Context: an optimization exercise on an open-source flow, tuned for small area. The choices shown serve that exercise and are no tape-out recipe.
RTL that was checked went through simulation tests only; none was proved equivalent to the original.
Some runs may be left out. An edit can pass the tests and still lose a function that they never use.
For runs 2 to 5, 8 and 9, only the layout was checked, not whether the RTL still works.

==> design/flow/design.v <==
module test_lcd_ctrl(
    input wire clk, input wire rst, output wire redled, output wire dbg_l2, output wire dbg_l3, output wire dbg_l4,
    input wire pSetButton, input wire pAlarmButton, input wire pTimerToggle0, input wire pTimerToggle1,
    input wire pButton0, input wire pButton1, input wire pButton2,
    output wire RS, output wire E, output wire RW,
    output wire LCD_DB0,
    output wire LCD_DB1,
    output wire LCD_DB2,
    output wire LCD_DB3,
    output wire LCD_DB4,
    output wire LCD_DB5,
    output wire LCD_DB6,
    output wire LCD_DB7,
    output wire buzzer
);
    wire [6:0] pin = ~{pButton0, pButton1, pButton2, pSetButton, pAlarmButton, pTimerToggle0, pTimerToggle1};
    reg [3:0] bcnt;
    reg [6:0] smp;
    reg [6:0] rise;
    always @(posedge clk) begin
        if (rst) begin
            bcnt <= 0; smp <= 0; rise <= 0;
        end else if (bcnt == 4'd10) begin
            bcnt <= 0; smp <= pin; rise <= pin & ~smp;
        end else bcnt <= bcnt + 1'b1;
    end
    wire act = (bcnt == 4'd0);
    wire pul = (bcnt == 4'd1);
    wire b1 = pul & rise[6];
    wire b2 = pul & rise[5];
    wire b3 = pul & rise[4];
    reg [1:0] cm, tm;
    reg t12, alm_en, tmr_en;
    wire idle = (cm == 2'd0) && (tm == 2'd0);
    always @(posedge clk) begin
        if (rst) begin
            cm <= 0; tm <= 0; t12 <= 0; alm_en <= 0; tmr_en <= 0;
        end else if (act) begin
            if (rise[6] && idle) t12 <= ~t12;
            if (rise[5] && idle) alm_en <= ~alm_en;
            if (rise[4] && idle) tmr_en <= ~tmr_en;
            if (rise[1]) begin
                if (tm == 2'd0 && cm == 2'd0) tm <= 2'd1;
                if (tm == 2'd1 && cm == 2'd0) tm <= 2'd0;
            end
            if (rise[0]) begin
                if (tm == 2'd0 && cm == 2'd0) tm <= 2'd2;
                if (tm == 2'd2 && cm == 2'd0) tm <= 2'd0;
            end
            if (rise[3]) begin
                if (cm == 2'd0 && tm == 2'd0) cm <= 2'd1;
                else if (cm == 2'd1 && tm == 2'd0) cm <= 2'd3;
                else if (cm == 2'd3 && tm == 2'd0) cm <= 2'd0;
            end
            if (rise[2]) begin
                if (cm == 2'd0 && tm == 2'd0) cm <= 2'd2;
                if (cm == 2'd2 && tm == 2'd0) cm <= 2'd0;
            end
        end
    end
    assign redled = alm_en;
    assign dbg_l2 = tmr_en;
    assign dbg_l3 = tm[0];
    assign dbg_l4 = tm[1];
    reg [2:0] scr;
    always @(posedge clk) begin
        if (rst) scr <= 0;
        else if (tm == 2'd0) scr <= (cm == 2'd0) ? 3'd0 : (cm == 2'd1) ? 3'd1 : (cm == 2'd3) ? 3'd2 : 3'd3;
        else if (tm == 2'd1) scr <= 3'd4;
        else if (tm == 2'd2) scr <= 3'd5;
    end
    wire was_set = (scr != 3'd0);
    reg [9:0] dcnt;
    always @(posedge clk) begin
        if (rst || dcnt == 10'd999) dcnt <= 0;
        else dcnt <= dcnt + 1'b1;
    end
    wire tick = (dcnt == 10'd499);
    wire [1:0] ts_h1; wire [3:0] ts_h2; wire [2:0] ts_m1; wire [3:0] ts_m2; wire [2:0] ts_s1; wire [3:0] ts_s2;
    wire [1:0] as_h1; wire [3:0] as_h2; wire [2:0] as_m1; wire [3:0] as_m2; wire [2:0] as_s1; wire [3:0] as_s2;
    wire [1:0] rs_h1; wire [3:0] rs_h2; wire [2:0] rs_m1; wire [3:0] rs_m2; wire [2:0] rs_s1; wire [3:0] rs_s2;
    settime u_tset(.clk(clk), .rst(rst), .b1(b1), .b2(b2), .b3(b3), .en(cm == 2'd1), .first(!was_set),
        .h1(ts_h1), .h2(ts_h2), .m1(ts_m1), .m2(ts_m2), .s1(ts_s1), .s2(ts_s2));
    settime u_aset(.clk(clk), .rst(rst), .b1(b1), .b2(b2), .b3(b3), .en(cm == 2'd2), .first(!was_set),
        .h1(as_h1), .h2(as_h2), .m1(as_m1), .m2(as_m2), .s1(as_s1), .s2(as_s2));
    settime u_rset(.clk(clk), .rst(rst), .b1(b1), .b2(b2), .b3(b3), .en(tm == 2'd1), .first(!was_set),
        .h1(rs_h1), .h2(rs_h2), .m1(rs_m1), .m2(rs_m2), .s1(rs_s1), .s2(rs_s2));
    reg [7:0] hr;
    reg [2:0] mi1; reg [3:0] mi2;
    reg [2:0] se1; reg [3:0] se2;
    wire se59 = (se1 == 3'd5) && (se2 == 4'd9);
    wire mi59 = (mi1 == 3'd5) && (mi2 == 4'd9);
    always @(posedge clk) begin
        if (rst) begin
            hr <= 0; mi1 <= 0; mi2 <= 0; se1 <= 0; se2 <= 0;
        end else if (tick) begin
            if (cm == 2'd1) begin
                hr <= {2'b00, ts_h1, ts_h2};
                mi1 <= ts_m1; mi2 <= ts_m2; se1 <= ts_s1; se2 <= ts_s2;
            end else if (cm == 2'd0) begin
                if (se2 == 4'd9) begin
                    se2 <= 0;
                    se1 <= (se1 == 3'd5) ? 3'd0 : se1 + 1'b1;
                end else se2 <= se2 + 1'b1;
                if (se59) begin
                    if (mi2 == 4'd9) begin
                        mi2 <= 0;
                        mi1 <= (mi1 == 3'd5) ? 3'd0 : mi1 + 1'b1;
                    end else mi2 <= mi2 + 1'b1;
                    if (mi59) begin
                        if (hr == 8'h23) hr <= 8'h00;
                        else if (hr == 8'h09 || hr == 8'h19) hr <= {2'b00, hr[5:4] + 2'd1, 4'd0};
                        else hr <= hr + 1'b1;
                    end
                end
            end
        end
    end
    reg [1:0] th1; reg [3:0] th2; reg [2:0] tm1; reg [3:0] tm2; reg [2:0] ts1; reg [3:0] ts2;
    reg tbuz;
    wire ts00 = (ts1 == 3'd0) && (ts2 == 4'd0);
    wire tm00 = (tm1 == 3'd0) && (tm2 == 4'd0);
    wire th00 = (th1 == 2'd0) && (th2 == 4'd0);
    always @(posedge clk) begin
        if (rst) begin
            th1 <= 0; th2 <= 0; tm1 <= 0; tm2 <= 0; ts1 <= 0; ts2 <= 0; tbuz <= 0;
        end else if (tick) begin
            if (tm == 2'd1) begin
                th1 <= rs_h1; th2 <= rs_h2; tm1 <= rs_m1; tm2 <= rs_m2; ts1 <= rs_s1; ts2 <= rs_s2;
                tbuz <= 0;
            end else if (!tbuz) begin
                tbuz <= ts00 && tm00 && th00;
                if (ts2 == 4'd0) begin
                    ts2 <= 4'd9;
                    ts1 <= (ts1 == 3'd0) ? 3'd5 : ts1 - 1'b1;
                end else ts2 <= ts2 - 1'b1;
                if (ts00) begin
                    if (tm2 == 4'd0) begin
                        tm2 <= 4'd9;
                        tm1 <= (tm1 == 3'd0) ? 3'd5 : tm1 - 1'b1;
                    end else tm2 <= tm2 - 1'b1;
                    if (tm00 && !th00) begin
                        if (th2 == 4'd0) begin
                            th2 <= 4'd9;
                            th1 <= th1 - 1'b1;
                        end else th2 <= th2 - 1'b1;
                    end
                end
            end
        end
    end
    wire norm = (cm == 2'd0) && (tm == 2'd0);
    wire use_tmr = (tm == 2'd1) || (tm == 2'd2);
    wire [7:0] h24 = use_tmr ? {2'b00, th1, th2} : (cm == 2'd2) ? {2'b00, as_h1, as_h2} : hr;
    wire [7:0] mm = use_tmr ? {1'b0, tm1, tm2} : (cm == 2'd2) ? {1'b0, as_m1, as_m2} : {1'b0, mi1, mi2};
    wire [7:0] ss = use_tmr ? {1'b0, ts1, ts2} : (cm == 2'd2) ? {1'b0, as_s1, as_s2} : {1'b0, se1, se2};
    wire am_pm = (hr > 8'h11) && norm;
    wire [5:0] hsub = hr[5:0] - ((hr[5:1] == 5'b10000) ? 6'h18 : 6'h12);
    wire [5:0] h12 = ((hr == 8'h00) || (hr == 8'h12)) ? 6'h12 : (am_pm ? hsub : hr[5:0]);
    wire [7:0] hh = (t12 && norm) ? {2'b00, h12} : h24;
    reg [1:0] al_h1; reg [3:0] al_h2; reg [2:0] al_m1; reg [3:0] al_m2;
    reg ring;
    always @(posedge clk) begin
        if (rst) begin
            al_h1 <= 0; al_h2 <= 0; al_m1 <= 0; al_m2 <= 0; ring <= 0;
        end else begin
            if (cm == 2'd2) begin
                al_h1 <= hh[5:4]; al_h2 <= hh[3:0]; al_m1 <= mm[6:4]; al_m2 <= mm[3:0];
            end
            ring <= ({hh, mm} == {2'b00, al_h1, al_h2, 1'b0, al_m1, al_m2});
        end
    end
    assign buzzer = (ring && alm_en) || (tbuz && tmr_en);
    reg [1:0] dst;
    reg [1:0] sd_d1; reg [3:0] sd_d2; reg [1:0] sd_m1; reg [3:0] sd_m2; reg [3:0] sd_y1; reg [3:0] sd_y2; reg [2:0] sd_wd;
    wire dset = (cm == 2'd3);
    wire dclr = (scr != 3'd2);
    always @(posedge clk) begin
        if (rst) begin
            dst <= 0; sd_d1 <= 0; sd_d2 <= 0; sd_m1 <= 0; sd_m2 <= 0; sd_y1 <= 0; sd_y2 <= 0; sd_wd <= 0;
        end else if (dset) begin
            if (dclr) begin
                dst <= 0; sd_d1 <= 0; sd_d2 <= 0; sd_m1 <= 0; sd_m2 <= 0; sd_y1 <= 0; sd_y2 <= 0;
            end
            case (dst)
                2'd0: begin
                    if (b1) sd_d1 <= (sd_d1 == 2'd3) ? 2'd0 : sd_d1 + 1'b1;
                    if (b2) sd_d2 <= (sd_d2 == 4'd9) ? 4'd0 : sd_d2 + 1'b1;
                    if (b3) dst <= 2'd1;
                end
                2'd1: begin
                    if (b1) sd_m1 <= (sd_m1 == 2'd3) ? 2'd0 : sd_m1 + 1'b1;
                    if (b2) sd_m2 <= (sd_m2 == 4'd9) ? 4'd0 : sd_m2 + 1'b1;
                    if (b3) dst <= 2'd2;
                end
                2'd2: begin
                    if (b1) sd_y1 <= (sd_y1 == 4'd9) ? 4'd0 : sd_y1 + 1'b1;
                    if (b2) sd_y2 <= (sd_y2 == 4'd9) ? 4'd0 : sd_y2 + 1'b1;
                    if (b3) dst <= 2'd3;
                end
                default: begin
                    if (b1) sd_wd <= (sd_wd == 3'd6) ? 3'd0 : sd_wd + 1'b1;
                    if (b3) dst <= 2'd0;
                end
            endcase
        end
    end
    reg [5:0] day; reg [7:0] mon; reg [7:0] yr; reg [2:0] wd;
    reg p23, pd1, pm1, nday;
    wire nmon = (day == 6'h01) && !pd1;
    wire nyr = (mon == 8'h01) && !pm1;
    wire feb = (mon == 8'h02);
    wire m30 = (mon[7:5] == 3'd0) && ((mon[4:3] == 2'b00) ^ mon[0]);
    wire m31 = (mon[7:5] == 3'd0) && !m30;
    always @(posedge clk) begin
        if (rst) begin
            nday <= 0; p23 <= 0; pd1 <= 0; pm1 <= 0;
            day <= 0; mon <= 0; yr <= 0; wd <= 0;
        end else begin
            nday <= (hr == 8'h00) && p23;
            p23 <= (hr == 8'h23);
            pd1 <= (day == 6'h01);
            pm1 <= (mon == 8'h01);
            if (dset) begin
                yr <= {sd_y1, sd_y2}; mon <= {2'b00, sd_m1, sd_m2}; day <= {sd_d1, sd_d2}; wd <= sd_wd;
            end else begin
                if (nyr) begin
                    if (yr[3:0] == 4'h9) yr <= {yr[7:4] + 4'h1, 4'h0};
                    else yr <= yr + 1'b1;
                end
                if (nmon) begin
                    if (mon == 8'h12) mon <= 8'h01;
                    else if (mon == 8'h09) mon <= 8'h10;
                    else mon <= mon + 1'b1;
                end
                if (nday) begin
                    if (feb) begin
                        if (day == 6'h29) day <= 6'h01;
                        else if (day == 6'h28) day <= (yr[1:0] == 2'b00) ? 6'h29 : 6'h01;
                        else if (day[3:0] == 4'h9) day <= {day[5:4] + 2'h1, 4'h0};
                        else day <= day + 1'b1;
                    end else if (m30 || m31) begin
                        if (day == (m30 ? 6'h30 : 6'h31)) day <= 6'h01;
                        else if (day[3:0] == 4'h9) day <= {day[5:4] + 2'h1, 4'h0};
                        else day <= day + 1'b1;
                    end
                    wd <= (wd == 3'd6) ? 3'd0 : wd + 1'b1;
                end
            end
        end
    end
    wire[63:0] weekdays0 = {8'h45, 8'h53, 8'h46, 8'h54, 8'h57, 8'h54, 8'h4d, 8'h53};
    wire[63:0] weekdays1 = {8'h45, 8'h61, 8'h72, 8'h68, 8'h65, 8'h75, 8'h6f, 8'h75};
    wire[63:0] weekdays2 = {8'h45, 8'h74, 8'h69, 8'h75, 8'h64, 8'h65, 8'h6e, 8'h6e};
    wire[23:0] week_disp = {weekdays2[8*wd+:8], weekdays1[8*wd+:8], weekdays0[8*wd+:8]};
    wire[79:0] date_disp = {
               {4'b0011, yr[3:0]}, {4'b0011, yr[7:4]},
                8'h30,                  8'h32,
        8'h2d, {4'b0011, mon[3:0]}, {4'b0011, mon[7:4]},
        8'h2d, {4'b0011, day[3:0]}, {2'b00, 2'b11, 2'b00, day[5:4]}
    };
    wire[71:0] time_disp = {
        8'h20, {4'b0011, ss[3:0]}, {4'b0011, ss[7:4]},
        8'h3a, {4'b0011, mm[3:0]}, {4'b0011, mm[7:4]},
        8'h3a, {4'b0011, hh[3:0]}, {4'b0011, hh[7:4]}
    };
    wire [7:0] timerChar = tmr_en ? 8'h01 : 8'h20;
    wire [7:0] alarmChar = alm_en ? 8'h00 : 8'h20;
    reg [127:0] lineA;
    always @(*) begin
        case (scr)
            3'd0: lineA = { alarmChar, timerChar, week_disp[23:0], 8'h2c, date_disp[79:0] };
            3'd1: lineA = { {8{8'h20}}, 64'h656d6954_20746553 };
            3'd2: lineA = { {8{8'h20}}, 64'h65746144_20746553 };
            3'd3: lineA = { {7{8'h20}}, 72'h6d72616c41_20746553 };
            3'd4: lineA = { {7{8'h20}}, 72'h72656d6954_20746553 };
            3'd5: lineA = { {11{8'h20}}, 40'h72656d6954 };
            default: lineA = 128'b0;
        endcase
    end
    wire [127:0] lineB = (scr == 3'd2) ? { 8'h20, week_disp[23:0], 8'h20, date_disp[79:0], 8'h20 } :
                         (t12 && scr == 3'd0) ? { {2{8'h20}}, 8'h4d, am_pm ? 8'h50 : 8'h41, time_disp[71:0], {3{8'h20}} } :
                         { {3{8'h20}}, time_disp[71:0], {4{8'h20}} };
    reg [4:0] wcnt;
    reg [5:0] idx;
    reg sub, ib;
    reg rE, rRS;
    reg [7:0] rDB;
    wire intr = (wcnt == 5'd0);
    reg [8:0] ient;
    always @(*) begin
        case (idx[4:0])
            5'd0: ient = 9'h038;
            5'd1: ient = 9'h00c;
            5'd2: ient = 9'h006;
            5'd3: ient = 9'h040;
            5'd4: ient = 9'h104;
            5'd5: ient = 9'h10e;
            5'd6: ient = 9'h10e;
            5'd7: ient = 9'h10e;
            5'd8: ient = 9'h11f;
            5'd9: ient = 9'h100;
            5'd10: ient = 9'h104;
            5'd11: ient = 9'h100;
            5'd12: ient = 9'h048;
            5'd13: ient = 9'h11f;
            5'd14: ient = 9'h11f;
            5'd15: ient = 9'h111;
            5'd16: ient = 9'h11b;
            5'd17: ient = 9'h11b;
            5'd18: ient = 9'h11b;
            5'd19: ient = 9'h11f;
            5'd20: ient = 9'h11f;
            default: ient = 9'h000;
        endcase
    end
    wire [4:0] posA = idx[4:0] - 5'd1;
    wire [5:0] posB = idx - 6'd18;
    wire [8:0] dent = (idx == 6'd0) ? 9'h080 : (idx == 6'd17) ? 9'h0c0 :
                      (idx < 6'd17) ? {1'b1, lineA[8*posA[3:0] +: 8]} : {1'b1, lineB[8*posB[3:0] +: 8]};
    always @(posedge clk) begin
        if (rst) begin
            wcnt <= 5'd22; idx <= 0; sub <= 0; ib <= 0;
            rE <= 0; rRS <= 0; rDB <= 0;
        end else begin
            if (intr) begin
                sub <= ~sub;
                if (!ib) begin
                    if (sub && idx == 6'd20) begin
                        ib <= 1; idx <= 0; wcnt <= 5'd21;
                    end else begin
                        if (sub) idx <= idx + 1'b1;
                        wcnt <= 5'd22;
                    end
                end else begin
                    if (sub) idx <= (idx == 6'd33) ? 6'd0 : idx + 1'b1;
                    wcnt <= rRS ? 5'd9 : 5'd21;
                end
            end else wcnt <= wcnt - 1'b1;
            if (sub) rE <= 0;
            else begin
                rE <= 1;
                {rRS, rDB} <= ib ? dent : ient;
            end
        end
    end
    assign E = rE;
    assign RS = rRS;
    assign RW = 1'b0;
    assign {LCD_DB7, LCD_DB6, LCD_DB5, LCD_DB4, LCD_DB3, LCD_DB2, LCD_DB1, LCD_DB0} = rDB;
endmodule
module settime (
    input wire clk, input wire rst,
    input wire b1, input wire b2, input wire b3,
    input wire en, input wire first,
    output reg [1:0] h1, output reg [3:0] h2,
    output reg [2:0] m1, output reg [3:0] m2,
    output reg [2:0] s1, output reg [3:0] s2
);
    reg [1:0] st;
    always @(posedge clk) begin
        if (rst) begin
            st <= 0; h1 <= 0; h2 <= 0; m1 <= 0; m2 <= 0; s1 <= 0; s2 <= 0;
        end else if (en) begin
            if (first) begin
                st <= 0; h1 <= 0; h2 <= 0; m1 <= 0; m2 <= 0; s1 <= 0; s2 <= 0;
            end else begin
                case (st)
                    2'd0: begin
                        if (b1) h1 <= (h1 == 2'd2) ? 2'd0 : h1 + 1'b1;
                        if (b2) h2 <= (h2 == 4'd9) ? 4'd0 : h2 + 1'b1;
                        if (b3) st <= 2'd1;
                    end
                    2'd1: begin
                        if (b1) m1 <= (m1 == 3'd5) ? 3'd0 : m1 + 1'b1;
                        if (b2) m2 <= (m2 == 4'd9) ? 4'd0 : m2 + 1'b1;
                        if (b3) st <= 2'd2;
                    end
                    default: begin
                        if (b1) s1 <= (s1 == 3'd5) ? 3'd0 : s1 + 1'b1;
                        if (b2) s2 <= (s2 == 4'd9) ? 4'd0 : s2 + 1'b1;
                        if (b3) st <= 2'd0;
                    end
                endcase
            end
        end
    end
endmodule
==> design/flow/run.sh <==
#!/bin/bash
# synth_recipe.tcl (not shown) runs the flow's synth.tcl, then flattens the netlist and writes it again
# the make line also repeats each setting of config.mk as NAME=value (left out here)
make -C /OpenROAD-flow-scripts/flow DESIGN_CONFIG=/design/flow/config.mk WORK_HOME=/design/flow/orfs CLKGATE_MAP_FILE= SYNTH_SCRIPT=/design/flow/synth_recipe.tcl finish
==> design/flow/config.mk <==
export PLATFORM = sky130hd
export DESIGN_NAME = test_lcd_ctrl
export DESIGN_NICKNAME = test_lcd_ctrl
export VERILOG_FILES = /design/flow/design.v
export SDC_FILE = /design/flow/constraint.sdc
export NUM_CORES = 4
export LEC_CHECK = 0
export CAP_MARGIN = 20
export CORE_MARGIN = 2
export CORE_UTILIZATION = 40
export SLEW_MARGIN = 20
==> design/flow/constraint.sdc <==
create_clock -name core_clock -period 10.0 [get_ports {clk}]
set_input_delay 2.0000 -clock core_clock [delete_from_list [all_inputs] [get_ports {clk}]]
set_output_delay 2.0000 -clock core_clock [all_outputs]
set_load 0.01 [all_outputs]
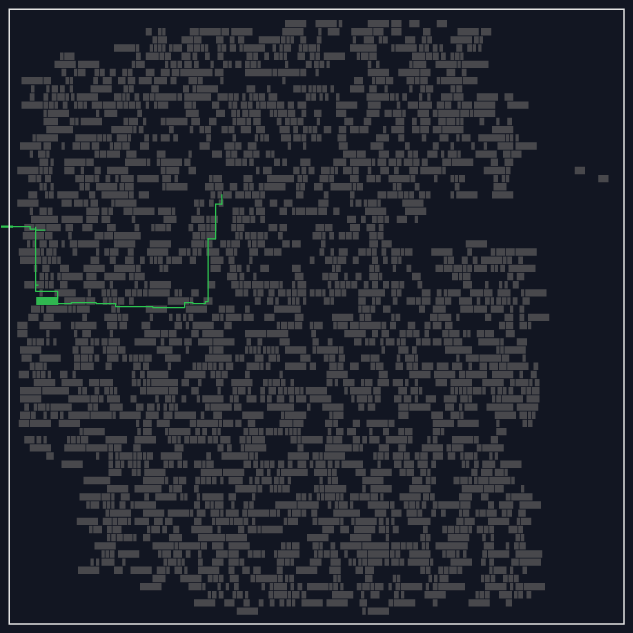
**Above:** run 1 (nets reached from selected ports).
Drawn at 3 px/um.
| port | colour | bits | direction | end cells | wire |
|---|---|---|---|---|---|
| dbg_l2 | green | 1 | output | 1 | 140 um |

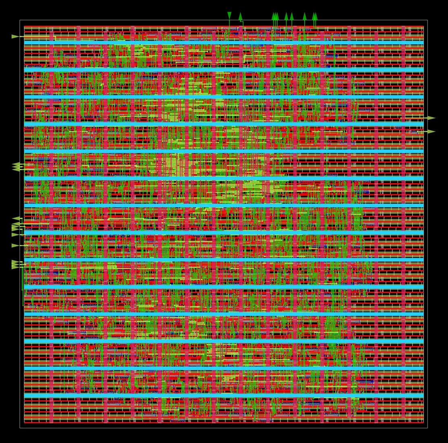
**Above:** run 1 (finished layout with every layer on).
die width: 204 um
Finished Layout Cells: 2,612

==> results.toml, run 1 <==
[cts]
cts_hold_buf = 0
clkTransAtPathRegs_ns = 0.06
cts_resized = 0
cts_max_level = 1
cts_setup_buffers = 0

[grt]
grt_antenna_before_repair = 0
overflow = 0

[synthesis]
synth_compound_area_frac = 0.256
synth_nets = 2208
synth.distinct_cells = 84
synth_top_family_by_area = "compound AO/OA/AOI/OAI gates"
synth_ff_type = "dfxtp_1"

[floorplanning]
io_pins = 25
tapCellCount = 525
die_area_sq_um = 41800
rows = 73
core_sq_um = 39700

[cells_and_area]
final_cell_area_sq_um = 17600
multiInputGateArea_sq_um = 10300
n_sequential_cell = 246
multi_input_area_share = 0.586
dominant_cells = "multi-input gates"
nets = 2144
fin_util = 0.444
nClkBuffers = 41
drive_gt1_frac = 0.0628
inv_count = 74
diodes = 0
area_delta_synth_final_pct = 9.72

[sta]
fin_crit_ns = 5.30
tightest_slew_ns = 1.04
setup_viol = 0
max_slew_margin = 0.298

[place]
place_congestion = 0.955
placed_area_sq_um = 16600
portBuffers = 23

[detailed_routing]
drt_iter0_markers = 1354
vias_per_cell = 6.05

[setup_path]
critical_path_cell_count = 11
regToRegSetupSlack_ns = 4.70
crit_buf_inv = 4
cp-startpoint = "idx[0]$_SDFFE_PP0P_"
critPathRequiredTime_ns = 10.46
r2r-end = "ient[3]$_DFF_P_"
path_max_fanout = 71

[worst_hold_path]
hold_end = "rise[6]$_SDFFE_PP0P_"
holdPathStages = 1
hold_path.class = "register to register"

[run_status]
status = "no timing/DRC/antenna violations"
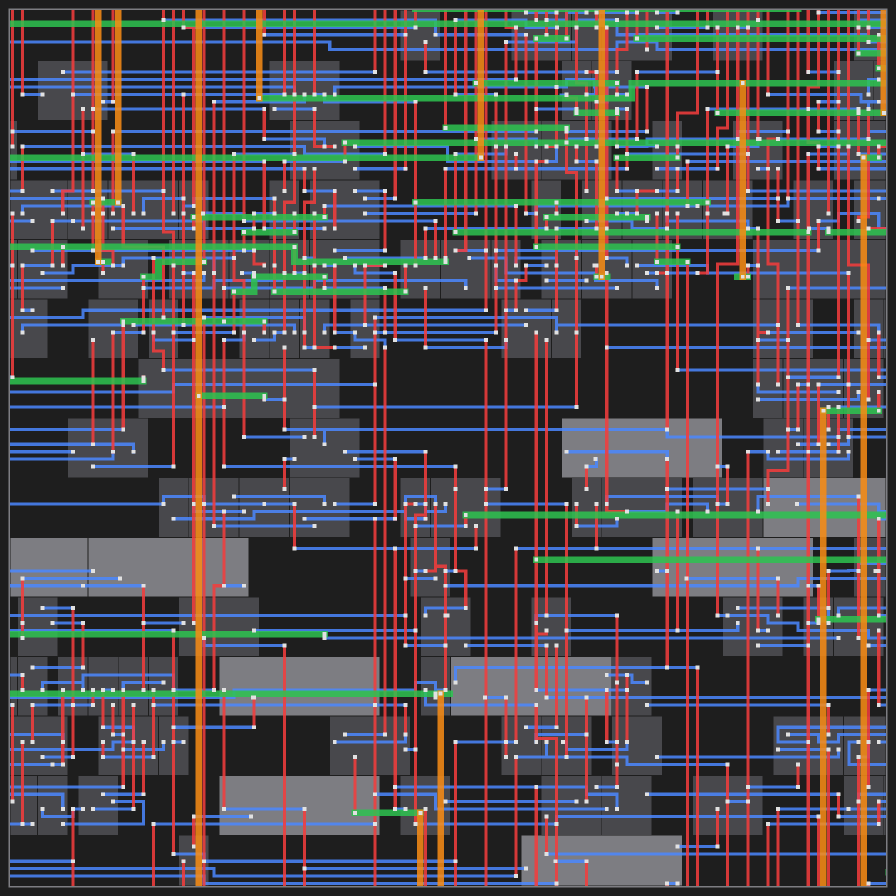
**Above:** run 1 (zoomed window).
Window x 82 to 122, y 82 to 122 um. Cells in grey, sequential cells in the stronger grey; small squares are vias.
| layer | colour |
|---|---|
| metal 1 | blue |
| metal 4 | orange |
| metal 3 | green |
| metal 2 | red |
sequential cells in the window: 8
netlist names of flops here include: al_h2 (3), ts1 (2)
cells with their middle in the window: 112
most frequent: nor2_1 (17), nand2_1 (10), o21ai_0 (9)

## run 1: logic make-up after synthesis
| logic type | count (synthesis) |
|---|---|
| AND/OR/NAND/NOR | 827 |
| AO/OA/AOI/OAI | 636 |
| flip-flops | 246 |
| buffers and inverters | 219 |
| adder cells (fa/ha/maj) | 70 |
| multiplexers | 68 |
| XOR/XNOR | 62 |
| other | 1 |
## run 1: per-stage QoR
step,hold slack [ns],cells
floorplan,0.421,2129
global placement,0.427,2559
detailed placement,0.434,2559
CTS,0.439,2612
global route,0.454,2612
finish,0.438,2612
## run 1: registers in the layout, indices dropped and copies added (netlist names), 5 cells and up
signal  flops
yr          8
rise        7
ient        8
day         6
rDB         8
dcnt       10
mon         8
wcnt        5
idx         6
hr          8
smp         7
## run 1: layer usage
layer / global-route usage / routed length [um]
met1: 0.330 / 23000
met2: 0.360 / 21800
met3: 0.0357 / 3300
met4: 0.0875 / 1770
met5: 0 / 0
## run 1: cells in the mapped netlist, types with 15 or more instances
cell	count	area share
a31oi_1	27	0.011
clkbuf_1	129	0.030
a21oi_1	175	0.054
o211ai_1	22	0.010
nand3_1	67	0.021
o31ai_1	17	0.0079
nand2b_1	29	0.011
nand4_1	22	0.0086
xor2_1	25	0.014
mux2i_1	49	0.031
inv_1	71	0.017
o21ai_0	151	0.047
nor3_1	65	0.020
dfxtp_1	246	0.31
and2_1	15	0.0058
nor2b_1	29	0.011
a22oi_1	32	0.015
mux2_2	19	0.013
and3_1	17	0.0066
nand2_1	206	0.048
ha_1	70	0.054
a211oi_1	41	0.019
xnor2_1	37	0.020
nor2_1	256	0.060
## run 1: layout by cell type, fill, tap and decap left out, drive strengths merged, types with 10 or more instances in the layout
cell type / n
and3: 17
a211oi: 42
nand3b: 14
xor2: 25
dfxtp: 246
nand2b: 29
nor4b: 10
xnor2: 37
nor2b: 29
clkbuf: 41
a22o: 10
nor2: 256
a21oi: 175
clkdlybuf4s50: 22
mux2i: 49
a311oi: 13
mux2: 19
nand2: 207
a22oi: 32
and2: 16
or4: 11
o211ai: 22
o31ai: 17
nand4: 22
nor4: 17
o21ai: 152
ha: 70
or3: 14
inv: 73
a211o: 10
a221oi: 14
a31oi: 27
a21o: 13
nand3: 67
nor3: 65
buf: 28
**Run 1: cells coloured by class**

Drawn at 2 px/um.
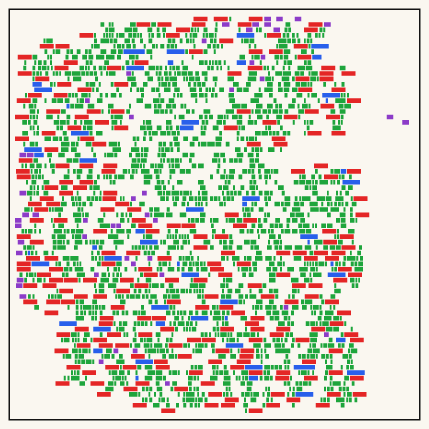

==> run 1 -> run 2 <==
--- a/design/flow/design.v
+++ b/design/flow/design.v
@@ -79,9 +79,11 @@
     wire [1:0] ts_h1; wire [3:0] ts_h2; wire [2:0] ts_m1; wire [3:0] ts_m2; wire [2:0] ts_s1; wire [3:0] ts_s2;
+    wire [1:0] as_st;
     wire [1:0] as_h1; wire [3:0] as_h2; wire [2:0] as_m1; wire [3:0] as_m2; wire [2:0] as_s1; wire [3:0] as_s2;
     wire [1:0] rs_h1; wire [3:0] rs_h2; wire [2:0] rs_m1; wire [3:0] rs_m2; wire [2:0] rs_s1; wire [3:0] rs_s2;
-    settime u_tset(.clk(clk), .rst(rst), .b1(b1), .b2(b2), .b3(b3), .en(cm == 2'd1), .first(!was_set),
+    settime u_tset(.clk(clk), .rst(rst), .b1(b1), .b2(b2), .b3(b3), .en(cm == 2'd1), .first(!was_set), .ld(1'b0), .ldv(13'd0), .st(),
         .h1(ts_h1), .h2(ts_h2), .m1(ts_m1), .m2(ts_m2), .s1(ts_s1), .s2(ts_s2));
     settime u_aset(.clk(clk), .rst(rst), .b1(b1), .b2(b2), .b3(b3), .en(cm == 2'd2), .first(!was_set),
+        .ld(cm == 2'd2 && tm != 2'd0), .ldv({hh[5:0], mm[6:0]}), .st(as_st),
         .h1(as_h1), .h2(as_h2), .m1(as_m1), .m2(as_m2), .s1(as_s1), .s2(as_s2));
-    settime u_rset(.clk(clk), .rst(rst), .b1(b1), .b2(b2), .b3(b3), .en(tm == 2'd1), .first(!was_set),
+    settime u_rset(.clk(clk), .rst(rst), .b1(b1), .b2(b2), .b3(b3), .en(tm == 2'd1), .first(!was_set), .ld(1'b0), .ldv(13'd0), .st(),
         .h1(rs_h1), .h2(rs_h2), .m1(rs_m1), .m2(rs_m2), .s1(rs_s1), .s2(rs_s2));
@@ -160,3 +162,4 @@
     wire [7:0] hh = (t12 && norm) ? {2'b00, h12} : h24;
-    reg [1:0] al_h1; reg [3:0] al_h2; reg [2:0] al_m1; reg [3:0] al_m2;
+    wire [12:0] ahm = {as_h1, as_h2, as_m1, as_m2};
+    reg chg;
     reg ring;
@@ -164,8 +167,6 @@
         if (rst) begin
-            al_h1 <= 0; al_h2 <= 0; al_m1 <= 0; al_m2 <= 0; ring <= 0;
+            chg <= 0; ring <= 0;
         end else begin
-            if (cm == 2'd2) begin
-                al_h1 <= hh[5:4]; al_h2 <= hh[3:0]; al_m1 <= mm[6:4]; al_m2 <= mm[3:0];
-            end
-            ring <= ({hh, mm} == {2'b00, al_h1, al_h2, 1'b0, al_m1, al_m2});
+            chg <= was_set ? ((b1 | b2) & !as_st[1]) : (ahm != 13'd0);
+            ring <= (cm == 2'd2 && tm == 2'd0 && was_set) ? !chg : ({hh, mm} == {2'b00, as_h1, as_h2, 1'b0, as_m1, as_m2});
         end
@@ -251,36 +252,6 @@
     end
-    wire[63:0] weekdays0 = {8'h45, 8'h53, 8'h46, 8'h54, 8'h57, 8'h54, 8'h4d, 8'h53};
-    wire[63:0] weekdays1 = {8'h45, 8'h61, 8'h72, 8'h68, 8'h65, 8'h75, 8'h6f, 8'h75};
-    wire[63:0] weekdays2 = {8'h45, 8'h74, 8'h69, 8'h75, 8'h64, 8'h65, 8'h6e, 8'h6e};
-    wire[23:0] week_disp = {weekdays2[8*wd+:8], weekdays1[8*wd+:8], weekdays0[8*wd+:8]};
-    wire[79:0] date_disp = {
-               {4'b0011, yr[3:0]}, {4'b0011, yr[7:4]},
-                8'h30,                  8'h32,
-        8'h2d, {4'b0011, mon[3:0]}, {4'b0011, mon[7:4]},
-        8'h2d, {4'b0011, day[3:0]}, {2'b00, 2'b11, 2'b00, day[5:4]}
-    };
-    wire[71:0] time_disp = {
-        8'h20, {4'b0011, ss[3:0]}, {4'b0011, ss[7:4]},
-        8'h3a, {4'b0011, mm[3:0]}, {4'b0011, mm[7:4]},
-        8'h3a, {4'b0011, hh[3:0]}, {4'b0011, hh[7:4]}
-    };
-    wire [7:0] timerChar = tmr_en ? 8'h01 : 8'h20;
-    wire [7:0] alarmChar = alm_en ? 8'h00 : 8'h20;
-    reg [127:0] lineA;
-    always @(*) begin
-        case (scr)
-            3'd0: lineA = { alarmChar, timerChar, week_disp[23:0], 8'h2c, date_disp[79:0] };
-            3'd1: lineA = { {8{8'h20}}, 64'h656d6954_20746553 };
-            3'd2: lineA = { {8{8'h20}}, 64'h65746144_20746553 };
-            3'd3: lineA = { {7{8'h20}}, 72'h6d72616c41_20746553 };
-            3'd4: lineA = { {7{8'h20}}, 72'h72656d6954_20746553 };
-            3'd5: lineA = { {11{8'h20}}, 40'h72656d6954 };
-            default: lineA = 128'b0;
-        endcase
-    end
-    wire [127:0] lineB = (scr == 3'd2) ? { 8'h20, week_disp[23:0], 8'h20, date_disp[79:0], 8'h20 } :
-                         (t12 && scr == 3'd0) ? { {2{8'h20}}, 8'h4d, am_pm ? 8'h50 : 8'h41, time_disp[71:0], {3{8'h20}} } :
-                         { {3{8'h20}}, time_disp[71:0], {4{8'h20}} };
     reg [4:0] wcnt;
-    reg [5:0] idx;
+    reg ln;
+    reg [3:0] pos;
+    reg cmdf;
     reg sub, ib;
@@ -289,5 +260,6 @@
     wire intr = (wcnt == 5'd0);
+    wire [4:0] lp = {ln, pos};
     reg [8:0] ient;
     always @(*) begin
-        case (idx[4:0])
+        case (lp)
             5'd0: ient = 9'h038;
@@ -316,9 +288,79 @@
     end
-    wire [4:0] posA = idx[4:0] - 5'd1;
-    wire [5:0] posB = idx - 6'd18;
-    wire [8:0] dent = (idx == 6'd0) ? 9'h080 : (idx == 6'd17) ? 9'h0c0 :
-                      (idx < 6'd17) ? {1'b1, lineA[8*posA[3:0] +: 8]} : {1'b1, lineB[8*posB[3:0] +: 8]};
+    wire dlay = ln ? (scr == 3'd2) : (scr == 3'd0);
+    wire t12l = t12 && (scr == 3'd0);
+    wire [3:0] qd = pos - {3'd0, ln};
+    wire [3:0] qt = pos + {3'd0, t12l};
+    reg [7:0] wk0, wk1, wk2;
+    always @(*) begin
+        case (wd)
+            3'd0: begin wk0 = 8'h53; wk1 = 8'h75; wk2 = 8'h6e; end
+            3'd1: begin wk0 = 8'h4d; wk1 = 8'h6f; wk2 = 8'h6e; end
+            3'd2: begin wk0 = 8'h54; wk1 = 8'h75; wk2 = 8'h65; end
+            3'd3: begin wk0 = 8'h57; wk1 = 8'h65; wk2 = 8'h64; end
+            3'd4: begin wk0 = 8'h54; wk1 = 8'h68; wk2 = 8'h75; end
+            3'd5: begin wk0 = 8'h46; wk1 = 8'h72; wk2 = 8'h69; end
+            3'd6: begin wk0 = 8'h53; wk1 = 8'h61; wk2 = 8'h74; end
+            default: begin wk0 = 8'h45; wk1 = 8'h45; wk2 = 8'h45; end
+        endcase
+    end
+    reg [7:0] chr;
+    always @(*) begin
+        chr = 8'h20;
+        if (dlay) begin
+            case (qd)
+                4'd0: chr = {6'b001100, day[5:4]};
+                4'd1: chr = {4'h3, day[3:0]};
+                4'd2, 4'd5: chr = 8'h2d;
+                4'd3: chr = {4'h3, mon[7:4]};
+                4'd4: chr = {4'h3, mon[3:0]};
+                4'd6: chr = 8'h32;
+                4'd7: chr = 8'h30;
+                4'd8: chr = {4'h3, yr[7:4]};
+                4'd9: chr = {4'h3, yr[3:0]};
+                4'd10: chr = ln ? 8'h20 : 8'h2c;
+                4'd11: chr = wk0;
+                4'd12: chr = wk1;
+                4'd13: chr = wk2;
+                4'd14: chr = ln ? 8'h20 : (tmr_en ? 8'h01 : 8'h20);
+                default: chr = ln ? 8'h20 : (alm_en ? 8'h00 : 8'h20);
+            endcase
+        end else if (ln) begin
+            case (qt)
+                4'd4: chr = {4'h3, hh[7:4]};
+                4'd5: chr = {4'h3, hh[3:0]};
+                4'd6, 4'd9: chr = 8'h3a;
+                4'd7: chr = {4'h3, mm[7:4]};
+                4'd8: chr = {4'h3, mm[3:0]};
+                4'd10: chr = {4'h3, ss[7:4]};
+                4'd11: chr = {4'h3, ss[3:0]};
+                4'd13: chr = t12l ? (am_pm ? 8'h50 : 8'h41) : 8'h20;
+                4'd14: chr = t12l ? 8'h4d : 8'h20;
+                default: chr = 8'h20;
+            endcase
+        end else if (scr == 3'd5) begin
+            case (pos)
+                4'd0: chr = 8'h54;
+                4'd1: chr = 8'h69;
+                4'd2: chr = 8'h6d;
+                4'd3: chr = 8'h65;
+                4'd4: chr = 8'h72;
+                default: chr = 8'h20;
+            endcase
+        end else begin
+            case (pos)
+                4'd0: chr = 8'h53;
+                4'd1: chr = 8'h65;
+                4'd2: chr = 8'h74;
+                4'd4: chr = (scr == 3'd1) ? 8'h54 : (scr == 3'd2) ? 8'h44 : (scr == 3'd3) ? 8'h41 : 8'h54;
+                4'd5: chr = (scr == 3'd1) ? 8'h69 : (scr == 3'd2) ? 8'h61 : (scr == 3'd3) ? 8'h6c : 8'h69;
+                4'd6: chr = (scr == 3'd1) ? 8'h6d : (scr == 3'd2) ? 8'h74 : (scr == 3'd3) ? 8'h61 : 8'h6d;
+                4'd7: chr = (scr == 3'd1) ? 8'h65 : (scr == 3'd2) ? 8'h65 : (scr == 3'd3) ? 8'h72 : 8'h65;
+                4'd8: chr = (scr == 3'd3) ? 8'h6d : (scr == 3'd4) ? 8'h72 : 8'h20;
+                default: chr = 8'h20;
+            endcase
+        end
+    end
     always @(posedge clk) begin
         if (rst) begin
-            wcnt <= 5'd22; idx <= 0; sub <= 0; ib <= 0;
+            wcnt <= 5'd22; ln <= 0; pos <= 0; cmdf <= 0; sub <= 0; ib <= 0;
             rE <= 0; rRS <= 0; rDB <= 0;
@@ -328,6 +370,6 @@
                 if (!ib) begin
-                    if (sub && idx == 6'd20) begin
-                        ib <= 1; idx <= 0; wcnt <= 5'd21;
+                    if (sub && lp == 5'd20) begin
+                        ib <= 1; ln <= 0; pos <= 0; cmdf <= 1; wcnt <= 5'd21;
                     end else begin
-                        if (sub) idx <= idx + 1'b1;
+                        if (sub) {ln, pos} <= lp + 1'b1;
                         wcnt <= 5'd22;
@@ -335,3 +377,9 @@
                 end else begin
-                    if (sub) idx <= (idx == 6'd33) ? 6'd0 : idx + 1'b1;
+                    if (sub) begin
+                        if (cmdf) cmdf <= 0;
+                        else begin
+                            {ln, pos} <= lp + 1'b1;
+                            if (pos == 4'd15) cmdf <= 1;
+                        end
+                    end
                     wcnt <= rRS ? 5'd9 : 5'd21;
@@ -342,3 +390,3 @@
                 rE <= 1;
-                {rRS, rDB} <= ib ? dent : ient;
+                {rRS, rDB} <= !ib ? ient : cmdf ? {2'b01, ln, 6'd0} : {1'b1, chr};
             end
@@ -355,2 +403,4 @@
     input wire en, input wire first,
+    input wire ld, input wire [12:0] ldv,
+    output reg [1:0] st,
     output reg [1:0] h1, output reg [3:0] h2,
@@ -359,3 +409,2 @@
 );
-    reg [1:0] st;
     always @(posedge clk) begin
@@ -363,2 +412,4 @@
             st <= 0; h1 <= 0; h2 <= 0; m1 <= 0; m2 <= 0; s1 <= 0; s2 <= 0;
+        end else if (ld) begin
+            {h1, h2, m1, m2} <= ldv;
         end else if (en) begin
--- a/design/flow/config.mk
+++ b/design/flow/config.mk
@@ -7,2 +7,3 @@
 export LEC_CHECK = 0
+export ABC_AREA = 1
 export CAP_MARGIN = 20
@@ -10,2 +11,3 @@
 export CORE_UTILIZATION = 40
+export CTS_BUF_LIST = sky130_fd_sc_hd__clkbuf_4
 export SLEW_MARGIN = 20
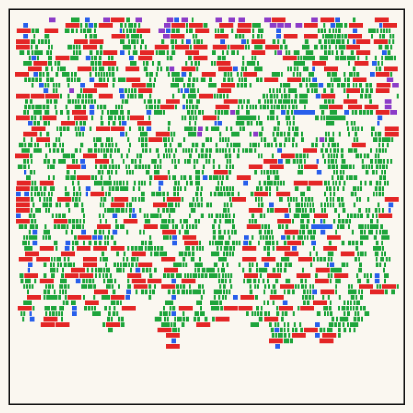
**Above:** run 2 (cells coloured by class).
Drawn at 2 px/um.
| class | colour | cells | share of their area |
|---|---|---|---|
| clock drivers and dummy loads | blue | 121 | 5.7% |
| combinational and other logic | green | 1,979 | 63% |
| sequential cells | red | 234 | 30% |
| remaining buffers and delay cells | purple | 30 | 1.8% |
post-route cell area: 16,400 sq um
FP Rows: 70
core area: 36,600 sq um
Final Util: 0.447

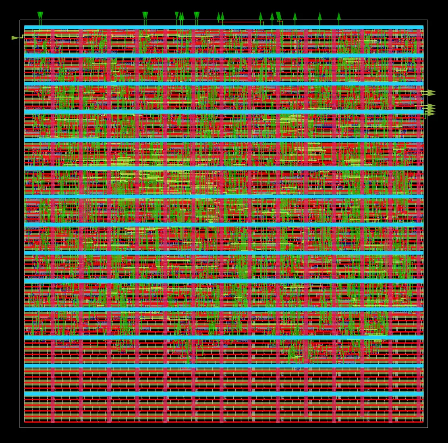
**Above:** run 2 (finished layout with every layer on).
Die Ht: 197 um
io pins: 25
Finished Layout Cells: 2,833
die width: 197 um

==> results.toml, run 2 <==
[synthesis]
synth_ff_type = "dfxtp_1"
syn_avg_cell_area_sq_um = 6.54
synth_common_cells = "514 x nand2_1, 287 x inv_1, 248 x nor2_1, 234 x dfxtp_1, 173 x a21oi_1"
synth.area.top_cells = "dfxtp_1 32%, nand2_1 13%, inv_1 7.3%"
synth.distinct_cells = 62
yosys.area.top_type = "dfxtp_1"
yosys.cell_count.top_type = "nand2_1"
synth_nets = 2349

[setup_path]
path_max_fanout = 4
worstPathCellList = "inv_1 > o21ai_0 > clkdlybuf4s50_1"
crit_buf_inv = 2
critPathRequiredTime_ns = 8.00

[floorplanning]
die_area_sq_um = 38700

[grt]
overflow = 0
grt_antenna_before_repair = 1

[sta]
max_slew_margin = 0.328
fin_crit_ns = 4.06
tightest_slew_ns = 1.01
slew_violations = 0

[detailed_routing]
drt_iter0_markers = 1114
vias_per_cell = 5.31

[cells_and_area]
drive_gt1_frac = 0.0880
area_delta_synth_final_pct = 10.2
largest_register_ffs = 10
layout_common_cells = "514 x nand2_1, 286 x inv_1, 248 x nor2_1"
nets = 2392
layout_commonest_cell = "nand2_1"

[run_status]
status = "no timing/DRC/antenna violations"

[cts]
clkTransAtPathRegs_ns = 0.06
worstSkewPairLatency_ns = 0.70
cts_max_level = 3

[worst_hold_path]
hold_path.class = "register to register"
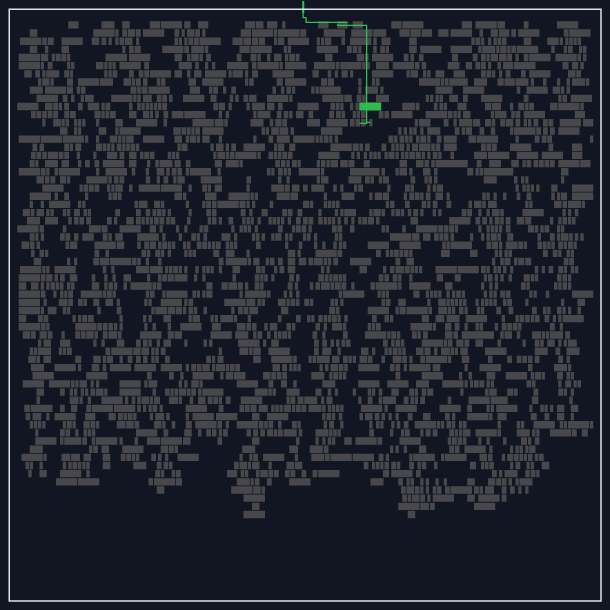
**Above:** run 2 (nets reached from selected ports).
Drawn at 3 px/um.
| port | colour | bits | direction | end cells | wire |
|---|---|---|---|---|---|
| dbg_l2 | green | 1 | output | 1 | 69.6 um |
PortBufs: 23

==> run 2: worst paths after layout <==
check	startpoint	end	slack, ns	depth (start not counted)
worst min-delay path	p23$_SDFF_PP0_	nday$_SDFF_PP0_	0.42	2
worst min register to register	p23$_SDFF_PP0_	nday$_SDFF_PP0_	0.42	2
worst max-delay path	tmr_en$_SDFFE_PP0P_	buzzer	5.94	3
worst max register to register	tm[1]$_SDFFE_PP0P_	rDB[0]$_SDFFE_PP0N_	6.69	14
==> run 2: per-stage QoR <==
stage          hold slack, ns   util  setup WS [ns]  area, sq um  std cells
2_1_floorplan           0.410      -           6.76        14900       2272
3_3_place_gp            0.414  0.422           5.91        15500       2711
3_5_place_dp            0.425  0.422           5.84        15500       2711
4_1_cts                 0.426  0.447           5.83        16400       2832
5_1_grt                 0.459  0.447           5.78        16400       2833
6_report                0.422  0.447           5.94        16400       2833
==> run 2: kinds of logic after synthesis <==
logic type / after synthesis / share of synthesized area
DFF: 234 / 0.315
xor gates and xnor gates: 22 / 0.0155
other: 1 / 0.000252
AOI/OAI and AO/OA: 508 / 0.199
adders and majority gates: 68 / 0.0573
buffers and inverters: 364 / 0.0947
and+or+nand+nor: 1075 / 0.318
==> run 2: cell type report <==
class                   instances  share of cell area
multi-input cells            1674               0.536
clock inverters                19             0.00787
repair buffers                 30              0.0171
clock buffers                 102              0.0468
flip-flops and latches        234               0.286
diodes                          1            0.000153
well taps                     468              0.0358
inverters                     305              0.0703
==> run 2: worst reg2reg max path, cell delays in order, from the launching register on <==
cell and delay (ns):
dfxtp_1 0.45, inv_1 0.09, ha_1 0.73, inv_1 0.56, or2_2 0.45, nand2_1 0.15, nor2_1 0.07, nor2_1 0.11
nand2_1 0.09, nor2_1 0.10, nand2_1 0.06, nand2_1 0.07, nand2_1 0.12, nand2_1 0.10, a21oi_1 0.06
==> run 2: layer usage <==
metal	track usage	vias up	part of all wire
met4	0.0913	0	0.035
met5	0	-	0
met2	0.369	386	0.46
li1	-	7689	-
met3	0.0383	103	0.052
met1	0.281	6857	0.45
**Run 2: zoomed window**

Window x 78 to 118, y 78 to 118 um. Cells in grey, sequential cells in the stronger grey; small squares are vias.
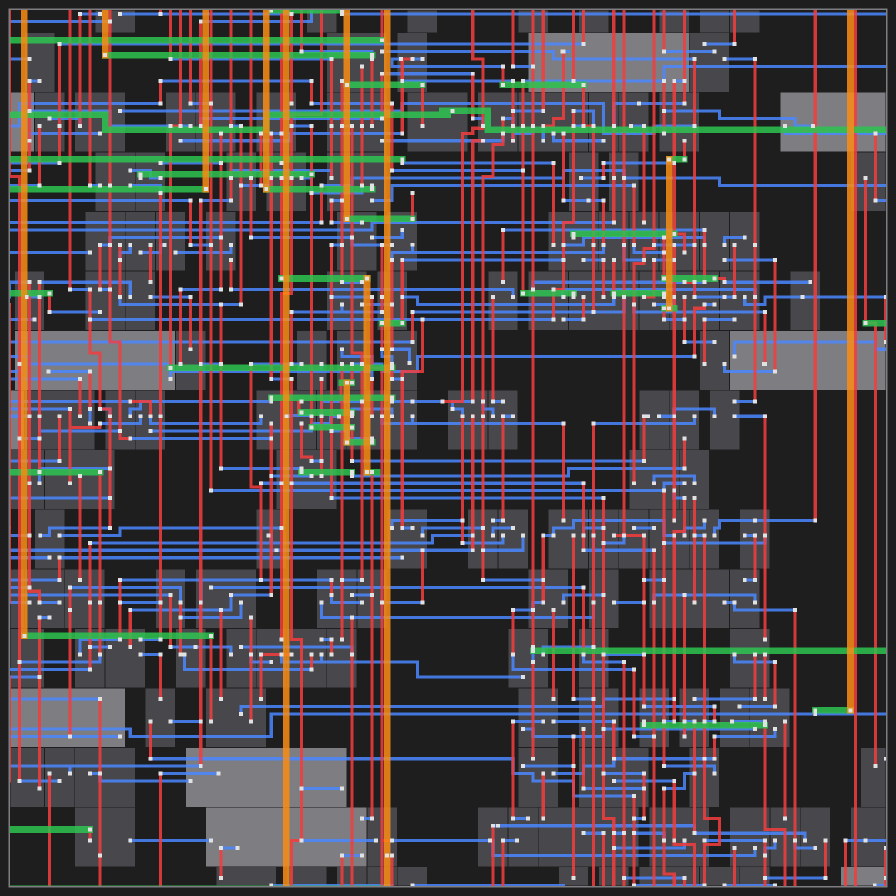

==> run 2 -> run 3 <==
--- a/design/flow/config.mk
+++ b/design/flow/config.mk
@@ -10,4 +10,5 @@
 export CORE_MARGIN = 2
-export CORE_UTILIZATION = 40
-export CTS_BUF_LIST = sky130_fd_sc_hd__clkbuf_4
+export CORE_UTILIZATION = 60
+export CTS_BUF_LIST = sky130_fd_sc_hd__clkbuf_2
+export CTS_CLUSTER_SIZE = 20
 export SLEW_MARGIN = 20
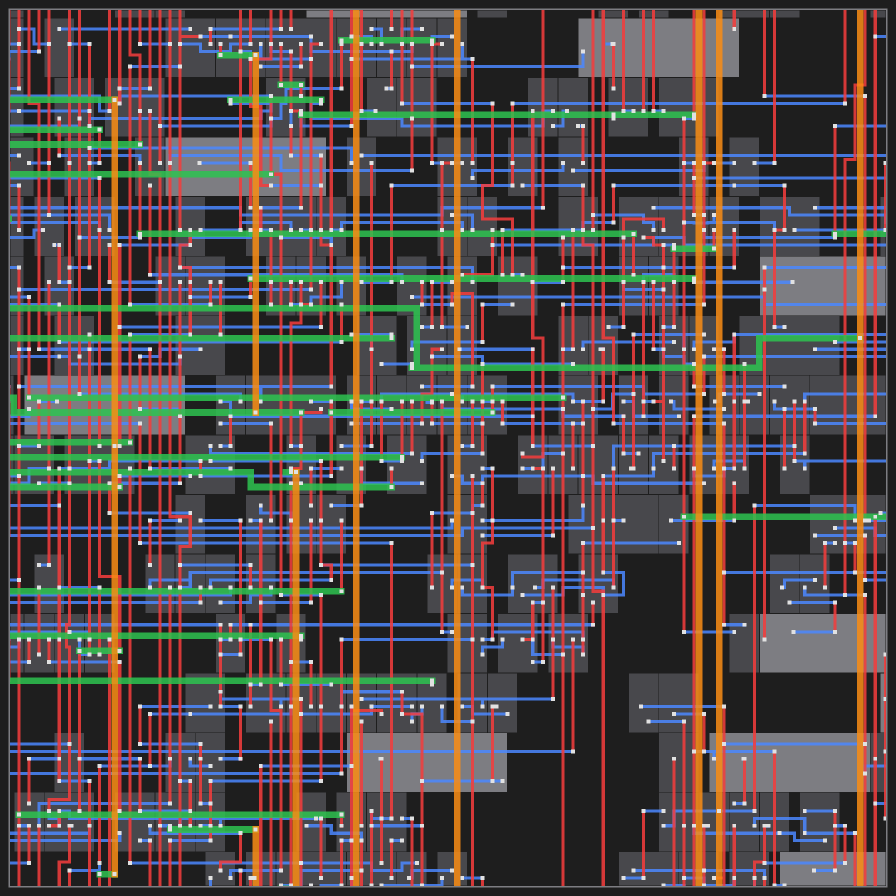
**Above:** run 3 (zoomed window).
Window x 61 to 101, y 61 to 101 um. Cells in grey, sequential cells in the stronger grey; small squares are vias.
| layer | colour |
|---|---|
| metal 3 | green |
| metal 4 | orange |
| metal 2 | red |
| metal 1 | blue |
most frequent: nand2_1 (45), nor2_1 (30), nand3_1 (23)
sequential cells in the window: 8
cells with their middle in the window: 162
netlist names of flops here include: sd_wd (2)

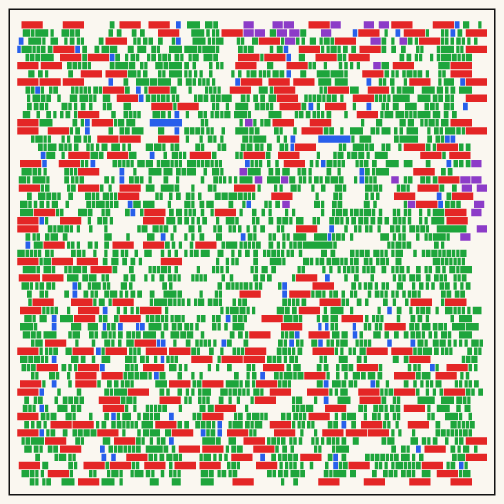
**Above:** run 3 (cells coloured by class).
Drawn at 3 px/um.
| class | colour | cells | share of their area |
|---|---|---|---|
| clock drivers and dummy loads | blue | 110 | 3.8% |
| sequential cells | red | 234 | 30% |
| remaining buffers and delay cells | purple | 31 | 1.9% |
| combinational and other logic | green | 1,979 | 64% |

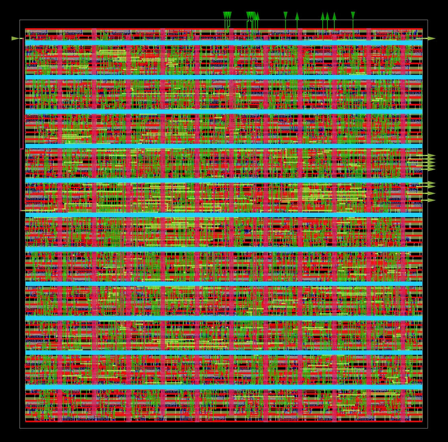
**Above:** run 3 (finished layout with every layer on).
final WL: 40,500 um
post-route cell area: 15,900 sq um
Finished Layout Cells: 2,680
die area: 26,000 sq um
Die Ht: 161 um

==> results.toml, run 3 <==
[cells_and_area]
nets = 2390
layout_common_cells = "514 x nand2_1, 286 x inv_1, 248 x nor2_1"
drive_gt1_frac = 0.0862
area_delta_synth_final_pct = 6.94
layout_commonest_cell = "nand2_1"

[run_status]
status = "no timing/DRC/antenna violations"

[setup_path]
regToRegSetupSlack_ns = 6.71
rr_startpoint = "tm[1]$_SDFFE_PP0P_"
r2r-end = "ring$_SDFF_PP0_"
crit_path_end = "buzzer"
cp-startpoint = "tmr_en$_SDFFE_PP0P_"
path_max_fanout = 4

[detailed_routing]
vias_per_cell = 5.64

[worst_hold_path]
hold_path.class = "register to register"

[grt]
overflow = 0
busiest_layer = "met2"
grt_antenna_before_repair = 2

[cts]
cts_max_level = 3
worstSkewPairLatency_ns = 0.85
clkTransAtPathRegs_ns = 0.09

[synthesis]
synth_common_cells = "514 x nand2_1, 287 x inv_1, 248 x nor2_1, 234 x dfxtp_1, 173 x a21oi_1"
synth_nets = 2349
synth.area.top_cells = "dfxtp_1 32%, nand2_1 13%, inv_1 7.3%"
yosys.cell_count.top_type = "nand2_1"
synth_ff_type = "dfxtp_1"
syn_avg_cell_area_sq_um = 6.54

[floorplanning]
die_x_um = 161
rows = 57

[sta]
fin_crit_ns = 4.28
tightest_slew_ns = 1.11
slew_violations = 0
fin_hold_ws_ns = 0.447
max_slew_margin = 0.263

[place]
placed_area_sq_um = 15300
run 3: cell types whose count changed in the layout (fill, tap and decap cells not counted), moves of 3 or more:
| cell | delta |
|---|---|
| clkbuf_2 | +98 |
| clkinv_2 | -4 |
| clkbuf_4 | -102 |
| clkinv_1 | -6 |
| inv_2 | +3 |
run 3: how the worst min path moves through the flow:
| stage | startpoint | end | slack [ns] | cells past startpoint |
|---|---|---|---|---|
| 5_1_grt | smp[2]$_SDFFE_PP0P_ | rise[2]$_SDFFE_PP0P_ | 0.47 | 1 |
| 2_1_floorplan | p23$_SDFF_PP0_ | nday$_SDFF_PP0_ | 0.41 | 2 |
| 3_3_place_gp | dcnt[0]$_SDFF_PP0_ | dcnt[0]$_SDFF_PP0_ | 0.43 | 1 |
| 3_5_place_dp | p23$_SDFF_PP0_ | nday$_SDFF_PP0_ | 0.44 | 2 |
| 4_1_cts | smp[2]$_SDFFE_PP0P_ | rise[2]$_SDFFE_PP0P_ | 0.45 | 1 |
| 6_report | smp[2]$_SDFFE_PP0P_ | rise[2]$_SDFFE_PP0P_ | 0.45 | 1 |
run 3: cell families after synthesis:
family                     Yosys count  share of synthesized area
adders and majority gates           68                     0.0573
AOI/OAI and AO/OA                  508                      0.199
and+or+nand+nor                   1075                      0.318
buffers and inverters              364                     0.0947
DFF                                234                      0.315
other                                1                   0.000252
xor gates and xnor gates            22                     0.0155
run 3: through the flow:
step / utilization / setup WS (ns) / instances
2_1_floorplan: - / 6.76 / 2272
3_3_place_gp: 0.629 / 6.09 / 2568
3_5_place_dp: 0.629 / 6.09 / 2568
4_1_cts: 0.653 / 5.71 / 2678
5_1_grt: 0.653 / 5.64 / 2679
6_report: 0.653 / 5.72 / 2680
run 3: final cells by class:
| type | count | share of cell area |
|---|---|---|
| repair buffers | 31 | 0.0181 |
| clock buffers | 98 | 0.0309 |
| inverters | 305 | 0.0725 |
| diodes | 2 | 0.000315 |
| flip-flops and latches | 234 | 0.295 |
| well taps | 324 | 0.0255 |
| multi-input cells | 1674 | 0.552 |
| clock inverters | 12 | 0.00614 |
run 3: per-layer routing:
metal	vias up	part of all wire
met4	0	0.034
met1	6923	0.44
met3	82	0.058
li1	7672	-
met5	-	0
met2	437	0.47
**Run 3: routed metal, one colour a layer**

Drawn at 2 px/um. Two of the layers only.
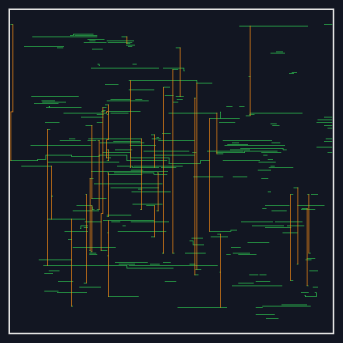

==> run 3 -> run 4 <==
--- a/design/flow/design.v
+++ b/design/flow/design.v
@@ -21,9 +21,9 @@
         if (rst) begin
-            bcnt <= 0; smp <= 0; rise <= 0;
-        end else if (bcnt == 4'd10) begin
-            bcnt <= 0; smp <= pin; rise <= pin & ~smp;
-        end else bcnt <= bcnt + 1'b1;
+            bcnt <= 4'd1; smp <= 0; rise <= 0;
+        end else if (bcnt == 4'd7) begin
+            bcnt <= 4'd1; smp <= pin; rise <= pin & ~smp;
+        end else bcnt <= {bcnt[2:0], bcnt[3] ^ bcnt[2]};
     end
-    wire act = (bcnt == 4'd0);
-    wire pul = (bcnt == 4'd1);
+    wire act = (bcnt == 4'd1);
+    wire pul = (bcnt == 4'd2);
     wire b1 = pul & rise[6];
@@ -74,6 +74,6 @@
     always @(posedge clk) begin
-        if (rst || dcnt == 10'd999) dcnt <= 0;
-        else dcnt <= dcnt + 1'b1;
+        if (rst || dcnt == 10'd982) dcnt <= 10'd1;
+        else dcnt <= {dcnt[8:0], dcnt[9] ^ dcnt[6]};
     end
-    wire tick = (dcnt == 10'd499);
+    wire tick = (dcnt == 10'd502);
     wire [1:0] ts_h1; wire [3:0] ts_h2; wire [2:0] ts_m1; wire [3:0] ts_m2; wire [2:0] ts_s1; wire [3:0] ts_s2;
==> design/flow/flow/run.sh (new file) <==
#!/bin/bash
# Layout flow: the standard synthesis, then the combinational logic between
# the flip-flops re-mapped by ABC for area (flip-flops, their names and cells
# untouched; the result is proved equivalent before it is used), then the
# standard floorplan, placement, CTS (without dummy loads), routing and finish.
# Each tool's output goes to a log file of its own in this folder.
set -euo pipefail
W=$(pwd)
F=$W/flow
R=$W/orfs/results/${FLOW_PLATFORM}/test_lcd_ctrl/base
LIB=$FLOW_HOME/platforms/${FLOW_PLATFORM}/lib/sky130_fd_sc_hd__tt_025C_1v80.lib
YOSYS=$FLOW_HOME/../tools/install/yosys/bin/yosys
[[ -x $YOSYS ]] || YOSYS=$(command -v yosys)

bash standard.sh synth > $W/log_1_standard_synth.txt 2>&1

cp $R/1_2_yosys.v $W/synth_std.v
DU=""
for c in $(grep -oE "sky130_fd_sc_hd__(probe|lpflow)[a-z0-9_]*" $FLOW_HOME/platforms/${FLOW_PLATFORM}/config.mk | sort -u); do
  DU="$DU -dont_use $c"
done
echo "module sky130_fd_sc_hd__dfxtp_1(input CLK, input D, output Q); endmodule" > $W/ff_stub.v
cat > $W/resyn1.ys <<EOS
read_liberty -ignore_miss_func $LIB
read_verilog $W/synth_std.v
delete sky130_fd_sc_hd__dfxtp_1
read_verilog -lib $W/ff_stub.v
hierarchy -top $FLOW_TOP
flatten
opt -purge
abc -liberty $LIB $DU -script +strash;&get,-n;&deepsyn,-T,${DEEPSYN_T:-60};&put;dch,-f;map,-a;
opt_clean -purge
write_verilog -noattr -nohex -nodec $W/resyn_mid.v
EOS
cat > $W/resyn2.ys <<EOS
read_liberty -lib $LIB
read_verilog $W/resyn_mid.v
hierarchy -top $FLOW_TOP
splitnets
opt_clean -purge
hilomap -singleton -hicell sky130_fd_sc_hd__conb_1 HI -locell sky130_fd_sc_hd__conb_1 LO
insbuf -buf sky130_fd_sc_hd__buf_2 A X
check -assert -mapped
tee -o $W/resyn_stat.txt stat -liberty $LIB
write_verilog -noattr -nohex -nodec $W/synth_resyn.v
EOS
cat > $W/equiv.ys <<EOS
read_liberty -ignore_miss_func $LIB
read_verilog $W/std_cut.v
rename $FLOW_TOP gold
read_verilog $W/resyn_cut.v
rename $FLOW_TOP gate
hierarchy -check
flatten gold gate
opt_clean gold gate
miter -equiv -flatten -make_assert gold gate miter
hierarchy -top miter
sat -verify -prove-asserts miter
EOS
use=0
if $YOSYS -q $W/resyn1.ys > $W/log_2_resyn1.txt 2>&1 \
   && $YOSYS -q $W/resyn2.ys > $W/log_3_resyn2.txt 2>&1 \
   && python3 $F/cutff.py $W/synth_std.v $W/std_cut.v $W/ff_std.txt > $W/log_4_cut.txt 2>&1 \
   && python3 $F/cutff.py $W/synth_resyn.v $W/resyn_cut.v $W/ff_resyn.txt >> $W/log_4_cut.txt 2>&1 \
   && cmp -s $W/ff_std.txt $W/ff_resyn.txt \
   && [[ $(grep -c "sky130_fd_sc_hd__df" $W/synth_std.v) == $(grep -c "sky130_fd_sc_hd__df" $W/synth_resyn.v) ]] \
   && $YOSYS -q $W/equiv.ys > $W/log_5_equiv.txt 2>&1; then
  use=1
fi
echo "resynthesised netlist used: $use" | tee $W/log_6_choice.txt
if [[ $use == 1 ]]; then
  cp $W/synth_resyn.v $R/1_2_yosys.v
  rm -f $R/1_synth.odb $R/1_synth.sdc
fi

# CTS without dummy loads; the clustering settings are in cts_args.txt
export CTS_ARGS="$(cat $F/cts_args.txt)"
bash standard.sh finish > $W/log_7_standard_finish.txt 2>&1
==> design/flow/flow/cts_args.txt (new file) <==
-sink_clustering_enable -repair_clock_nets -dont_use_dummy_load -sink_clustering_size 20 -sink_clustering_max_diameter 60 -buf_list {sky130_fd_sc_hd__clkbuf_8}
==> design/flow/flow/cutff.py (new file) <==
import re, sys
# cut dfxtp flops of a flat netlist into ports, keyed by instance name
src = open(sys.argv[1]).read()
pat = re.compile(r'sky130_fd_sc_hd__dfxtp_\d+\s+(\\\S+|\S+)\s*\(\s*\.CLK\(([^()]*)\),\s*\.D\(([^()]*)\),\s*\.Q\(([^()]*)\)\s*\);', re.S)
flops = {}
def rep(m):
    name, clk, d, q = m.group(1), m.group(2), m.group(3).strip(), m.group(4).strip()
    flops[name] = (d, q)
    return ''
body = pat.sub(rep, src)
names = sorted(flops)
idx = {n: i for i, n in enumerate(names)}
key = open(sys.argv[3], 'w') if len(sys.argv) > 3 else None
ports = []
decl = []
for n in names:
    i = idx[n]; d, q = flops[n]
    ports += ['ffq_%d' % i, 'ffd_%d' % i]
    decl.append('  input ffq_%d;\n  output ffd_%d;\n  assign %s = ffq_%d;\n  assign ffd_%d = %s ;\n' % (i, i, q, i, i, d))
    if key: key.write('%d %s\n' % (i, n))
m = re.search(r'module\s+test_lcd_ctrl\s*\(', body)
body = body[:m.end()] + ' ' + ', '.join(ports) + ', ' + body[m.end():]
e = body.index(');', m.end()) + 2
body = body[:e] + '\n' + ''.join(decl) + body[e:]
open(sys.argv[2], 'w').write(body)
print(len(names), 'flops cut')
==> design/flow/standard.sh (new file) <==
#!/bin/bash
# synth_recipe.tcl (not shown) runs the flow's synth.tcl, then flattens the netlist and writes it again
# the make line also repeats each setting of config.mk as NAME=value (left out here)
make -C /OpenROAD-flow-scripts/flow DESIGN_CONFIG=/design/flow/config.mk WORK_HOME=/design/flow/orfs CLKGATE_MAP_FILE= SYNTH_SCRIPT=/design/flow/synth_recipe.tcl "${@:-finish}"
--- a/design/flow/config.mk
+++ b/design/flow/config.mk
@@ -10,5 +10,3 @@
 export CORE_MARGIN = 2
-export CORE_UTILIZATION = 60
-export CTS_BUF_LIST = sky130_fd_sc_hd__clkbuf_2
-export CTS_CLUSTER_SIZE = 20
+export CORE_UTILIZATION = 65
 export SLEW_MARGIN = 20
removed: design/flow/run.sh
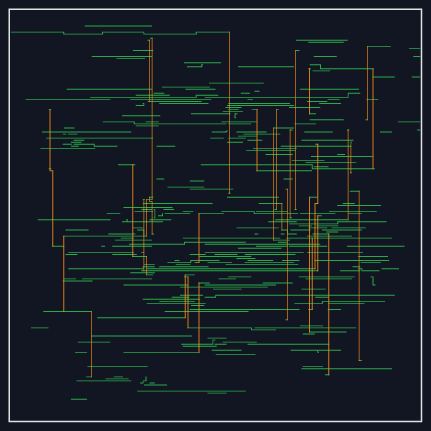
**Above:** run 4 (routed metal, one colour a layer).
Drawn at 3 px/um. Two of the layers only.
| layer | colour | wire length |
|---|---|---|
| metal 3 | green | 3,290 um |
| metal 4 | orange | 949 um |

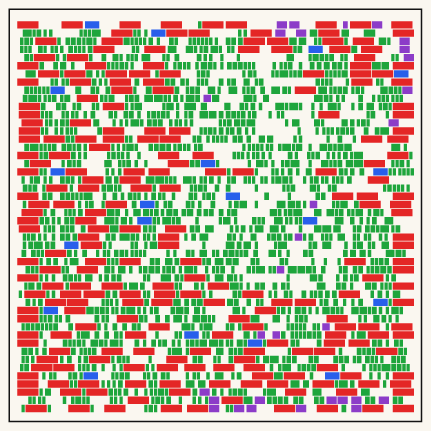
**Above:** run 4 (cells coloured by class).
Drawn at 3 px/um.
| class | colour | cells | share of their area |
|---|---|---|---|
| clock drivers | blue | 19 | 2.2% |
| remaining buffers and delay cells | purple | 30 | 2.3% |
| sequential cells | red | 234 | 39% |
| combinational and other logic | green | 1,446 | 57% |

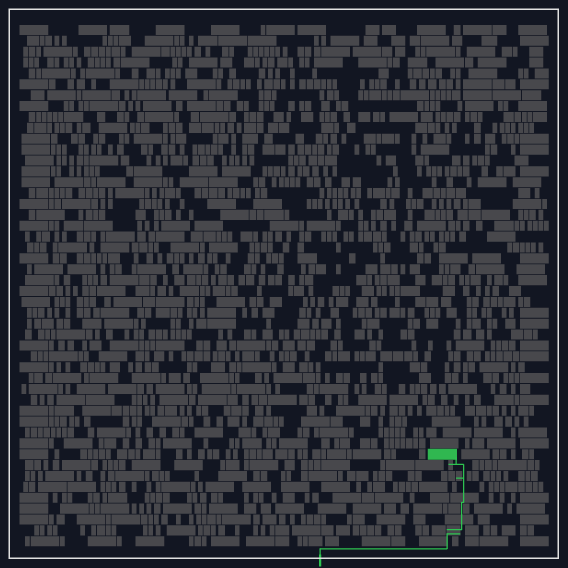
**Above:** run 4 (nets reached from selected ports).
Drawn at 4 px/um.
| port | colour | bits | direction | end cells | wire |
|---|---|---|---|---|---|
| dbg_l2 | green | 1 | output | 1 | 68.2 um |

==> results.toml, run 4 <==
[detailed_routing]
routed_wl_um = 33200
vias_per_cell = 6.07

[cells_and_area]
layout_common_cells = "310 x clkinv_1, 303 x nor2_1, 234 x dfxtp_1"
drive_gt1_frac = 0.0202
diodes = 0
area_delta_synth_final_pct = 7.11
layout_commonest_cell = "clkinv_1"
nets = 1740
largest_register_ffs = 10
fin_util = 0.711

[floorplanning]
io_pins = 25
rows = 48
die_h_um = 137
die_area_sq_um = 18700
die_x_um = 137

[sta]
tightest_slew_ns = 0.934
max_slew_margin = 0.375
slew_violations = 0
finalHoldViolCount = 0
setup_tns_ns = 0
fin_crit_ns = 4.78

[synthesis]
synth_nets = 1690
netlist_area_sq_um = 11500
syn_avg_cell_area_sq_um = 6.83

[grt]
grt_antenna_before_repair = 0
grt_pass1_vias = 10642
grt_max_degree = 42
grt_usage = 0.358
grt_pass1_wl_um = 53300
overflow = 0

[cts]
worstSkewPairLatency_ns = 0.56
clock_path_buffers = 3
clkTransAtPathRegs_ns = 0.12
cts_max_level = 1
cts.sink_count = 234
root_buffer = "clkbuf_8"

[setup_path]
path_max_fanout = 6
crit_buf_inv = 7
crit_type = "register to register"
critPathRequiredTime_ns = 10.41
critPathMostFrequentCell = "clkinv_1"
crit_family = "simple AND/OR/NAND/NOR gates"
startpoint_type = "register"

[worst_hold_path]
hold_path.class = "register to register"

[place]
place_congestion = 1.01

[run_status]
status = "no timing/DRC/antenna violations"
run 4: changes by cell type in the layout (fill, tap and decap cells not counted), moves of 22 or more:
| cell | previous run | this run |
|---|---|---|
| a211oi_1 | 29 | 7 |
| a21oi_1 | 173 | 117 |
| clkbuf_2 | 98 | 0 |
| clkinv_1 | 10 | 310 |
| ha_1 | 68 | 0 |
| inv_1 | 286 | 0 |
| nand2_1 | 514 | 205 |
| nand3_1 | 171 | 58 |
| nor2_1 | 248 | 303 |
| nor3_1 | 25 | 76 |
run 4: area by class of cell:
| type | instances | area share |
|---|---|---|
| repair buffers | 30 | 0.0226 |
| clock buffers | 19 | 0.0213 |
| flip-flops and latches | 234 | 0.381 |
| well taps | 225 | 0.0229 |
| inverters | 310 | 0.0946 |
| multi-input cells | 1136 | 0.458 |
run 4: layer usage:
| layer | GRT usage | part of all wire | up-vias |
|---|---|---|---|
| li1 | - | - | 5814 |
| met4 | 0.0974 | 0.029 | 0 |
| met2 | 0.537 | 0.42 | 543 |
| met5 | 0 | 0 | - |
| met3 | 0.0633 | 0.099 | 76 |
| met1 | 0.529 | 0.45 | 5424 |
run 4: worst paths after layout:
check                          start                  to  slack [ns]  cells after the start
hold reg to reg   dcnt[7]$_SDFF_PP0_  dcnt[8]$_SDFF_PP0_        0.43                      2
hold / removal    dcnt[7]$_SDFF_PP0_  dcnt[8]$_SDFF_PP0_        0.43                      2
setup reg to reg  dcnt[6]$_SDFF_PP0_  hr[7]$_SDFFE_PP0P_        5.22                     24
setup / recovery  dcnt[6]$_SDFF_PP0_  hr[7]$_SDFFE_PP0P_        5.22                     24
run 4: per-stage QoR:
stage,instances,cell area [sq um],worst slack [ns],hold slack (ns)
6_report,1954,12300,5.22,0.427
3_3_place_gp,1935,12000,4.95,0.407
4_1_cts,1954,12300,5.29,0.428
2_1_floorplan,1681,11500,5.73,0.402
5_1_grt,1954,12300,4.58,0.458
3_5_place_dp,1935,12000,4.81,0.412
**Run 4: finished layout with every layer on**

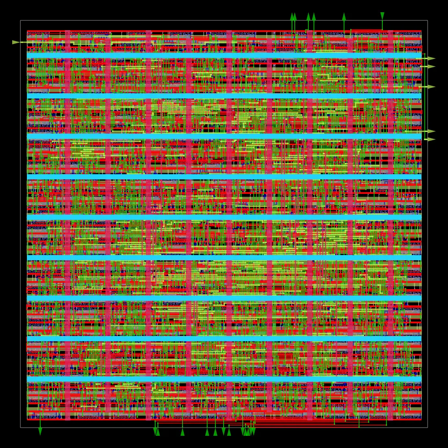

==> run 4 -> run 5 <==
==> design/flow/flow/cts_args.txt (replaced) <==
-sink_clustering_enable -repair_clock_nets -dont_use_dummy_load -sink_clustering_size 30 -sink_clustering_max_diameter 80 -buf_list {sky130_fd_sc_hd__clkbuf_16}
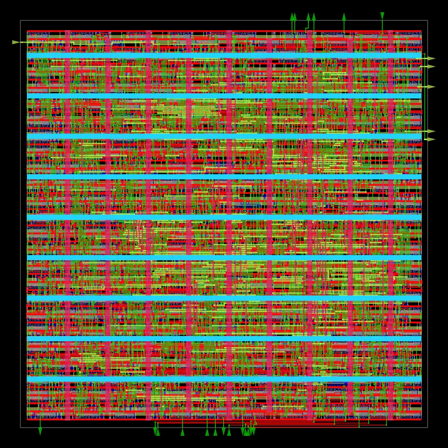
**Above:** run 5 (finished layout with every layer on).
Finished Layout Cells: 1,947
die width: 137 um
post-route cell area: 12,300 sq um

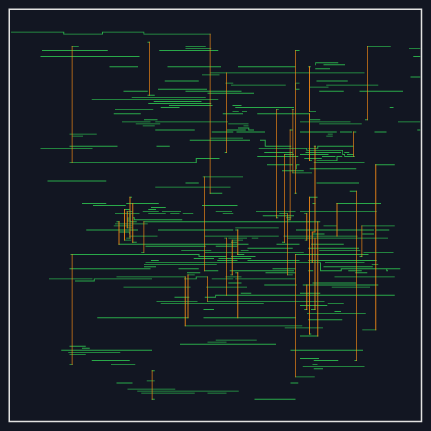
**Above:** run 5 (routed metal, one colour a layer).
Drawn at 3 px/um. Two of the layers only.
| layer | colour | wire length |
|---|---|---|
| metal 4 | orange | 951 um |
| metal 3 | green | 3,140 um |
final WL: 33,100 um
gr usage total: 0.358
vias: 11,907

==> results.toml, run 5 <==
[place]
placed_area_sq_um = 12000
place_congestion = 1.01

[cts]
clkTransAtPathRegs_ns = 0.10
cts_hold_buf = 0
root_buffer = "clkbuf_16"
cts.sink_count = 234
cts_max_level = 1
clock_path_buffers = 3

[setup_path]
path_max_fanout = 21
slowest_stage = "clkinv_1"
critPathMostFrequentCell = "nor2_1"
startpoint_type = "input port"
rr_startpoint = "dcnt[6]$_SDFF_PP0_"
crit_buf_inv = 4
regToRegSetupSlack_ns = 5.25
crit_type = "input port to register"
r2r_cells = 24
crit_family = "simple AND/OR/NAND/NOR gates"
critPathRequiredTime_ns = 10.37
r2r-end = "hr[7]$_SDFFE_PP0P_"
critical_path_cell_count = 12

[sta]
finalHoldViolCount = 0
tightest_slew_ns = 0.924
slew_violations = 0
fin_crit_ns = 4.76
max_slew_margin = 0.381

[grt]
grt_pass1_vias = 10653
overflow = 0
grt_pass1_wl_um = 53500
grt_antenna_before_repair = 0

[worst_hold_path]
hold_path.class = "register to register"
min_from = "dcnt[8]$_SDFF_PP0_"
holdPathStages = 2

[cells_and_area]
nets = 1733
drive_gt1_frac = 0.0163
largest_register_ffs = 10
layout_commonest_cell = "clkinv_1"
area_delta_synth_final_pct = 7.44

[floorplanning]
die_area_sq_um = 18700
io_pins = 25

[detailed_routing]
vias_per_cell = 6.12

[synthesis]
synth_nets = 1690
syn_avg_cell_area_sq_um = 6.83
netlist_area_sq_um = 11500

[run_status]
status = "no timing/DRC/antenna violations"
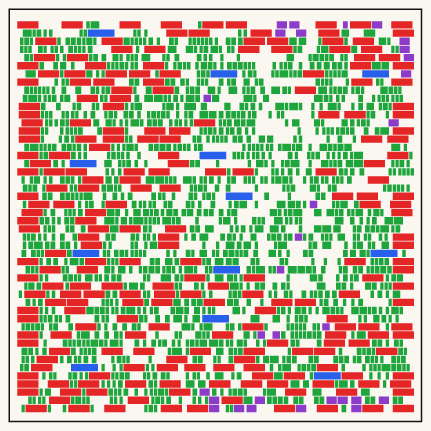
**Above:** run 5 (cells coloured by class).
Drawn at 3 px/um.
| class | colour | cells | share of their area |
|---|---|---|---|
| remaining buffers and delay cells | purple | 30 | 2.3% |
| combinational and other logic | green | 1,446 | 56% |
| sequential cells | red | 234 | 39% |
| clock drivers | blue | 12 | 2.5% |
FP Rows: 48
core area: 17,300 sq um
Final Util: 0.713
register fraction of the total cell area: 0.380

[run 5: tightest hold or removal path, delay by kind of cell, from the launching register on]
family | cells | cell delay [ns]
simple gates | 1 | 0.04
buf+inv | 1 | 0.05
flops | 1 | 0.31
[run 5: how the worst max path moves through the flow]
stage | start | endpoint | slack (ns)
2_1_floorplan | rst | sd_y2[3]$_SDFFE_PP0P_ | 5.73
3_3_place_gp | rst | sd_y2[3]$_SDFFE_PP0P_ | 4.95
3_5_place_dp | rst | sd_y2[3]$_SDFFE_PP0P_ | 4.81
4_1_cts | rst | sd_y2[3]$_SDFFE_PP0P_ | 5.31
5_1_grt | dcnt[6]$_SDFF_PP0_ | hr[7]$_SDFFE_PP0P_ | 4.61
6_report | rst | sd_y2[3]$_SDFFE_PP0P_ | 5.24
[run 5: stage by stage]
step                instances  utilization  setup WS, ns  hold WS (ns)
global route             1947        0.713          4.61         0.454
detailed placement       1935        0.696          4.81         0.412
CTS                      1947        0.713          5.31         0.426
finish                   1947        0.713          5.24         0.425
global placement         1935        0.696          4.95         0.407
floorplan                1681            -          5.73         0.402
[run 5: final cells by class]
| class | instances | area (sq um) |
|---|---|---|
| repair buffers | 30 | 278 |
| well taps | 225 | 282 |
| clock buffers | 12 | 300 |
| inverters | 310 | 1160 |
| fillers | 1528 | 4960 |
| multi-input cells | 1136 | 5630 |
| flip-flops and latches | 234 | 4680 |
[run 5: routing by layer]
| metal | global-route usage | share of wire | vias to the layer above |
|---|---|---|---|
| met5 | 0 | 0 | - |
| met4 | 0.102 | 0.029 | 0 |
| met3 | 0.0585 | 0.095 | 84 |
| met2 | 0.534 | 0.42 | 548 |
| met1 | 0.533 | 0.46 | 5453 |
| li1 | - | - | 5822 |
**Run 5: nets reached from selected ports**

Drawn at 4 px/um.
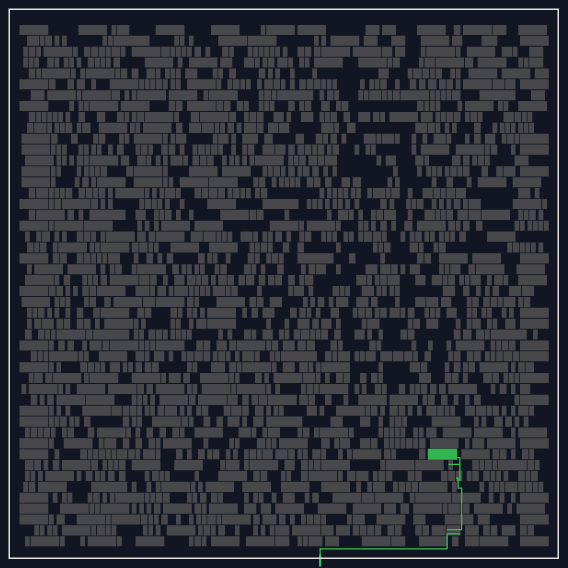

==> run 5 -> run 6 <==
--- a/design/flow/design.v
+++ b/design/flow/design.v
@@ -82,8 +82,8 @@
     wire [1:0] rs_h1; wire [3:0] rs_h2; wire [2:0] rs_m1; wire [3:0] rs_m2; wire [2:0] rs_s1; wire [3:0] rs_s2;
-    settime u_tset(.clk(clk), .rst(rst), .b1(b1), .b2(b2), .b3(b3), .en(cm == 2'd1), .first(!was_set), .ld(1'b0), .ldv(13'd0), .st(),
+    settime u_tset(.clk(clk), .rst(rst), .upd(pul && cm == 2'd1), .i1(rise[6]), .i2(rise[5]), .i3(rise[4]), .first(!was_set), .ld(1'b0), .ldv(13'd0), .st(),
         .h1(ts_h1), .h2(ts_h2), .m1(ts_m1), .m2(ts_m2), .s1(ts_s1), .s2(ts_s2));
-    settime u_aset(.clk(clk), .rst(rst), .b1(b1), .b2(b2), .b3(b3), .en(cm == 2'd2), .first(!was_set),
+    settime u_aset(.clk(clk), .rst(rst), .upd(pul && cm == 2'd2), .i1(rise[6]), .i2(rise[5]), .i3(rise[4]), .first(!was_set),
         .ld(cm == 2'd2 && tm != 2'd0), .ldv({hh[5:0], mm[6:0]}), .st(as_st),
         .h1(as_h1), .h2(as_h2), .m1(as_m1), .m2(as_m2), .s1(as_s1), .s2(as_s2));
-    settime u_rset(.clk(clk), .rst(rst), .b1(b1), .b2(b2), .b3(b3), .en(tm == 2'd1), .first(!was_set), .ld(1'b0), .ldv(13'd0), .st(),
+    settime u_rset(.clk(clk), .rst(rst), .upd(pul && tm == 2'd1), .i1(rise[6]), .i2(rise[5]), .i3(rise[4]), .first(!was_set), .ld(1'b0), .ldv(13'd0), .st(),
         .h1(rs_h1), .h2(rs_h2), .m1(rs_m1), .m2(rs_m2), .s1(rs_s1), .s2(rs_s2));
@@ -401,4 +401,4 @@
     input wire clk, input wire rst,
-    input wire b1, input wire b2, input wire b3,
-    input wire en, input wire first,
+    input wire upd, input wire i1, input wire i2, input wire i3,
+    input wire first,
     input wire ld, input wire [12:0] ldv,
@@ -410,3 +410,3 @@
     always @(posedge clk) begin
-        if (rst) begin
+        if (rst || (upd && first && !ld)) begin
             st <= 0; h1 <= 0; h2 <= 0; m1 <= 0; m2 <= 0; s1 <= 0; s2 <= 0;
@@ -414,24 +414,20 @@
             {h1, h2, m1, m2} <= ldv;
-        end else if (en) begin
-            if (first) begin
-                st <= 0; h1 <= 0; h2 <= 0; m1 <= 0; m2 <= 0; s1 <= 0; s2 <= 0;
-            end else begin
-                case (st)
-                    2'd0: begin
-                        if (b1) h1 <= (h1 == 2'd2) ? 2'd0 : h1 + 1'b1;
-                        if (b2) h2 <= (h2 == 4'd9) ? 4'd0 : h2 + 1'b1;
-                        if (b3) st <= 2'd1;
-                    end
-                    2'd1: begin
-                        if (b1) m1 <= (m1 == 3'd5) ? 3'd0 : m1 + 1'b1;
-                        if (b2) m2 <= (m2 == 4'd9) ? 4'd0 : m2 + 1'b1;
-                        if (b3) st <= 2'd2;
-                    end
-                    default: begin
-                        if (b1) s1 <= (s1 == 3'd5) ? 3'd0 : s1 + 1'b1;
-                        if (b2) s2 <= (s2 == 4'd9) ? 4'd0 : s2 + 1'b1;
-                        if (b3) st <= 2'd0;
-                    end
-                endcase
-            end
+        end else if (upd) begin
+            case (st)
+                2'd0: begin
+                    if (i1) h1 <= (h1 == 2'd2) ? 2'd0 : h1 + 1'b1;
+                    if (i2) h2 <= (h2 == 4'd9) ? 4'd0 : h2 + 1'b1;
+                    if (i3) st <= 2'd1;
+                end
+                2'd1: begin
+                    if (i1) m1 <= (m1 == 3'd5) ? 3'd0 : m1 + 1'b1;
+                    if (i2) m2 <= (m2 == 4'd9) ? 4'd0 : m2 + 1'b1;
+                    if (i3) st <= 2'd2;
+                end
+                default: begin
+                    if (i1) s1 <= (s1 == 3'd5) ? 3'd0 : s1 + 1'b1;
+                    if (i2) s2 <= (s2 == 4'd9) ? 4'd0 : s2 + 1'b1;
+                    if (i3) st <= 2'd0;
+                end
+            endcase
         end
--- a/design/flow/flow/run.sh
+++ b/design/flow/flow/run.sh
@@ -30,3 +30,3 @@
 opt -purge
-abc -liberty $LIB $DU -script +strash;&get,-n;&deepsyn,-T,${DEEPSYN_T:-60};&put;dch,-f;map,-a;
+abc -liberty $LIB $DU -script +strash;dc2;&get,-n;&deepsyn,-T,60;&put;dch,-f;&get,-n;&nf,-R,1000;&put;
 opt_clean -purge
@@ -77,2 +77,4 @@
 export CTS_ARGS="$(cat $F/cts_args.txt)"
+# every port still gets its own buffer, the smallest one
+export BUFFER_PORTS_ARGS="-buffer_cell sky130_fd_sc_hd__buf_1"
 bash standard.sh finish > $W/log_7_standard_finish.txt 2>&1
==> design/flow/flow/cts_args.txt (replaced) <==
-sink_clustering_enable -repair_clock_nets -dont_use_dummy_load -sink_clustering_size 16 -sink_clustering_max_diameter 50 -buf_list {sky130_fd_sc_hd__clkbuf_8}
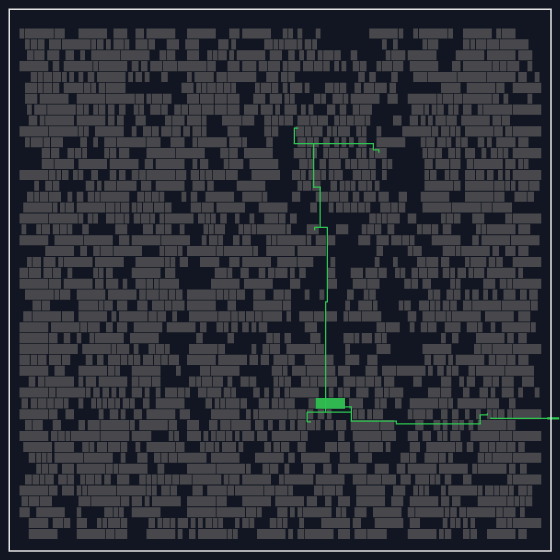
**Above:** run 6 (nets reached from selected ports).
Drawn at 4 px/um.
| port | colour | bits | direction | end cells | wire |
|---|---|---|---|---|---|
| dbg_l2 | green | 1 | output | 1 | 173 um |

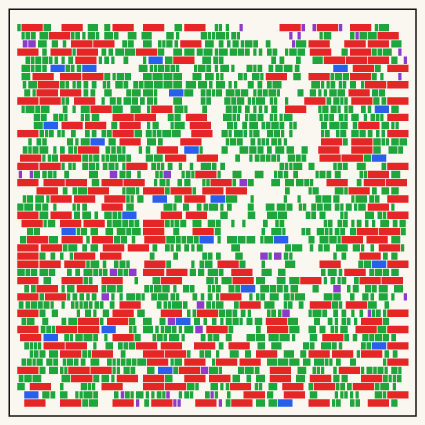
**Above:** run 6 (cells coloured by class).
Drawn at 3 px/um.
| class | colour | cells | share of their area |
|---|---|---|---|
| sequential cells | red | 234 | 40% |
| clock drivers | blue | 25 | 2.9% |
| combinational and other logic | green | 1,147 | 55% |
| remaining buffers and delay cells | purple | 38 | 1.7% |

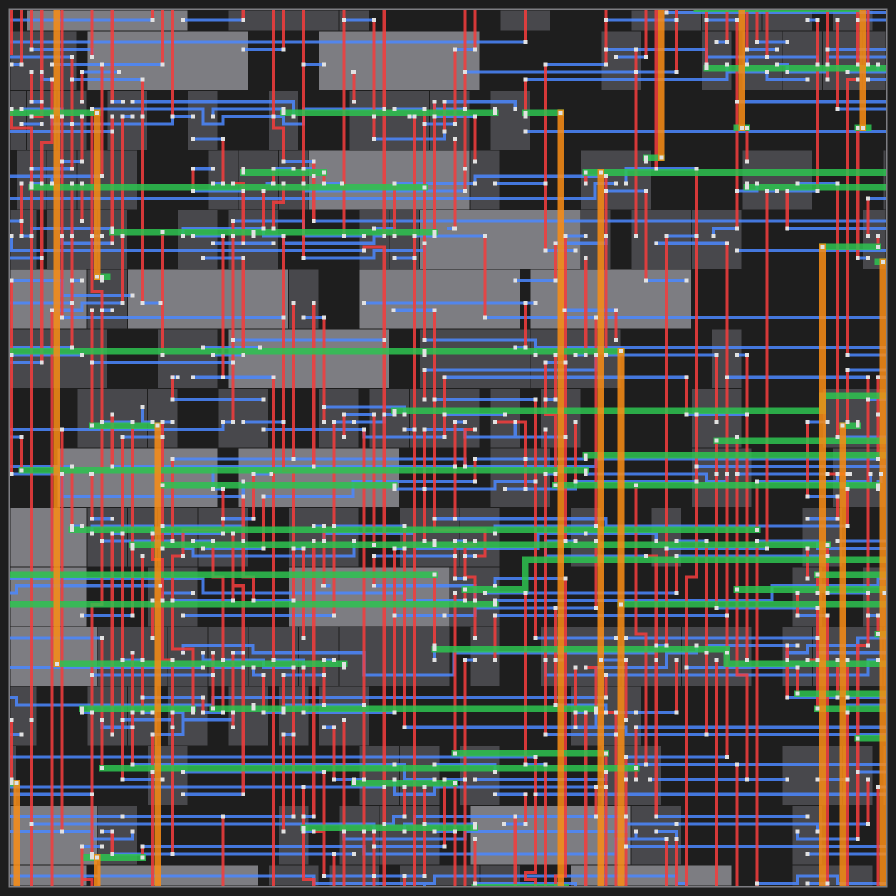
**Above:** run 6 (zoomed window).
Window x 48 to 88, y 48 to 88 um. Cells in grey, sequential cells in the stronger grey; small squares are vias.
| layer | colour |
|---|---|
| metal 4 | orange |
| metal 2 | red |
| metal 1 | blue |
| metal 3 | green |
cells with their middle in the window: 114
netlist names of flops here include: scr (3), u_aset.h2 (3), u_aset.h1 (2)
most frequent: nor2_1 (16), dfxtp_1 (14), nand2_1 (13)
sequential cells in the window: 14

==> results.toml, run 6 <==
[cts]
root_buffer = "clkbuf_8"
clkTransAtPathRegs_ns = 0.08

[setup_path]
r2r-end = "th1[0]$_SDFFE_PP0P_"
slowest_stage = "clkinv_1"
crit_buf_inv = 3
startpoint_type = "input port"
crit_type = "input port to register"
crit_family = "simple AND/OR/NAND/NOR gates"
regToRegSetupSlack_ns = 5.29
critPathMostFrequentCell = "nand3_1"

[grt]
grt_pass1_wl_um = 49700
grt_usage = 0.338

[synthesis]
netlist_area_sq_um = 11200
syn_avg_cell_area_sq_um = 8.08

[cells_and_area]
layout_commonest_cell = "dfxtp_1"
area_delta_synth_final_pct = 7.35
final_cells = 1664

[sta]
max_slew_margin = 0.379
slew_violations = 0

[place]
pre_cts_ws_ns = 4.47

[detailed_routing]
routed_wl_um = 31200
vias_per_cell = 6.56
wl_met3_um = 2900

[floorplanning]
die_area_sq_um = 18200

[run_status]
status = "no timing/DRC/antenna violations"
==> run 6: routing by layer <==
layer / vias up / global-route usage
met4: 0 / 0.141
met1: 5054 / 0.472
met3: 84 / 0.0552
li1: 5270 / -
met2: 501 / 0.521
met5: - / 0
==> run 6: worst register-to-register path, delay by kind of cell, from the launching register on <==
kind                      cells  cell delay, ns
AOI/OAI and AO/OA             1            0.20
DFF                           1            0.32
xor gates and xnor gates      1            0.18
and+or+nand+nor              13            3.93
==> run 6: cell type report <==
type                    instances  area, sq um  share of cell area
multi-input cells            1123         6390               0.533
repair buffers                 38          200              0.0167
clock buffers                  25          344              0.0287
well taps                     220          275              0.0230
inverters                      24         90.1             0.00751
flip-flops and latches        234         4680               0.391
==> run 6: worst max-delay path by stage <==
stage / startpoint / end / depth (start not counted)
after floorplan: rst / u_aset.m2[2]$_SDFFE_PP0P_ / 9
after global placement: rst / u_aset.m2[2]$_SDFFE_PP0P_ / 11
after detailed placement: rst / u_aset.m2[2]$_SDFFE_PP0P_ / 11
after CTS: rst / u_aset.m2[2]$_SDFFE_PP0P_ / 11
after global routing: rst / u_aset.m2[3]$_SDFFE_PP0P_ / 12
final: rst / u_aset.m2[2]$_SDFFE_PP0P_ / 11
**Run 6: finished layout with every layer on**

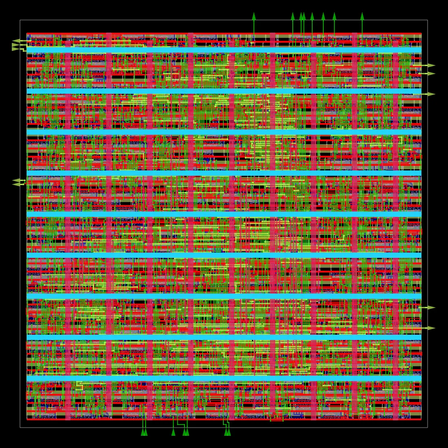

==> run 6 -> run 7 <==
--- a/design/flow/flow/run.sh
+++ b/design/flow/flow/run.sh
@@ -30,3 +30,3 @@
 opt -purge
-abc -liberty $LIB $DU -script +strash;dc2;&get,-n;&deepsyn,-T,60;&put;dch,-f;&get,-n;&nf,-R,1000;&put;
+abc -liberty $LIB $DU -script +strash;&get,-n;&deepsyn,-T,${DEEPSYN_T:-60};&put;dch,-f;map,-a;
 opt_clean -purge
@@ -77,4 +77,2 @@
 export CTS_ARGS="$(cat $F/cts_args.txt)"
-# every port still gets its own buffer, the smallest one
-export BUFFER_PORTS_ARGS="-buffer_cell sky130_fd_sc_hd__buf_1"
 bash standard.sh finish > $W/log_7_standard_finish.txt 2>&1
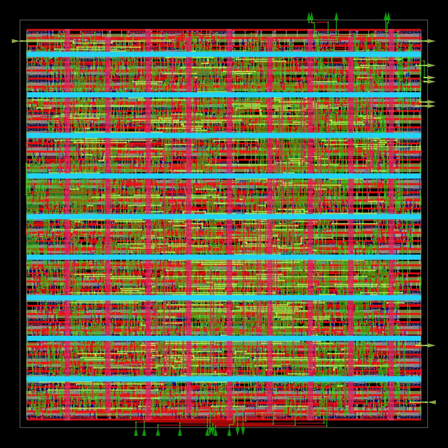
**Above:** run 7 (finished layout with every layer on).
Finished Layout Cells: 1,964
die area: 18,700 sq um
Die Ht: 137 um
final WL: 34,400 um

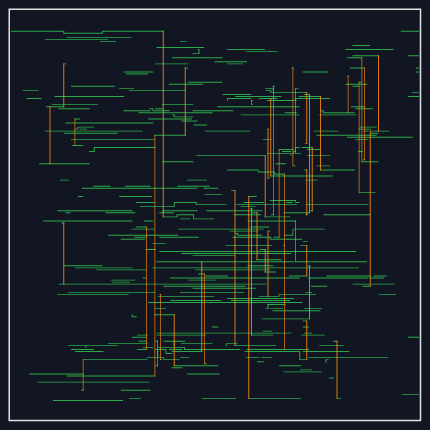
**Above:** run 7 (routed metal, one colour a layer).
Drawn at 3 px/um. Two of the layers only.
| layer | colour | wire length |
|---|---|---|
| metal 4 | orange | 1,220 um |
| metal 3 | green | 3,130 um |
WL/cell: 17.5 um
vias: 11,902
gr usage total: 0.373

==> results.toml, run 7 <==
[setup_path]
startpoint_type = "input port"
crit_type = "input port to register"
crit_family = "buffers and inverters"
critPathMostFrequentCell = "clkinv_1"
slowest_stage = "clkinv_1"
crit_buf_inv = 5
critPathRequiredTime_ns = 10.42

[detailed_routing]
drt_iter0_markers = 1237
drcViolationCount = 0
drtPass1Iterations = 6
vias_per_cell = 6.06
ant_nets = 0

[synthesis]
netlist_instances = 1687
syn_avg_cell_area_sq_um = 6.78
netlist_area_sq_um = 11400
synth_nets = 1696

[cells_and_area]
diodes = 0
layout_commonest_cell = "nor2_1"
layout_common_cells = "328 x nor2_1, 305 x clkinv_1, 234 x dfxtp_1"
nets = 1750
area_delta_synth_final_pct = 7.72
largest_register_ffs = 10
drive_gt1_frac = 0.0224

[cts]
cts_resized = 0
root_buffer = "clkbuf_8"
clock_path_buffers = 3
cts_setup_buffers = 0
clkTransAtPathRegs_ns = 0.10
cts.sink_count = 234
numCtsBuffers = 24
cts_max_level = 1

[floorplanning]
io_pins = 25
die_x_um = 137
core_sq_um = 17200
initial_core_util = 0.663
rows = 48

[run_status]
status = "no timing/DRC/antenna violations"

[place]
portBuffers = 23

[sta]
tightest_slew_ns = 1.02
slew_violations = 0
rsz0062_at_grt = "false"
max_slew_margin = 0.300
fin_crit_ns = 5.30
setup_tns_ns = 0
fin_skew_ns = 0.0984

[grt]
grt_pass1_wl_um = 55200
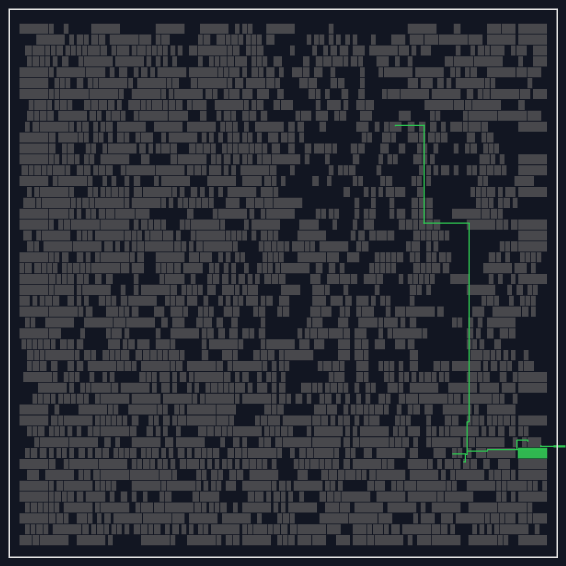
**Above:** run 7 (nets reached from selected ports).
Drawn at 4 px/um.
| port | colour | bits | direction | end cells | wire |
|---|---|---|---|---|---|
| dbg_l2 | green | 1 | output | 1 | 137 um |

-- run 7: layout make-up --
cell class	count	area [sq um]
multi-input combinational	1147	5600
clock buffer	24	330
sequential	234	4680
tap	225	282
fill	1425	4920
inverter	305	1140
timing repair buffer	29	275
-- run 7: per-stage QoR --
step	setup WS, ns	area (sq um)	cells	util
floorplan	6.18	11400	1687	-
global placement	4.51	12000	1940	0.695
detailed placement	4.27	12000	1940	0.695
CTS	4.84	12300	1964	0.714
global route	4.40	12300	1964	0.714
finish	4.70	12300	1964	0.714
-- run 7: worst register-to-register path: cells and delay by family, from the launching register on --
family	cells	cell delay, ns
compound gates	3	0.41
buf+inv	3	0.36
flops	1	0.37
simple gates	16	4.00
-- run 7: path summary, 6_finish.rpt --
kind	from	end	slack, ns	cells past startpoint
max	rst	tm[0]$_SDFFE_PP0P_	4.70	8
min	dcnt[1]$_SDFF_PP0_	dcnt[2]$_SDFF_PP0_	0.42	2
max reg2reg	dcnt[6]$_SDFF_PP0_	hr[7]$_SDFFE_PP0P_	4.74	22
min reg2reg	dcnt[1]$_SDFF_PP0_	dcnt[2]$_SDFF_PP0_	0.42	2
-- run 7: per-layer routing --
| layer | GRT usage | vias up | share of wire | routed length, um |
|---|---|---|---|---|
| met3 | 0.0585 | 99 | 0.091 | 3130 |
| li1 | - | 5778 | - | - |
| met1 | 0.525 | 5473 | 0.44 | 15000 |
| met4 | 0.129 | 0 | 0.035 | 1220 |
| met5 | 0 | - | 0 | 0 |
| met2 | 0.581 | 552 | 0.44 | 15000 |
**Run 7: zoomed window**

Window x 48 to 88, y 48 to 88 um. Cells in grey, sequential cells in the stronger grey; small squares are vias.
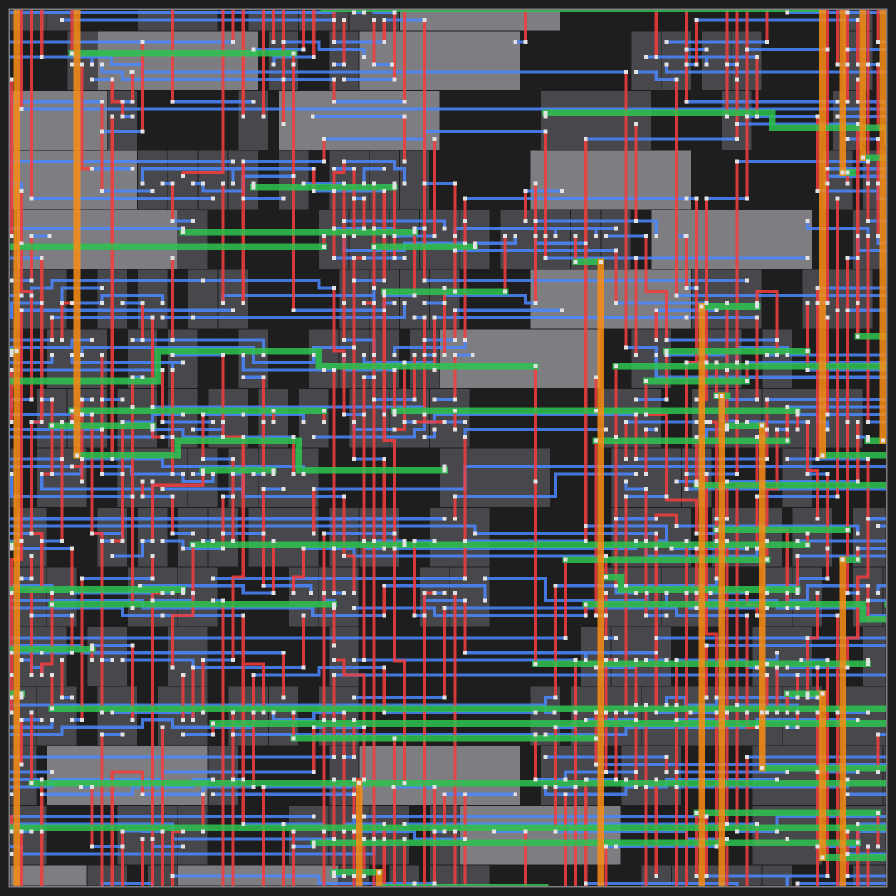

==> run 7 -> run 8 <==
--- a/design/flow/design.v
+++ b/design/flow/design.v
@@ -66,6 +66,4 @@
     always @(posedge clk) begin
-        if (rst) scr <= 0;
-        else if (tm == 2'd0) scr <= (cm == 2'd0) ? 3'd0 : (cm == 2'd1) ? 3'd1 : (cm == 2'd3) ? 3'd2 : 3'd3;
-        else if (tm == 2'd1) scr <= 3'd4;
-        else if (tm == 2'd2) scr <= 3'd5;
+        if (tm == 2'd0) scr <= (cm == 2'd0) ? 3'd0 : (cm == 2'd1) ? 3'd1 : (cm == 2'd3) ? 3'd2 : 3'd3;
+        else scr <= tm[1] ? 3'd5 : 3'd4;
     end
@@ -166,8 +164,4 @@
     always @(posedge clk) begin
-        if (rst) begin
-            chg <= 0; ring <= 0;
-        end else begin
-            chg <= was_set ? ((b1 | b2) & !as_st[1]) : (ahm != 13'd0);
-            ring <= (cm == 2'd2 && tm == 2'd0 && was_set) ? !chg : ({hh, mm} == {2'b00, as_h1, as_h2, 1'b0, as_m1, as_m2});
-        end
+        chg <= was_set ? ((b1 | b2) & !as_st[1]) : (ahm != 13'd0);
+        ring <= (cm == 2'd2 && tm == 2'd0 && was_set) ? !chg : ({hh, mm} == {2'b00, as_h1, as_h2, 1'b0, as_m1, as_m2});
     end
@@ -210,2 +204,6 @@
     reg p23, pd1, pm1, nday;
+    always @(posedge clk) begin
+        pd1 <= (day == 6'h01);
+        pm1 <= (mon == 8'h01);
+    end
     wire nmon = (day == 6'h01) && !pd1;
@@ -217,3 +215,3 @@
         if (rst) begin
-            nday <= 0; p23 <= 0; pd1 <= 0; pm1 <= 0;
+            nday <= 0; p23 <= 0;
             day <= 0; mon <= 0; yr <= 0; wd <= 0;
@@ -222,4 +220,2 @@
             p23 <= (hr == 8'h23);
-            pd1 <= (day == 6'h01);
-            pm1 <= (mon == 8'h01);
             if (dset) begin
@@ -410,4 +406,14 @@
     always @(posedge clk) begin
+        if (upd && first && !ld) st <= 0;
+        else if (upd && !ld) begin
+            case (st)
+                2'd0: if (i3) st <= 2'd1;
+                2'd1: if (i3) st <= 2'd2;
+                default: if (i3) st <= 2'd0;
+            endcase
+        end
+    end
+    always @(posedge clk) begin
         if (rst || (upd && first && !ld)) begin
-            st <= 0; h1 <= 0; h2 <= 0; m1 <= 0; m2 <= 0; s1 <= 0; s2 <= 0;
+            h1 <= 0; h2 <= 0; m1 <= 0; m2 <= 0; s1 <= 0; s2 <= 0;
         end else if (ld) begin
@@ -419,3 +425,2 @@
                     if (i2) h2 <= (h2 == 4'd9) ? 4'd0 : h2 + 1'b1;
-                    if (i3) st <= 2'd1;
                 end
@@ -424,3 +429,2 @@
                     if (i2) m2 <= (m2 == 4'd9) ? 4'd0 : m2 + 1'b1;
-                    if (i3) st <= 2'd2;
                 end
@@ -429,3 +433,2 @@
                     if (i2) s2 <= (s2 == 4'd9) ? 4'd0 : s2 + 1'b1;
-                    if (i3) st <= 2'd0;
                 end
--- a/design/flow/flow/run.sh
+++ b/design/flow/flow/run.sh
@@ -30,3 +30,3 @@
 opt -purge
-abc -liberty $LIB $DU -script +strash;&get,-n;&deepsyn,-T,${DEEPSYN_T:-60};&put;dch,-f;map,-a;
+abc -liberty $LIB $DU -script +strash;dc2;&get,-n;&deepsyn,-T,180;&put;dch,-f;&get,-n;&nf,-R,1000;&put;
 opt_clean -purge
@@ -77,2 +77,4 @@
 export CTS_ARGS="$(cat $F/cts_args.txt)"
+# every port still gets its own buffer, the smallest one
+export BUFFER_PORTS_ARGS="-buffer_cell sky130_fd_sc_hd__buf_1"
 bash standard.sh finish > $W/log_7_standard_finish.txt 2>&1
==> design/flow/flow/cts_args.txt (replaced) <==
-sink_clustering_enable -repair_clock_nets -dont_use_dummy_load -sink_clustering_size 20 -sink_clustering_max_diameter 60 -buf_list {sky130_fd_sc_hd__clkbuf_8}
--- a/design/flow/config.mk
+++ b/design/flow/config.mk
@@ -8,5 +8,5 @@
 export ABC_AREA = 1
-export CAP_MARGIN = 20
+export CAP_MARGIN = 10
 export CORE_MARGIN = 2
 export CORE_UTILIZATION = 65
-export SLEW_MARGIN = 20
+export SLEW_MARGIN = 10
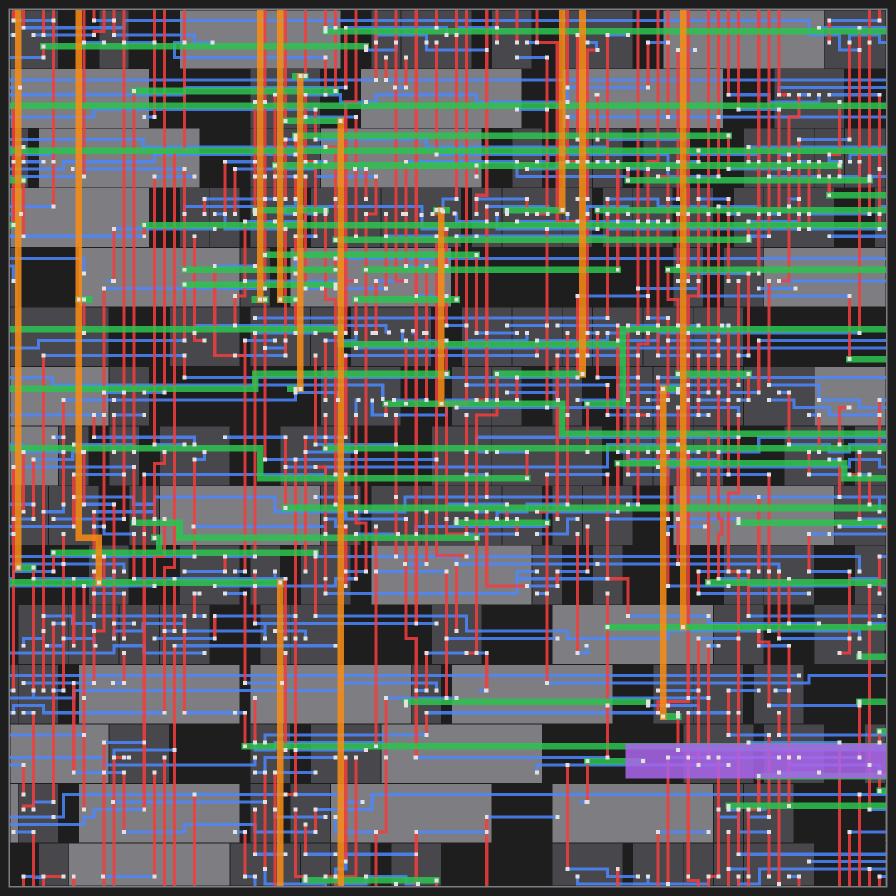
**Above:** run 8 (zoomed window).
Window x 47 to 87, y 47 to 87 um. Cells in grey, sequential cells in the stronger grey; small squares are vias.
| layer | colour |
|---|---|
| metal 4 | orange |
| metal 5 | purple |
| metal 3 | green |
| metal 2 | red |
| metal 1 | blue |
cells with their middle in the window: 143
netlist names of flops here include: u_aset.s2 (4), scr (3), u_aset.m2 (3)
most frequent: dfxtp_1 (25), nor2_1 (20), nand2_1 (15)
sequential cells in the window: 25

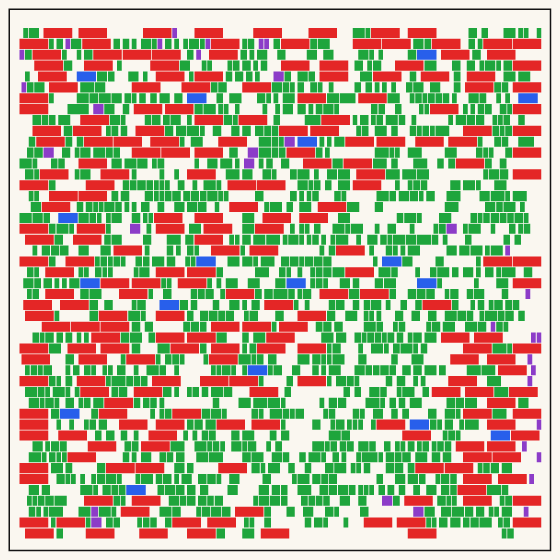
**Above:** run 8 (cells coloured by class).
Drawn at 4 px/um.
| class | colour | cells | share of their area |
|---|---|---|---|
| combinational and other logic | green | 1,144 | 56% |
| sequential cells | red | 234 | 41% |
| remaining buffers and delay cells | purple | 34 | 1.5% |
| clock drivers | blue | 17 | 2.0% |
core area: 16,700 sq um
register fraction of the total cell area: 0.396

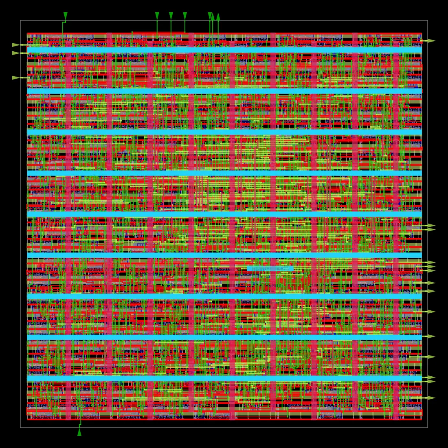
**Above:** run 8 (finished layout with every layer on).
Final Util: 0.708
Die Ht: 135 um
die width: 135 um
die area: 18,200 sq um
FP Rows: 47

==> results.toml, run 8 <==
[run_status]
status = "no timing/DRC/antenna violations"

[sta]
tightest_slew_ns = 1.10
rsz0062_at_grt = "false"
slew_violations = 0
setup_tns_ns = 0
max_slew_margin = 0.268

[detailed_routing]
drt_iter0_markers = 1229
drtPass1Iterations = 8
routed_wl_um = 30600
num_vias = 10884
drcViolationCount = 0
wl_per_cell_um = 18.5

[cts]
clock_path_buffers = 3
cts_resized = 0
numCtsBuffers = 17
cts.sink_count = 234
cts_max_level = 1
cts_setup_buffers = 0
clkTransAtPathRegs_ns = 0.11

[cells_and_area]
final_cells = 1650
area_delta_synth_final_pct = 6.13
largest_register_ffs = 10
drive_gt1_frac = 0.0210
layout_common_cells = "234 x dfxtp_1, 165 x nand2_1, 164 x nor2_1"
final_cell_area_sq_um = 11800
fill_cells = 1380
multiInputGateArea_sq_um = 6370

[floorplanning]
initial_core_util = 0.667

[setup_path]
crit_type = "register to register"
r2r_cells = 18
critPathMostFrequentCell = "or2_0"
startpoint_type = "register"
critPathRequiredTime_ns = 10.42

[place]
portBuffers = 23
dp.cells = 1632

[grt]
grt_pass1_wl_um = 48500

[synthesis]
synth_nets = 1388
run 8: stage by stage:
stage / util / setup slack [ns]
after floorplan: - / 4.94
after detailed placement: 0.694 / 4.58
final: 0.708 / 4.51
after CTS: 0.708 / 4.54
after global placement: 0.694 / 4.71
after global routing: 0.708 / 4.18
run 8: final timing paths:
kind,startpoint,to,slack [ns]
setup / recovery,dcnt[0]$_SDFF_PP1_,th2[0]$_SDFFE_PP0P_,4.51
hold / removal,sd_y1[0]$_SDFFE_PP0P_,yr[4]$_SDFFE_PP0P_,0.42
setup reg to reg,dcnt[0]$_SDFF_PP1_,th2[0]$_SDFFE_PP0P_,4.51
hold reg to reg,sd_y1[0]$_SDFFE_PP0P_,yr[4]$_SDFFE_PP0P_,0.42
run 8: per-layer routing:
metal,part of all wire,global-route usage
met4,0.026,0.0758
met2,0.43,0.510
met3,0.094,0.0608
met5,0.00043,0
met1,0.45,0.478
run 8: cell type report:
type                    count  area share
diodes                      1    0.000212
clock buffers              17      0.0198
inverters                  25     0.00793
multi-input cells        1119       0.538
flip-flops and latches    234       0.396
well taps                 220      0.0233
repair buffers             34      0.0144
run 8: worst max-delay path: cells and delay by family (launching register included):
kind                   cells  cell delay [ns]
AOI/OAI and AO/OA          2             0.22
buffers and inverters      1             0.09
DFF                        1             0.32
and+or+nand+nor           15             4.74
**Run 8: routed metal, one colour a layer**

Drawn at 3 px/um. Two of the layers only.
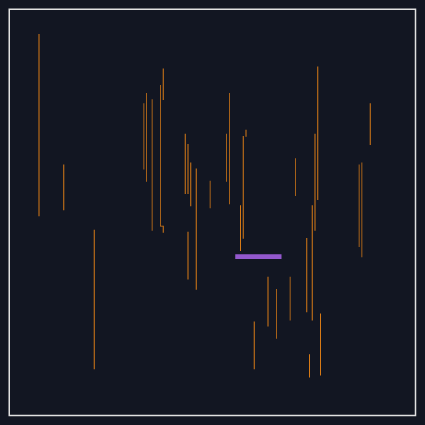

==> run 8 -> run 9 <==
==> design/flow/flow/cts_args.txt (replaced) <==
-sink_clustering_enable -repair_clock_nets -dont_use_dummy_load -sink_clustering_size 24 -sink_clustering_max_diameter 70 -buf_list {sky130_fd_sc_hd__clkbuf_8 sky130_fd_sc_hd__clkbuf_16}
--- a/design/flow/config.mk
+++ b/design/flow/config.mk
@@ -8,5 +8,5 @@
 export ABC_AREA = 1
-export CAP_MARGIN = 10
+export CAP_MARGIN = 20
 export CORE_MARGIN = 2
 export CORE_UTILIZATION = 65
-export SLEW_MARGIN = 10
+export SLEW_MARGIN = 20
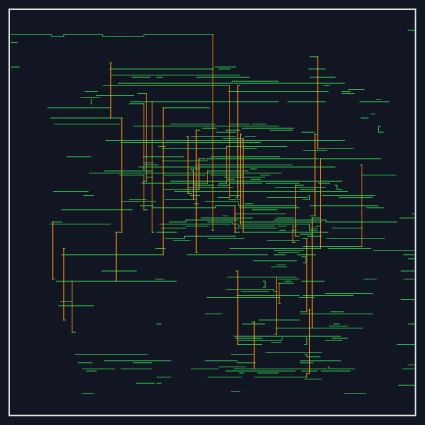
**Above:** run 9 (routed metal, one colour a layer).
Drawn at 3 px/um. Two of the layers only.
| layer | colour | wire length |
|---|---|---|
| metal 3 | green | 3,160 um |
| metal 4 | orange | 882 um |

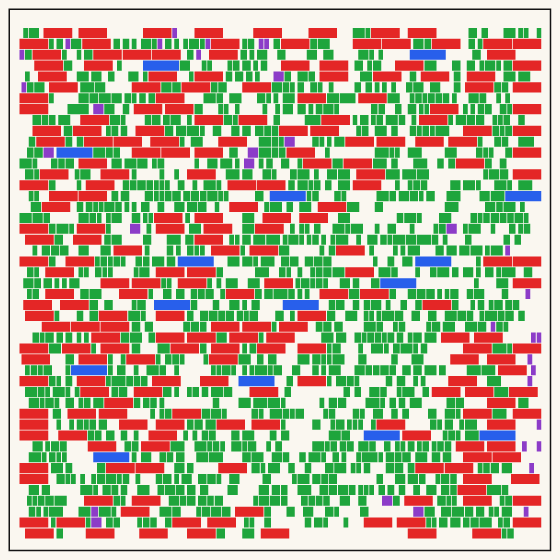
**Above:** run 9 (cells coloured by class).
Drawn at 4 px/um.
| class | colour | cells | share of their area |
|---|---|---|---|
| sequential cells | red | 234 | 40% |
| remaining buffers and delay cells | purple | 34 | 1.5% |
| clock drivers | blue | 15 | 3.2% |
| combinational and other logic | green | 1,144 | 55% |
Final Util: 0.717
post-route cell area: 12,000 sq um
register fraction of the total cell area: 0.391

==> results.toml, run 9 <==
[run_status]
status = "no timing/DRC/antenna violations"

[cts]
root_buffer = "clkbuf_16"
cts_tree = "built"
cts_resized = 0
clock_path_buffers = 3
numCtsBuffers = 15
cts_max_level = 1
clkTransAtPathRegs_ns = 0.09
cts_setup_buffers = 0

[cells_and_area]
area_delta_synth_final_pct = 7.38
diodes = 0
largest_register_ffs = 10
fill_cells = 1362
layout_common_cells = "234 x dfxtp_1, 165 x nand2_1, 164 x nor2_1"
drive_gt1_frac = 0.0196
multiInputGateArea_sq_um = 6370

[setup_path]
critPathMostFrequentCell = "or2_0"
crit_type = "register to register"
critPathRequiredTime_ns = 10.38
regToRegSetupSlack_ns = 4.50

[sta]
fin_skew_ns = 0.0590
slew_violations = 0
rsz0062_at_grt = "false"
tightest_slew_ns = 1.08
setup_tns_ns = 0
max_slew_margin = 0.278

[floorplanning]
die_h_um = 135
core_sq_um = 16700
initial_core_util = 0.667
die_x_um = 135
rows = 47
io_pins = 25

[synthesis]
synth_nets = 1388
netlist_area_sq_um = 11100

[detailed_routing]
vias_per_cell = 6.64
drt_iter0_markers = 1377
drcViolationCount = 0
wl_per_cell_um = 18.8
num_vias = 10928
drtPass1Iterations = 8

[place]
portBuffers = 23

[grt]
grt_pass1_wl_um = 49300
grt_usage = 0.335
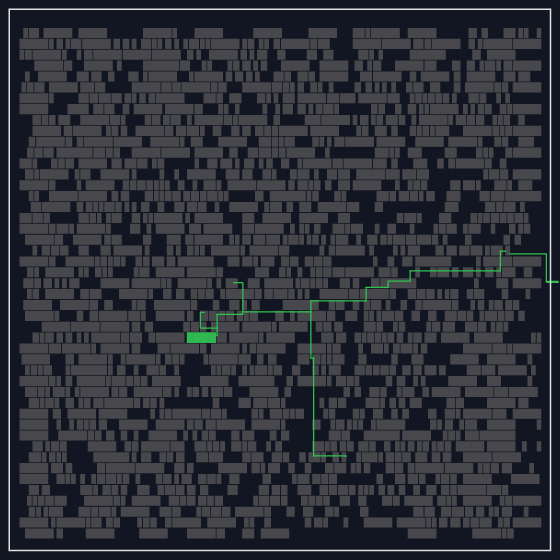
**Above:** run 9 (nets reached from selected ports).
Drawn at 4 px/um.
| port | colour | bits | direction | end cells | wire |
|---|---|---|---|---|---|
| dbg_l2 | green | 1 | output | 1 | 174 um |

==> run 9: changes by cell type in the layout (fill, tap and decap cells not counted) <==
cell	change
diode_2	-1
clkbuf_16	+15
clkbuf_8	-17
==> run 9: final timing paths <==
check | from | end | cells after the start
min reg2reg | smp[0]$_SDFFE_PP0P_ | rise[0]$_SDFFE_PP0P_ | 1
min | smp[0]$_SDFFE_PP0P_ | rise[0]$_SDFFE_PP0P_ | 1
max | dcnt[0]$_SDFF_PP1_ | th2[3]$_SDFFE_PP0P_ | 18
max reg2reg | dcnt[0]$_SDFF_PP1_ | th2[3]$_SDFFE_PP0P_ | 18
==> run 9: critical path: cells and delay by family, from the launching register on <==
kind	cells	cell delay, ns
buffers and inverters	1	0.09
AND/OR/NAND/NOR	15	4.75
AO/OA/AOI/OAI	2	0.22
flip-flops	1	0.31
==> run 9: area by class of cell <==
class	count	area share
Inverter	25	0.00784
Multi-Input combinational cell	1119	0.532
Timing Repair Buffer	34	0.0142
Tap cell	220	0.0230
Sequential cell	234	0.391
Clock buffer	15	0.0314
==> run 9: metal layers <==
layer  part of all wire  vias up  global-route usage
li1                   -     5198                   -
met1               0.44     5141               0.479
met2               0.43      512               0.519
met3               0.10       77              0.0649
met4              0.028        0              0.0943
met5                  0        -                   0
==> run 9: per-stage QoR <==
step | util | worst slack (ns) | hold slack, ns | cells
after floorplan | - | 4.94 | 0.409 | 1379
after global placement | 0.694 | 4.71 | 0.425 | 1632
after detailed placement | 0.694 | 4.58 | 0.432 | 1632
after CTS | 0.717 | 4.55 | 0.449 | 1647
after global routing | 0.717 | 4.17 | 0.471 | 1647
final | 0.717 | 4.50 | 0.446 | 1647
**Run 9: zoomed window**

Window x 47 to 87, y 47 to 87 um. Cells in grey, sequential cells in the stronger grey; small squares are vias.
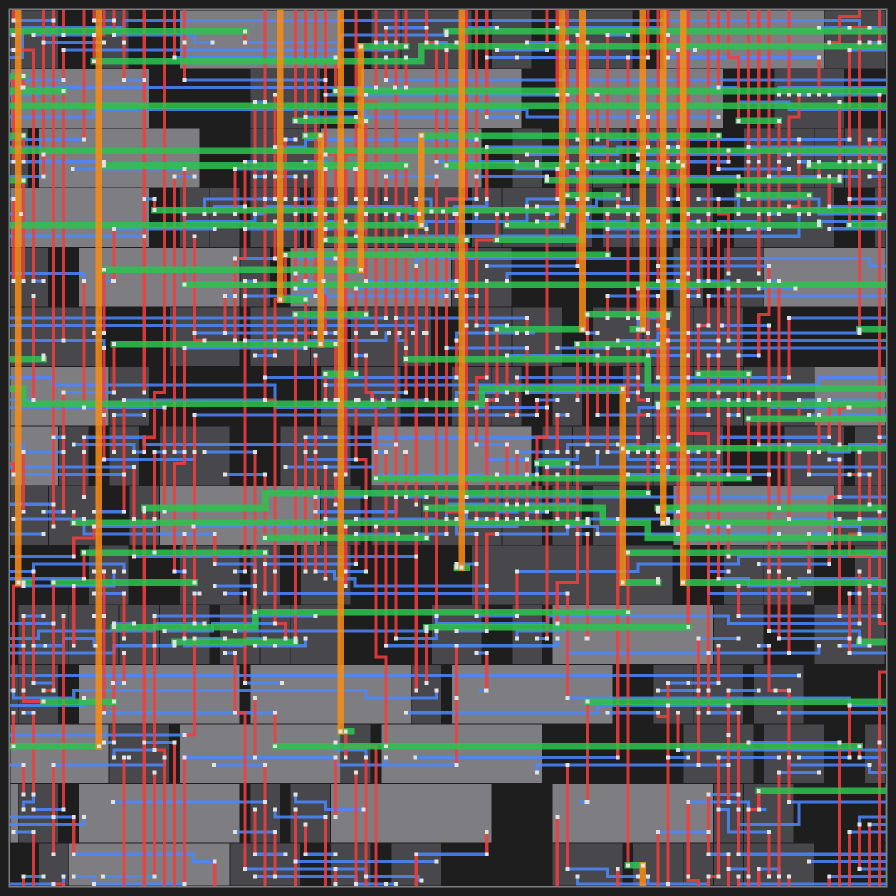

==> run 9 -> run 10 <==
--- a/design/flow/design.v
+++ b/design/flow/design.v
@@ -281,3 +281,3 @@
             5'd20: ient = 9'h11f;
-            default: ient = 9'h000;
+            default: ient = 9'hxxx;
         endcase
@@ -298,3 +298,3 @@
             3'd6: begin wk0 = 8'h53; wk1 = 8'h61; wk2 = 8'h74; end
-            default: begin wk0 = 8'h45; wk1 = 8'h45; wk2 = 8'h45; end
+            default: begin wk0 = 8'hxx; wk1 = 8'hxx; wk2 = 8'hxx; end
         endcase
==> design/flow/flow/cts_args.txt (replaced) <==
-sink_clustering_enable -repair_clock_nets -dont_use_dummy_load -sink_clustering_size 18 -sink_clustering_max_diameter 55 -buf_list {sky130_fd_sc_hd__clkbuf_8}
--- a/design/flow/config.mk
+++ b/design/flow/config.mk
@@ -8,5 +8,5 @@
 export ABC_AREA = 1
-export CAP_MARGIN = 20
+export CAP_MARGIN = 10
 export CORE_MARGIN = 2
-export CORE_UTILIZATION = 65
-export SLEW_MARGIN = 20
+export CORE_UTILIZATION = 75
+export SLEW_MARGIN = 10
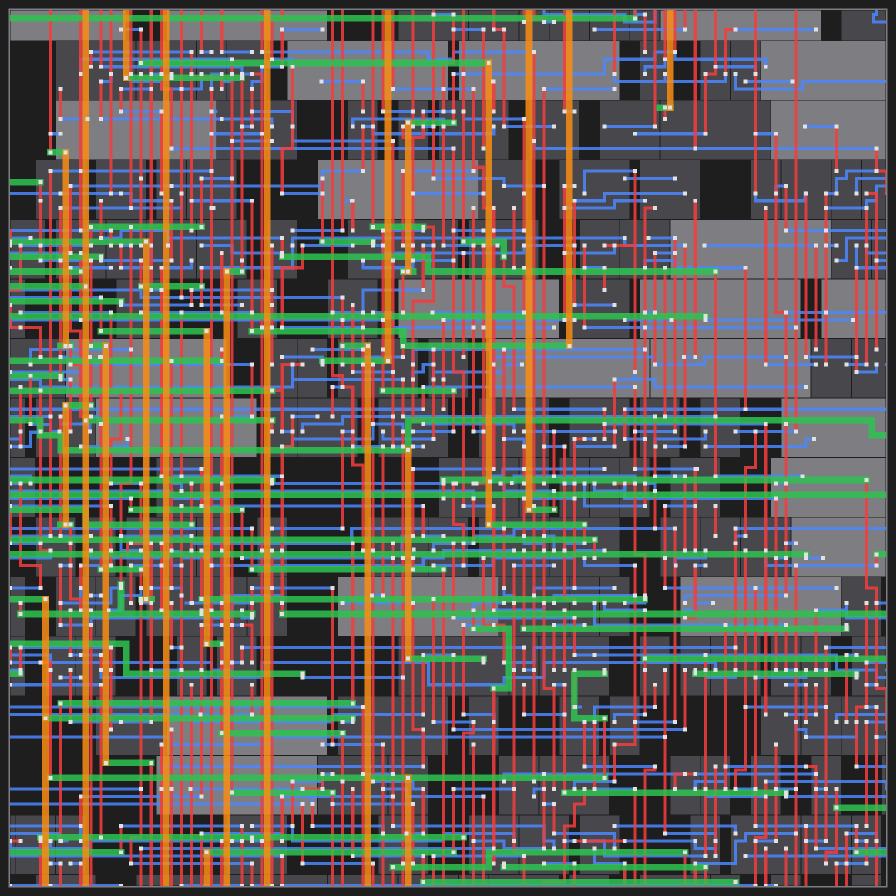
**Above:** run 10 (zoomed window).
Window x 43 to 83, y 43 to 83 um. Cells in grey, sequential cells in the stronger grey; small squares are vias.
| layer | colour |
|---|---|
| metal 4 | orange |
| metal 1 | blue |
| metal 3 | green |
| metal 2 | red |
netlist names of flops here include: u_aset.s2 (4), u_aset.m2 (3), u_aset.s1 (3)
sequential cells in the window: 23
cells with their middle in the window: 162
most frequent: nor2_1 (34), dfxtp_1 (23), nand2_1 (17)

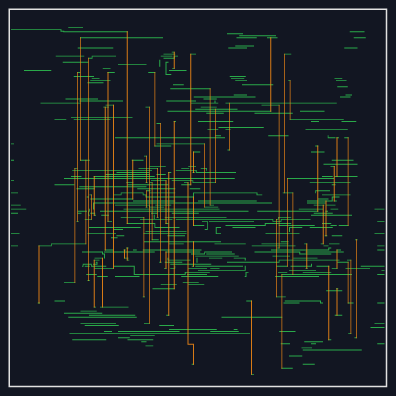
**Above:** run 10 (routed metal, one colour a layer).
Drawn at 3 px/um. Two of the layers only.
| layer | colour | wire length |
|---|---|---|
| metal 3 | green | 2,680 um |
| metal 4 | orange | 1,600 um |
WL/cell: 19.3 um
final WL: 30,900 um
gr usage total: 0.380
vias: 11,107

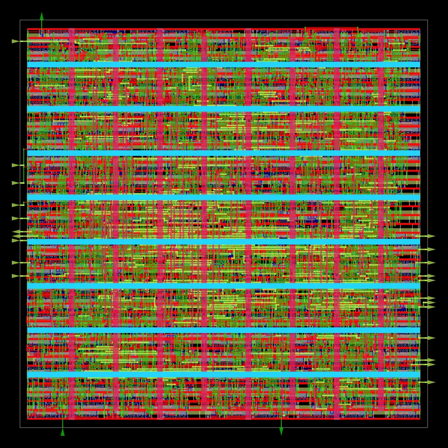
**Above:** run 10 (finished layout with every layer on).
Final Util: 0.807
Finished Layout Cells: 1,598
die width: 125 um
Die Ht: 125 um

==> results.toml, run 10 <==
[setup_path]
regToRegSetupSlack_ns = 5.17
critical_path_cell_count = 15
crit_buf_inv = 0
critPathRequiredTime_ns = 10.44

[cts]
numCtsBuffers = 18
cts_max_level = 1
clkTransAtPathRegs_ns = 0.11
cts_tree = "built"
cts_setup_buffers = 0
cts_resized = 0
root_buffer = "clkbuf_8"

[cells_and_area]
largest_register_ffs = 10
layout_common_cells = "234 x dfxtp_1, 182 x nor2_1, 158 x nand2_1"
fill_cells = 989
diodes = 0
area_delta_synth_final_pct = 5.63
drive_gt1_frac = 0.0198
final_cell_area_sq_um = 11600

[floorplanning]
initial_core_util = 0.764
io_pins = 25
core_sq_um = 14400

[sta]
setup_tns_ns = 0
slew_violations = 0
tightest_slew_ns = 1.32
rsz0062_at_grt = "false"
max_slew_margin = 0.109
fin_ws_ns = 5.17

[place]
portBuffers = 23
pre_cts_ws_ns = 4.90
dp.cells = 1579

[synthesis]
synth_nets = 1375
netlist_area_sq_um = 11000

[worst_hold_path]
holdPathStages = 1

[detailed_routing]
vias_per_cell = 6.95
drt_iter0_markers = 1486

[run_status]
status = "no timing/DRC/antenna violations"

[grt]
overflow = 0
run 10: area by class of cell:
| cell class | instances | area (sq um) | share of cell area |
|---|---|---|---|
| tap | 184 | 230 | 0.0198 |
| multi-input combinational | 1105 | 6230 | 0.536 |
| inverter | 26 | 97.6 | 0.00838 |
| sequential | 234 | 4680 | 0.402 |
| clock buffer | 18 | 248 | 0.0213 |
| timing repair buffer | 31 | 145 | 0.0125 |
run 10: stage by stage:
step	hold WS, ns	utilization
CTS	0.448	0.806
floorplan	0.402	-
global placement	0.424	0.789
detailed placement	0.424	0.789
global route	0.461	0.807
finish	0.446	0.807
run 10: path summary, 6_finish.rpt:
kind | from | end
hold / removal | smp[0]$_SDFFE_PP0P_ | rise[0]$_SDFFE_PP0P_
hold reg to reg | smp[0]$_SDFFE_PP0P_ | rise[0]$_SDFFE_PP0P_
setup reg to reg | dcnt[6]$_SDFF_PP0_ | th1[1]$_SDFFE_PP0P_
setup / recovery | dcnt[6]$_SDFF_PP0_ | th1[1]$_SDFFE_PP0P_
run 10: layer usage:
layer | routed length, um | GRT usage | up-vias
met5 | 0 | 0 | -
met4 | 1600 | 0.188 | 0
met3 | 2680 | 0.0573 | 134
met2 | 14200 | 0.623 | 617
met1 | 12500 | 0.492 | 5166
li1 | - | - | 5190
run 10: worst reg2reg max path, cell delays in order, from the launching register on:
cell and delay [ns]:
dfxtp_1 0.39, nand4b_1 0.14, or4_1 0.66, nor4_1 0.49, nand2_1 0.19, or2_0 0.32
nor3_1 0.44, nand2b_1 0.19, nor2_1 0.23, nand2_1 0.12, or2_0 0.31, nor4_1 0.45
nor2b_1 0.23, nand2_1 0.08, or2_0 0.25, a32o_1 0.27

[port drivers added, routing unchanged]
Ports are ideal in the flow. The routed layouts listed here were re-timed in OpenROAD.
Step 1: set_driving_cell puts a clkbuf_16 on clk and a buf_2 on each other input, an assumption about the parent block.
Step 2 moves the port delays by t, midway between the first and last clock arrival at a register: inputs arrive t later, outputs are due t later. That takes back most of the time a late clock gives input paths.
Three values: ideal, step 1, step 2; two values: the first two.
| run | shift t [ns] | setup slack, ns | worst register clock-pin slew, ns |
|---|---|---|---|
| run 1 | 0.632 | 4.701 / 4.701 / 4.701 | 0.07 / 0.07 |
| run 2 | 0.739 | 5.938 / 5.888 / 5.841 | 0.08 / 0.08 |
| run 3 | 0.854 | 5.715 / 5.674 / 6.064 | 0.12 / 0.12 |
| run 4 | 0.561 | 5.223 / 5.223 / 4.749 | 0.12 / 0.12 |
| run 5 | 0.517 | 5.241 / 5.249 / 4.743 | 0.11 / 0.11 |
| run 6 | 0.572 | 4.923 / 4.945 / 4.373 | 0.10 / 0.10 |
| run 7 | 0.578 | 4.697 / 4.717 / 4.139 | 0.10 / 0.10 |
| run 8 | 0.543 | 4.506 / 4.506 / 4.506 | 0.12 / 0.12 |
| run 9 | 0.516 | 4.505 / 4.505 / 4.505 | 0.09 / 0.09 |
| run 10 | 0.556 | 5.168 / 5.168 / 4.813 | 0.11 / 0.11 |
After both steps every run listed still meets setup and hold. For run 7, which loses most, drivers alone change the setup slack by +0.020 ns; drivers and shift together by -0.558 ns.
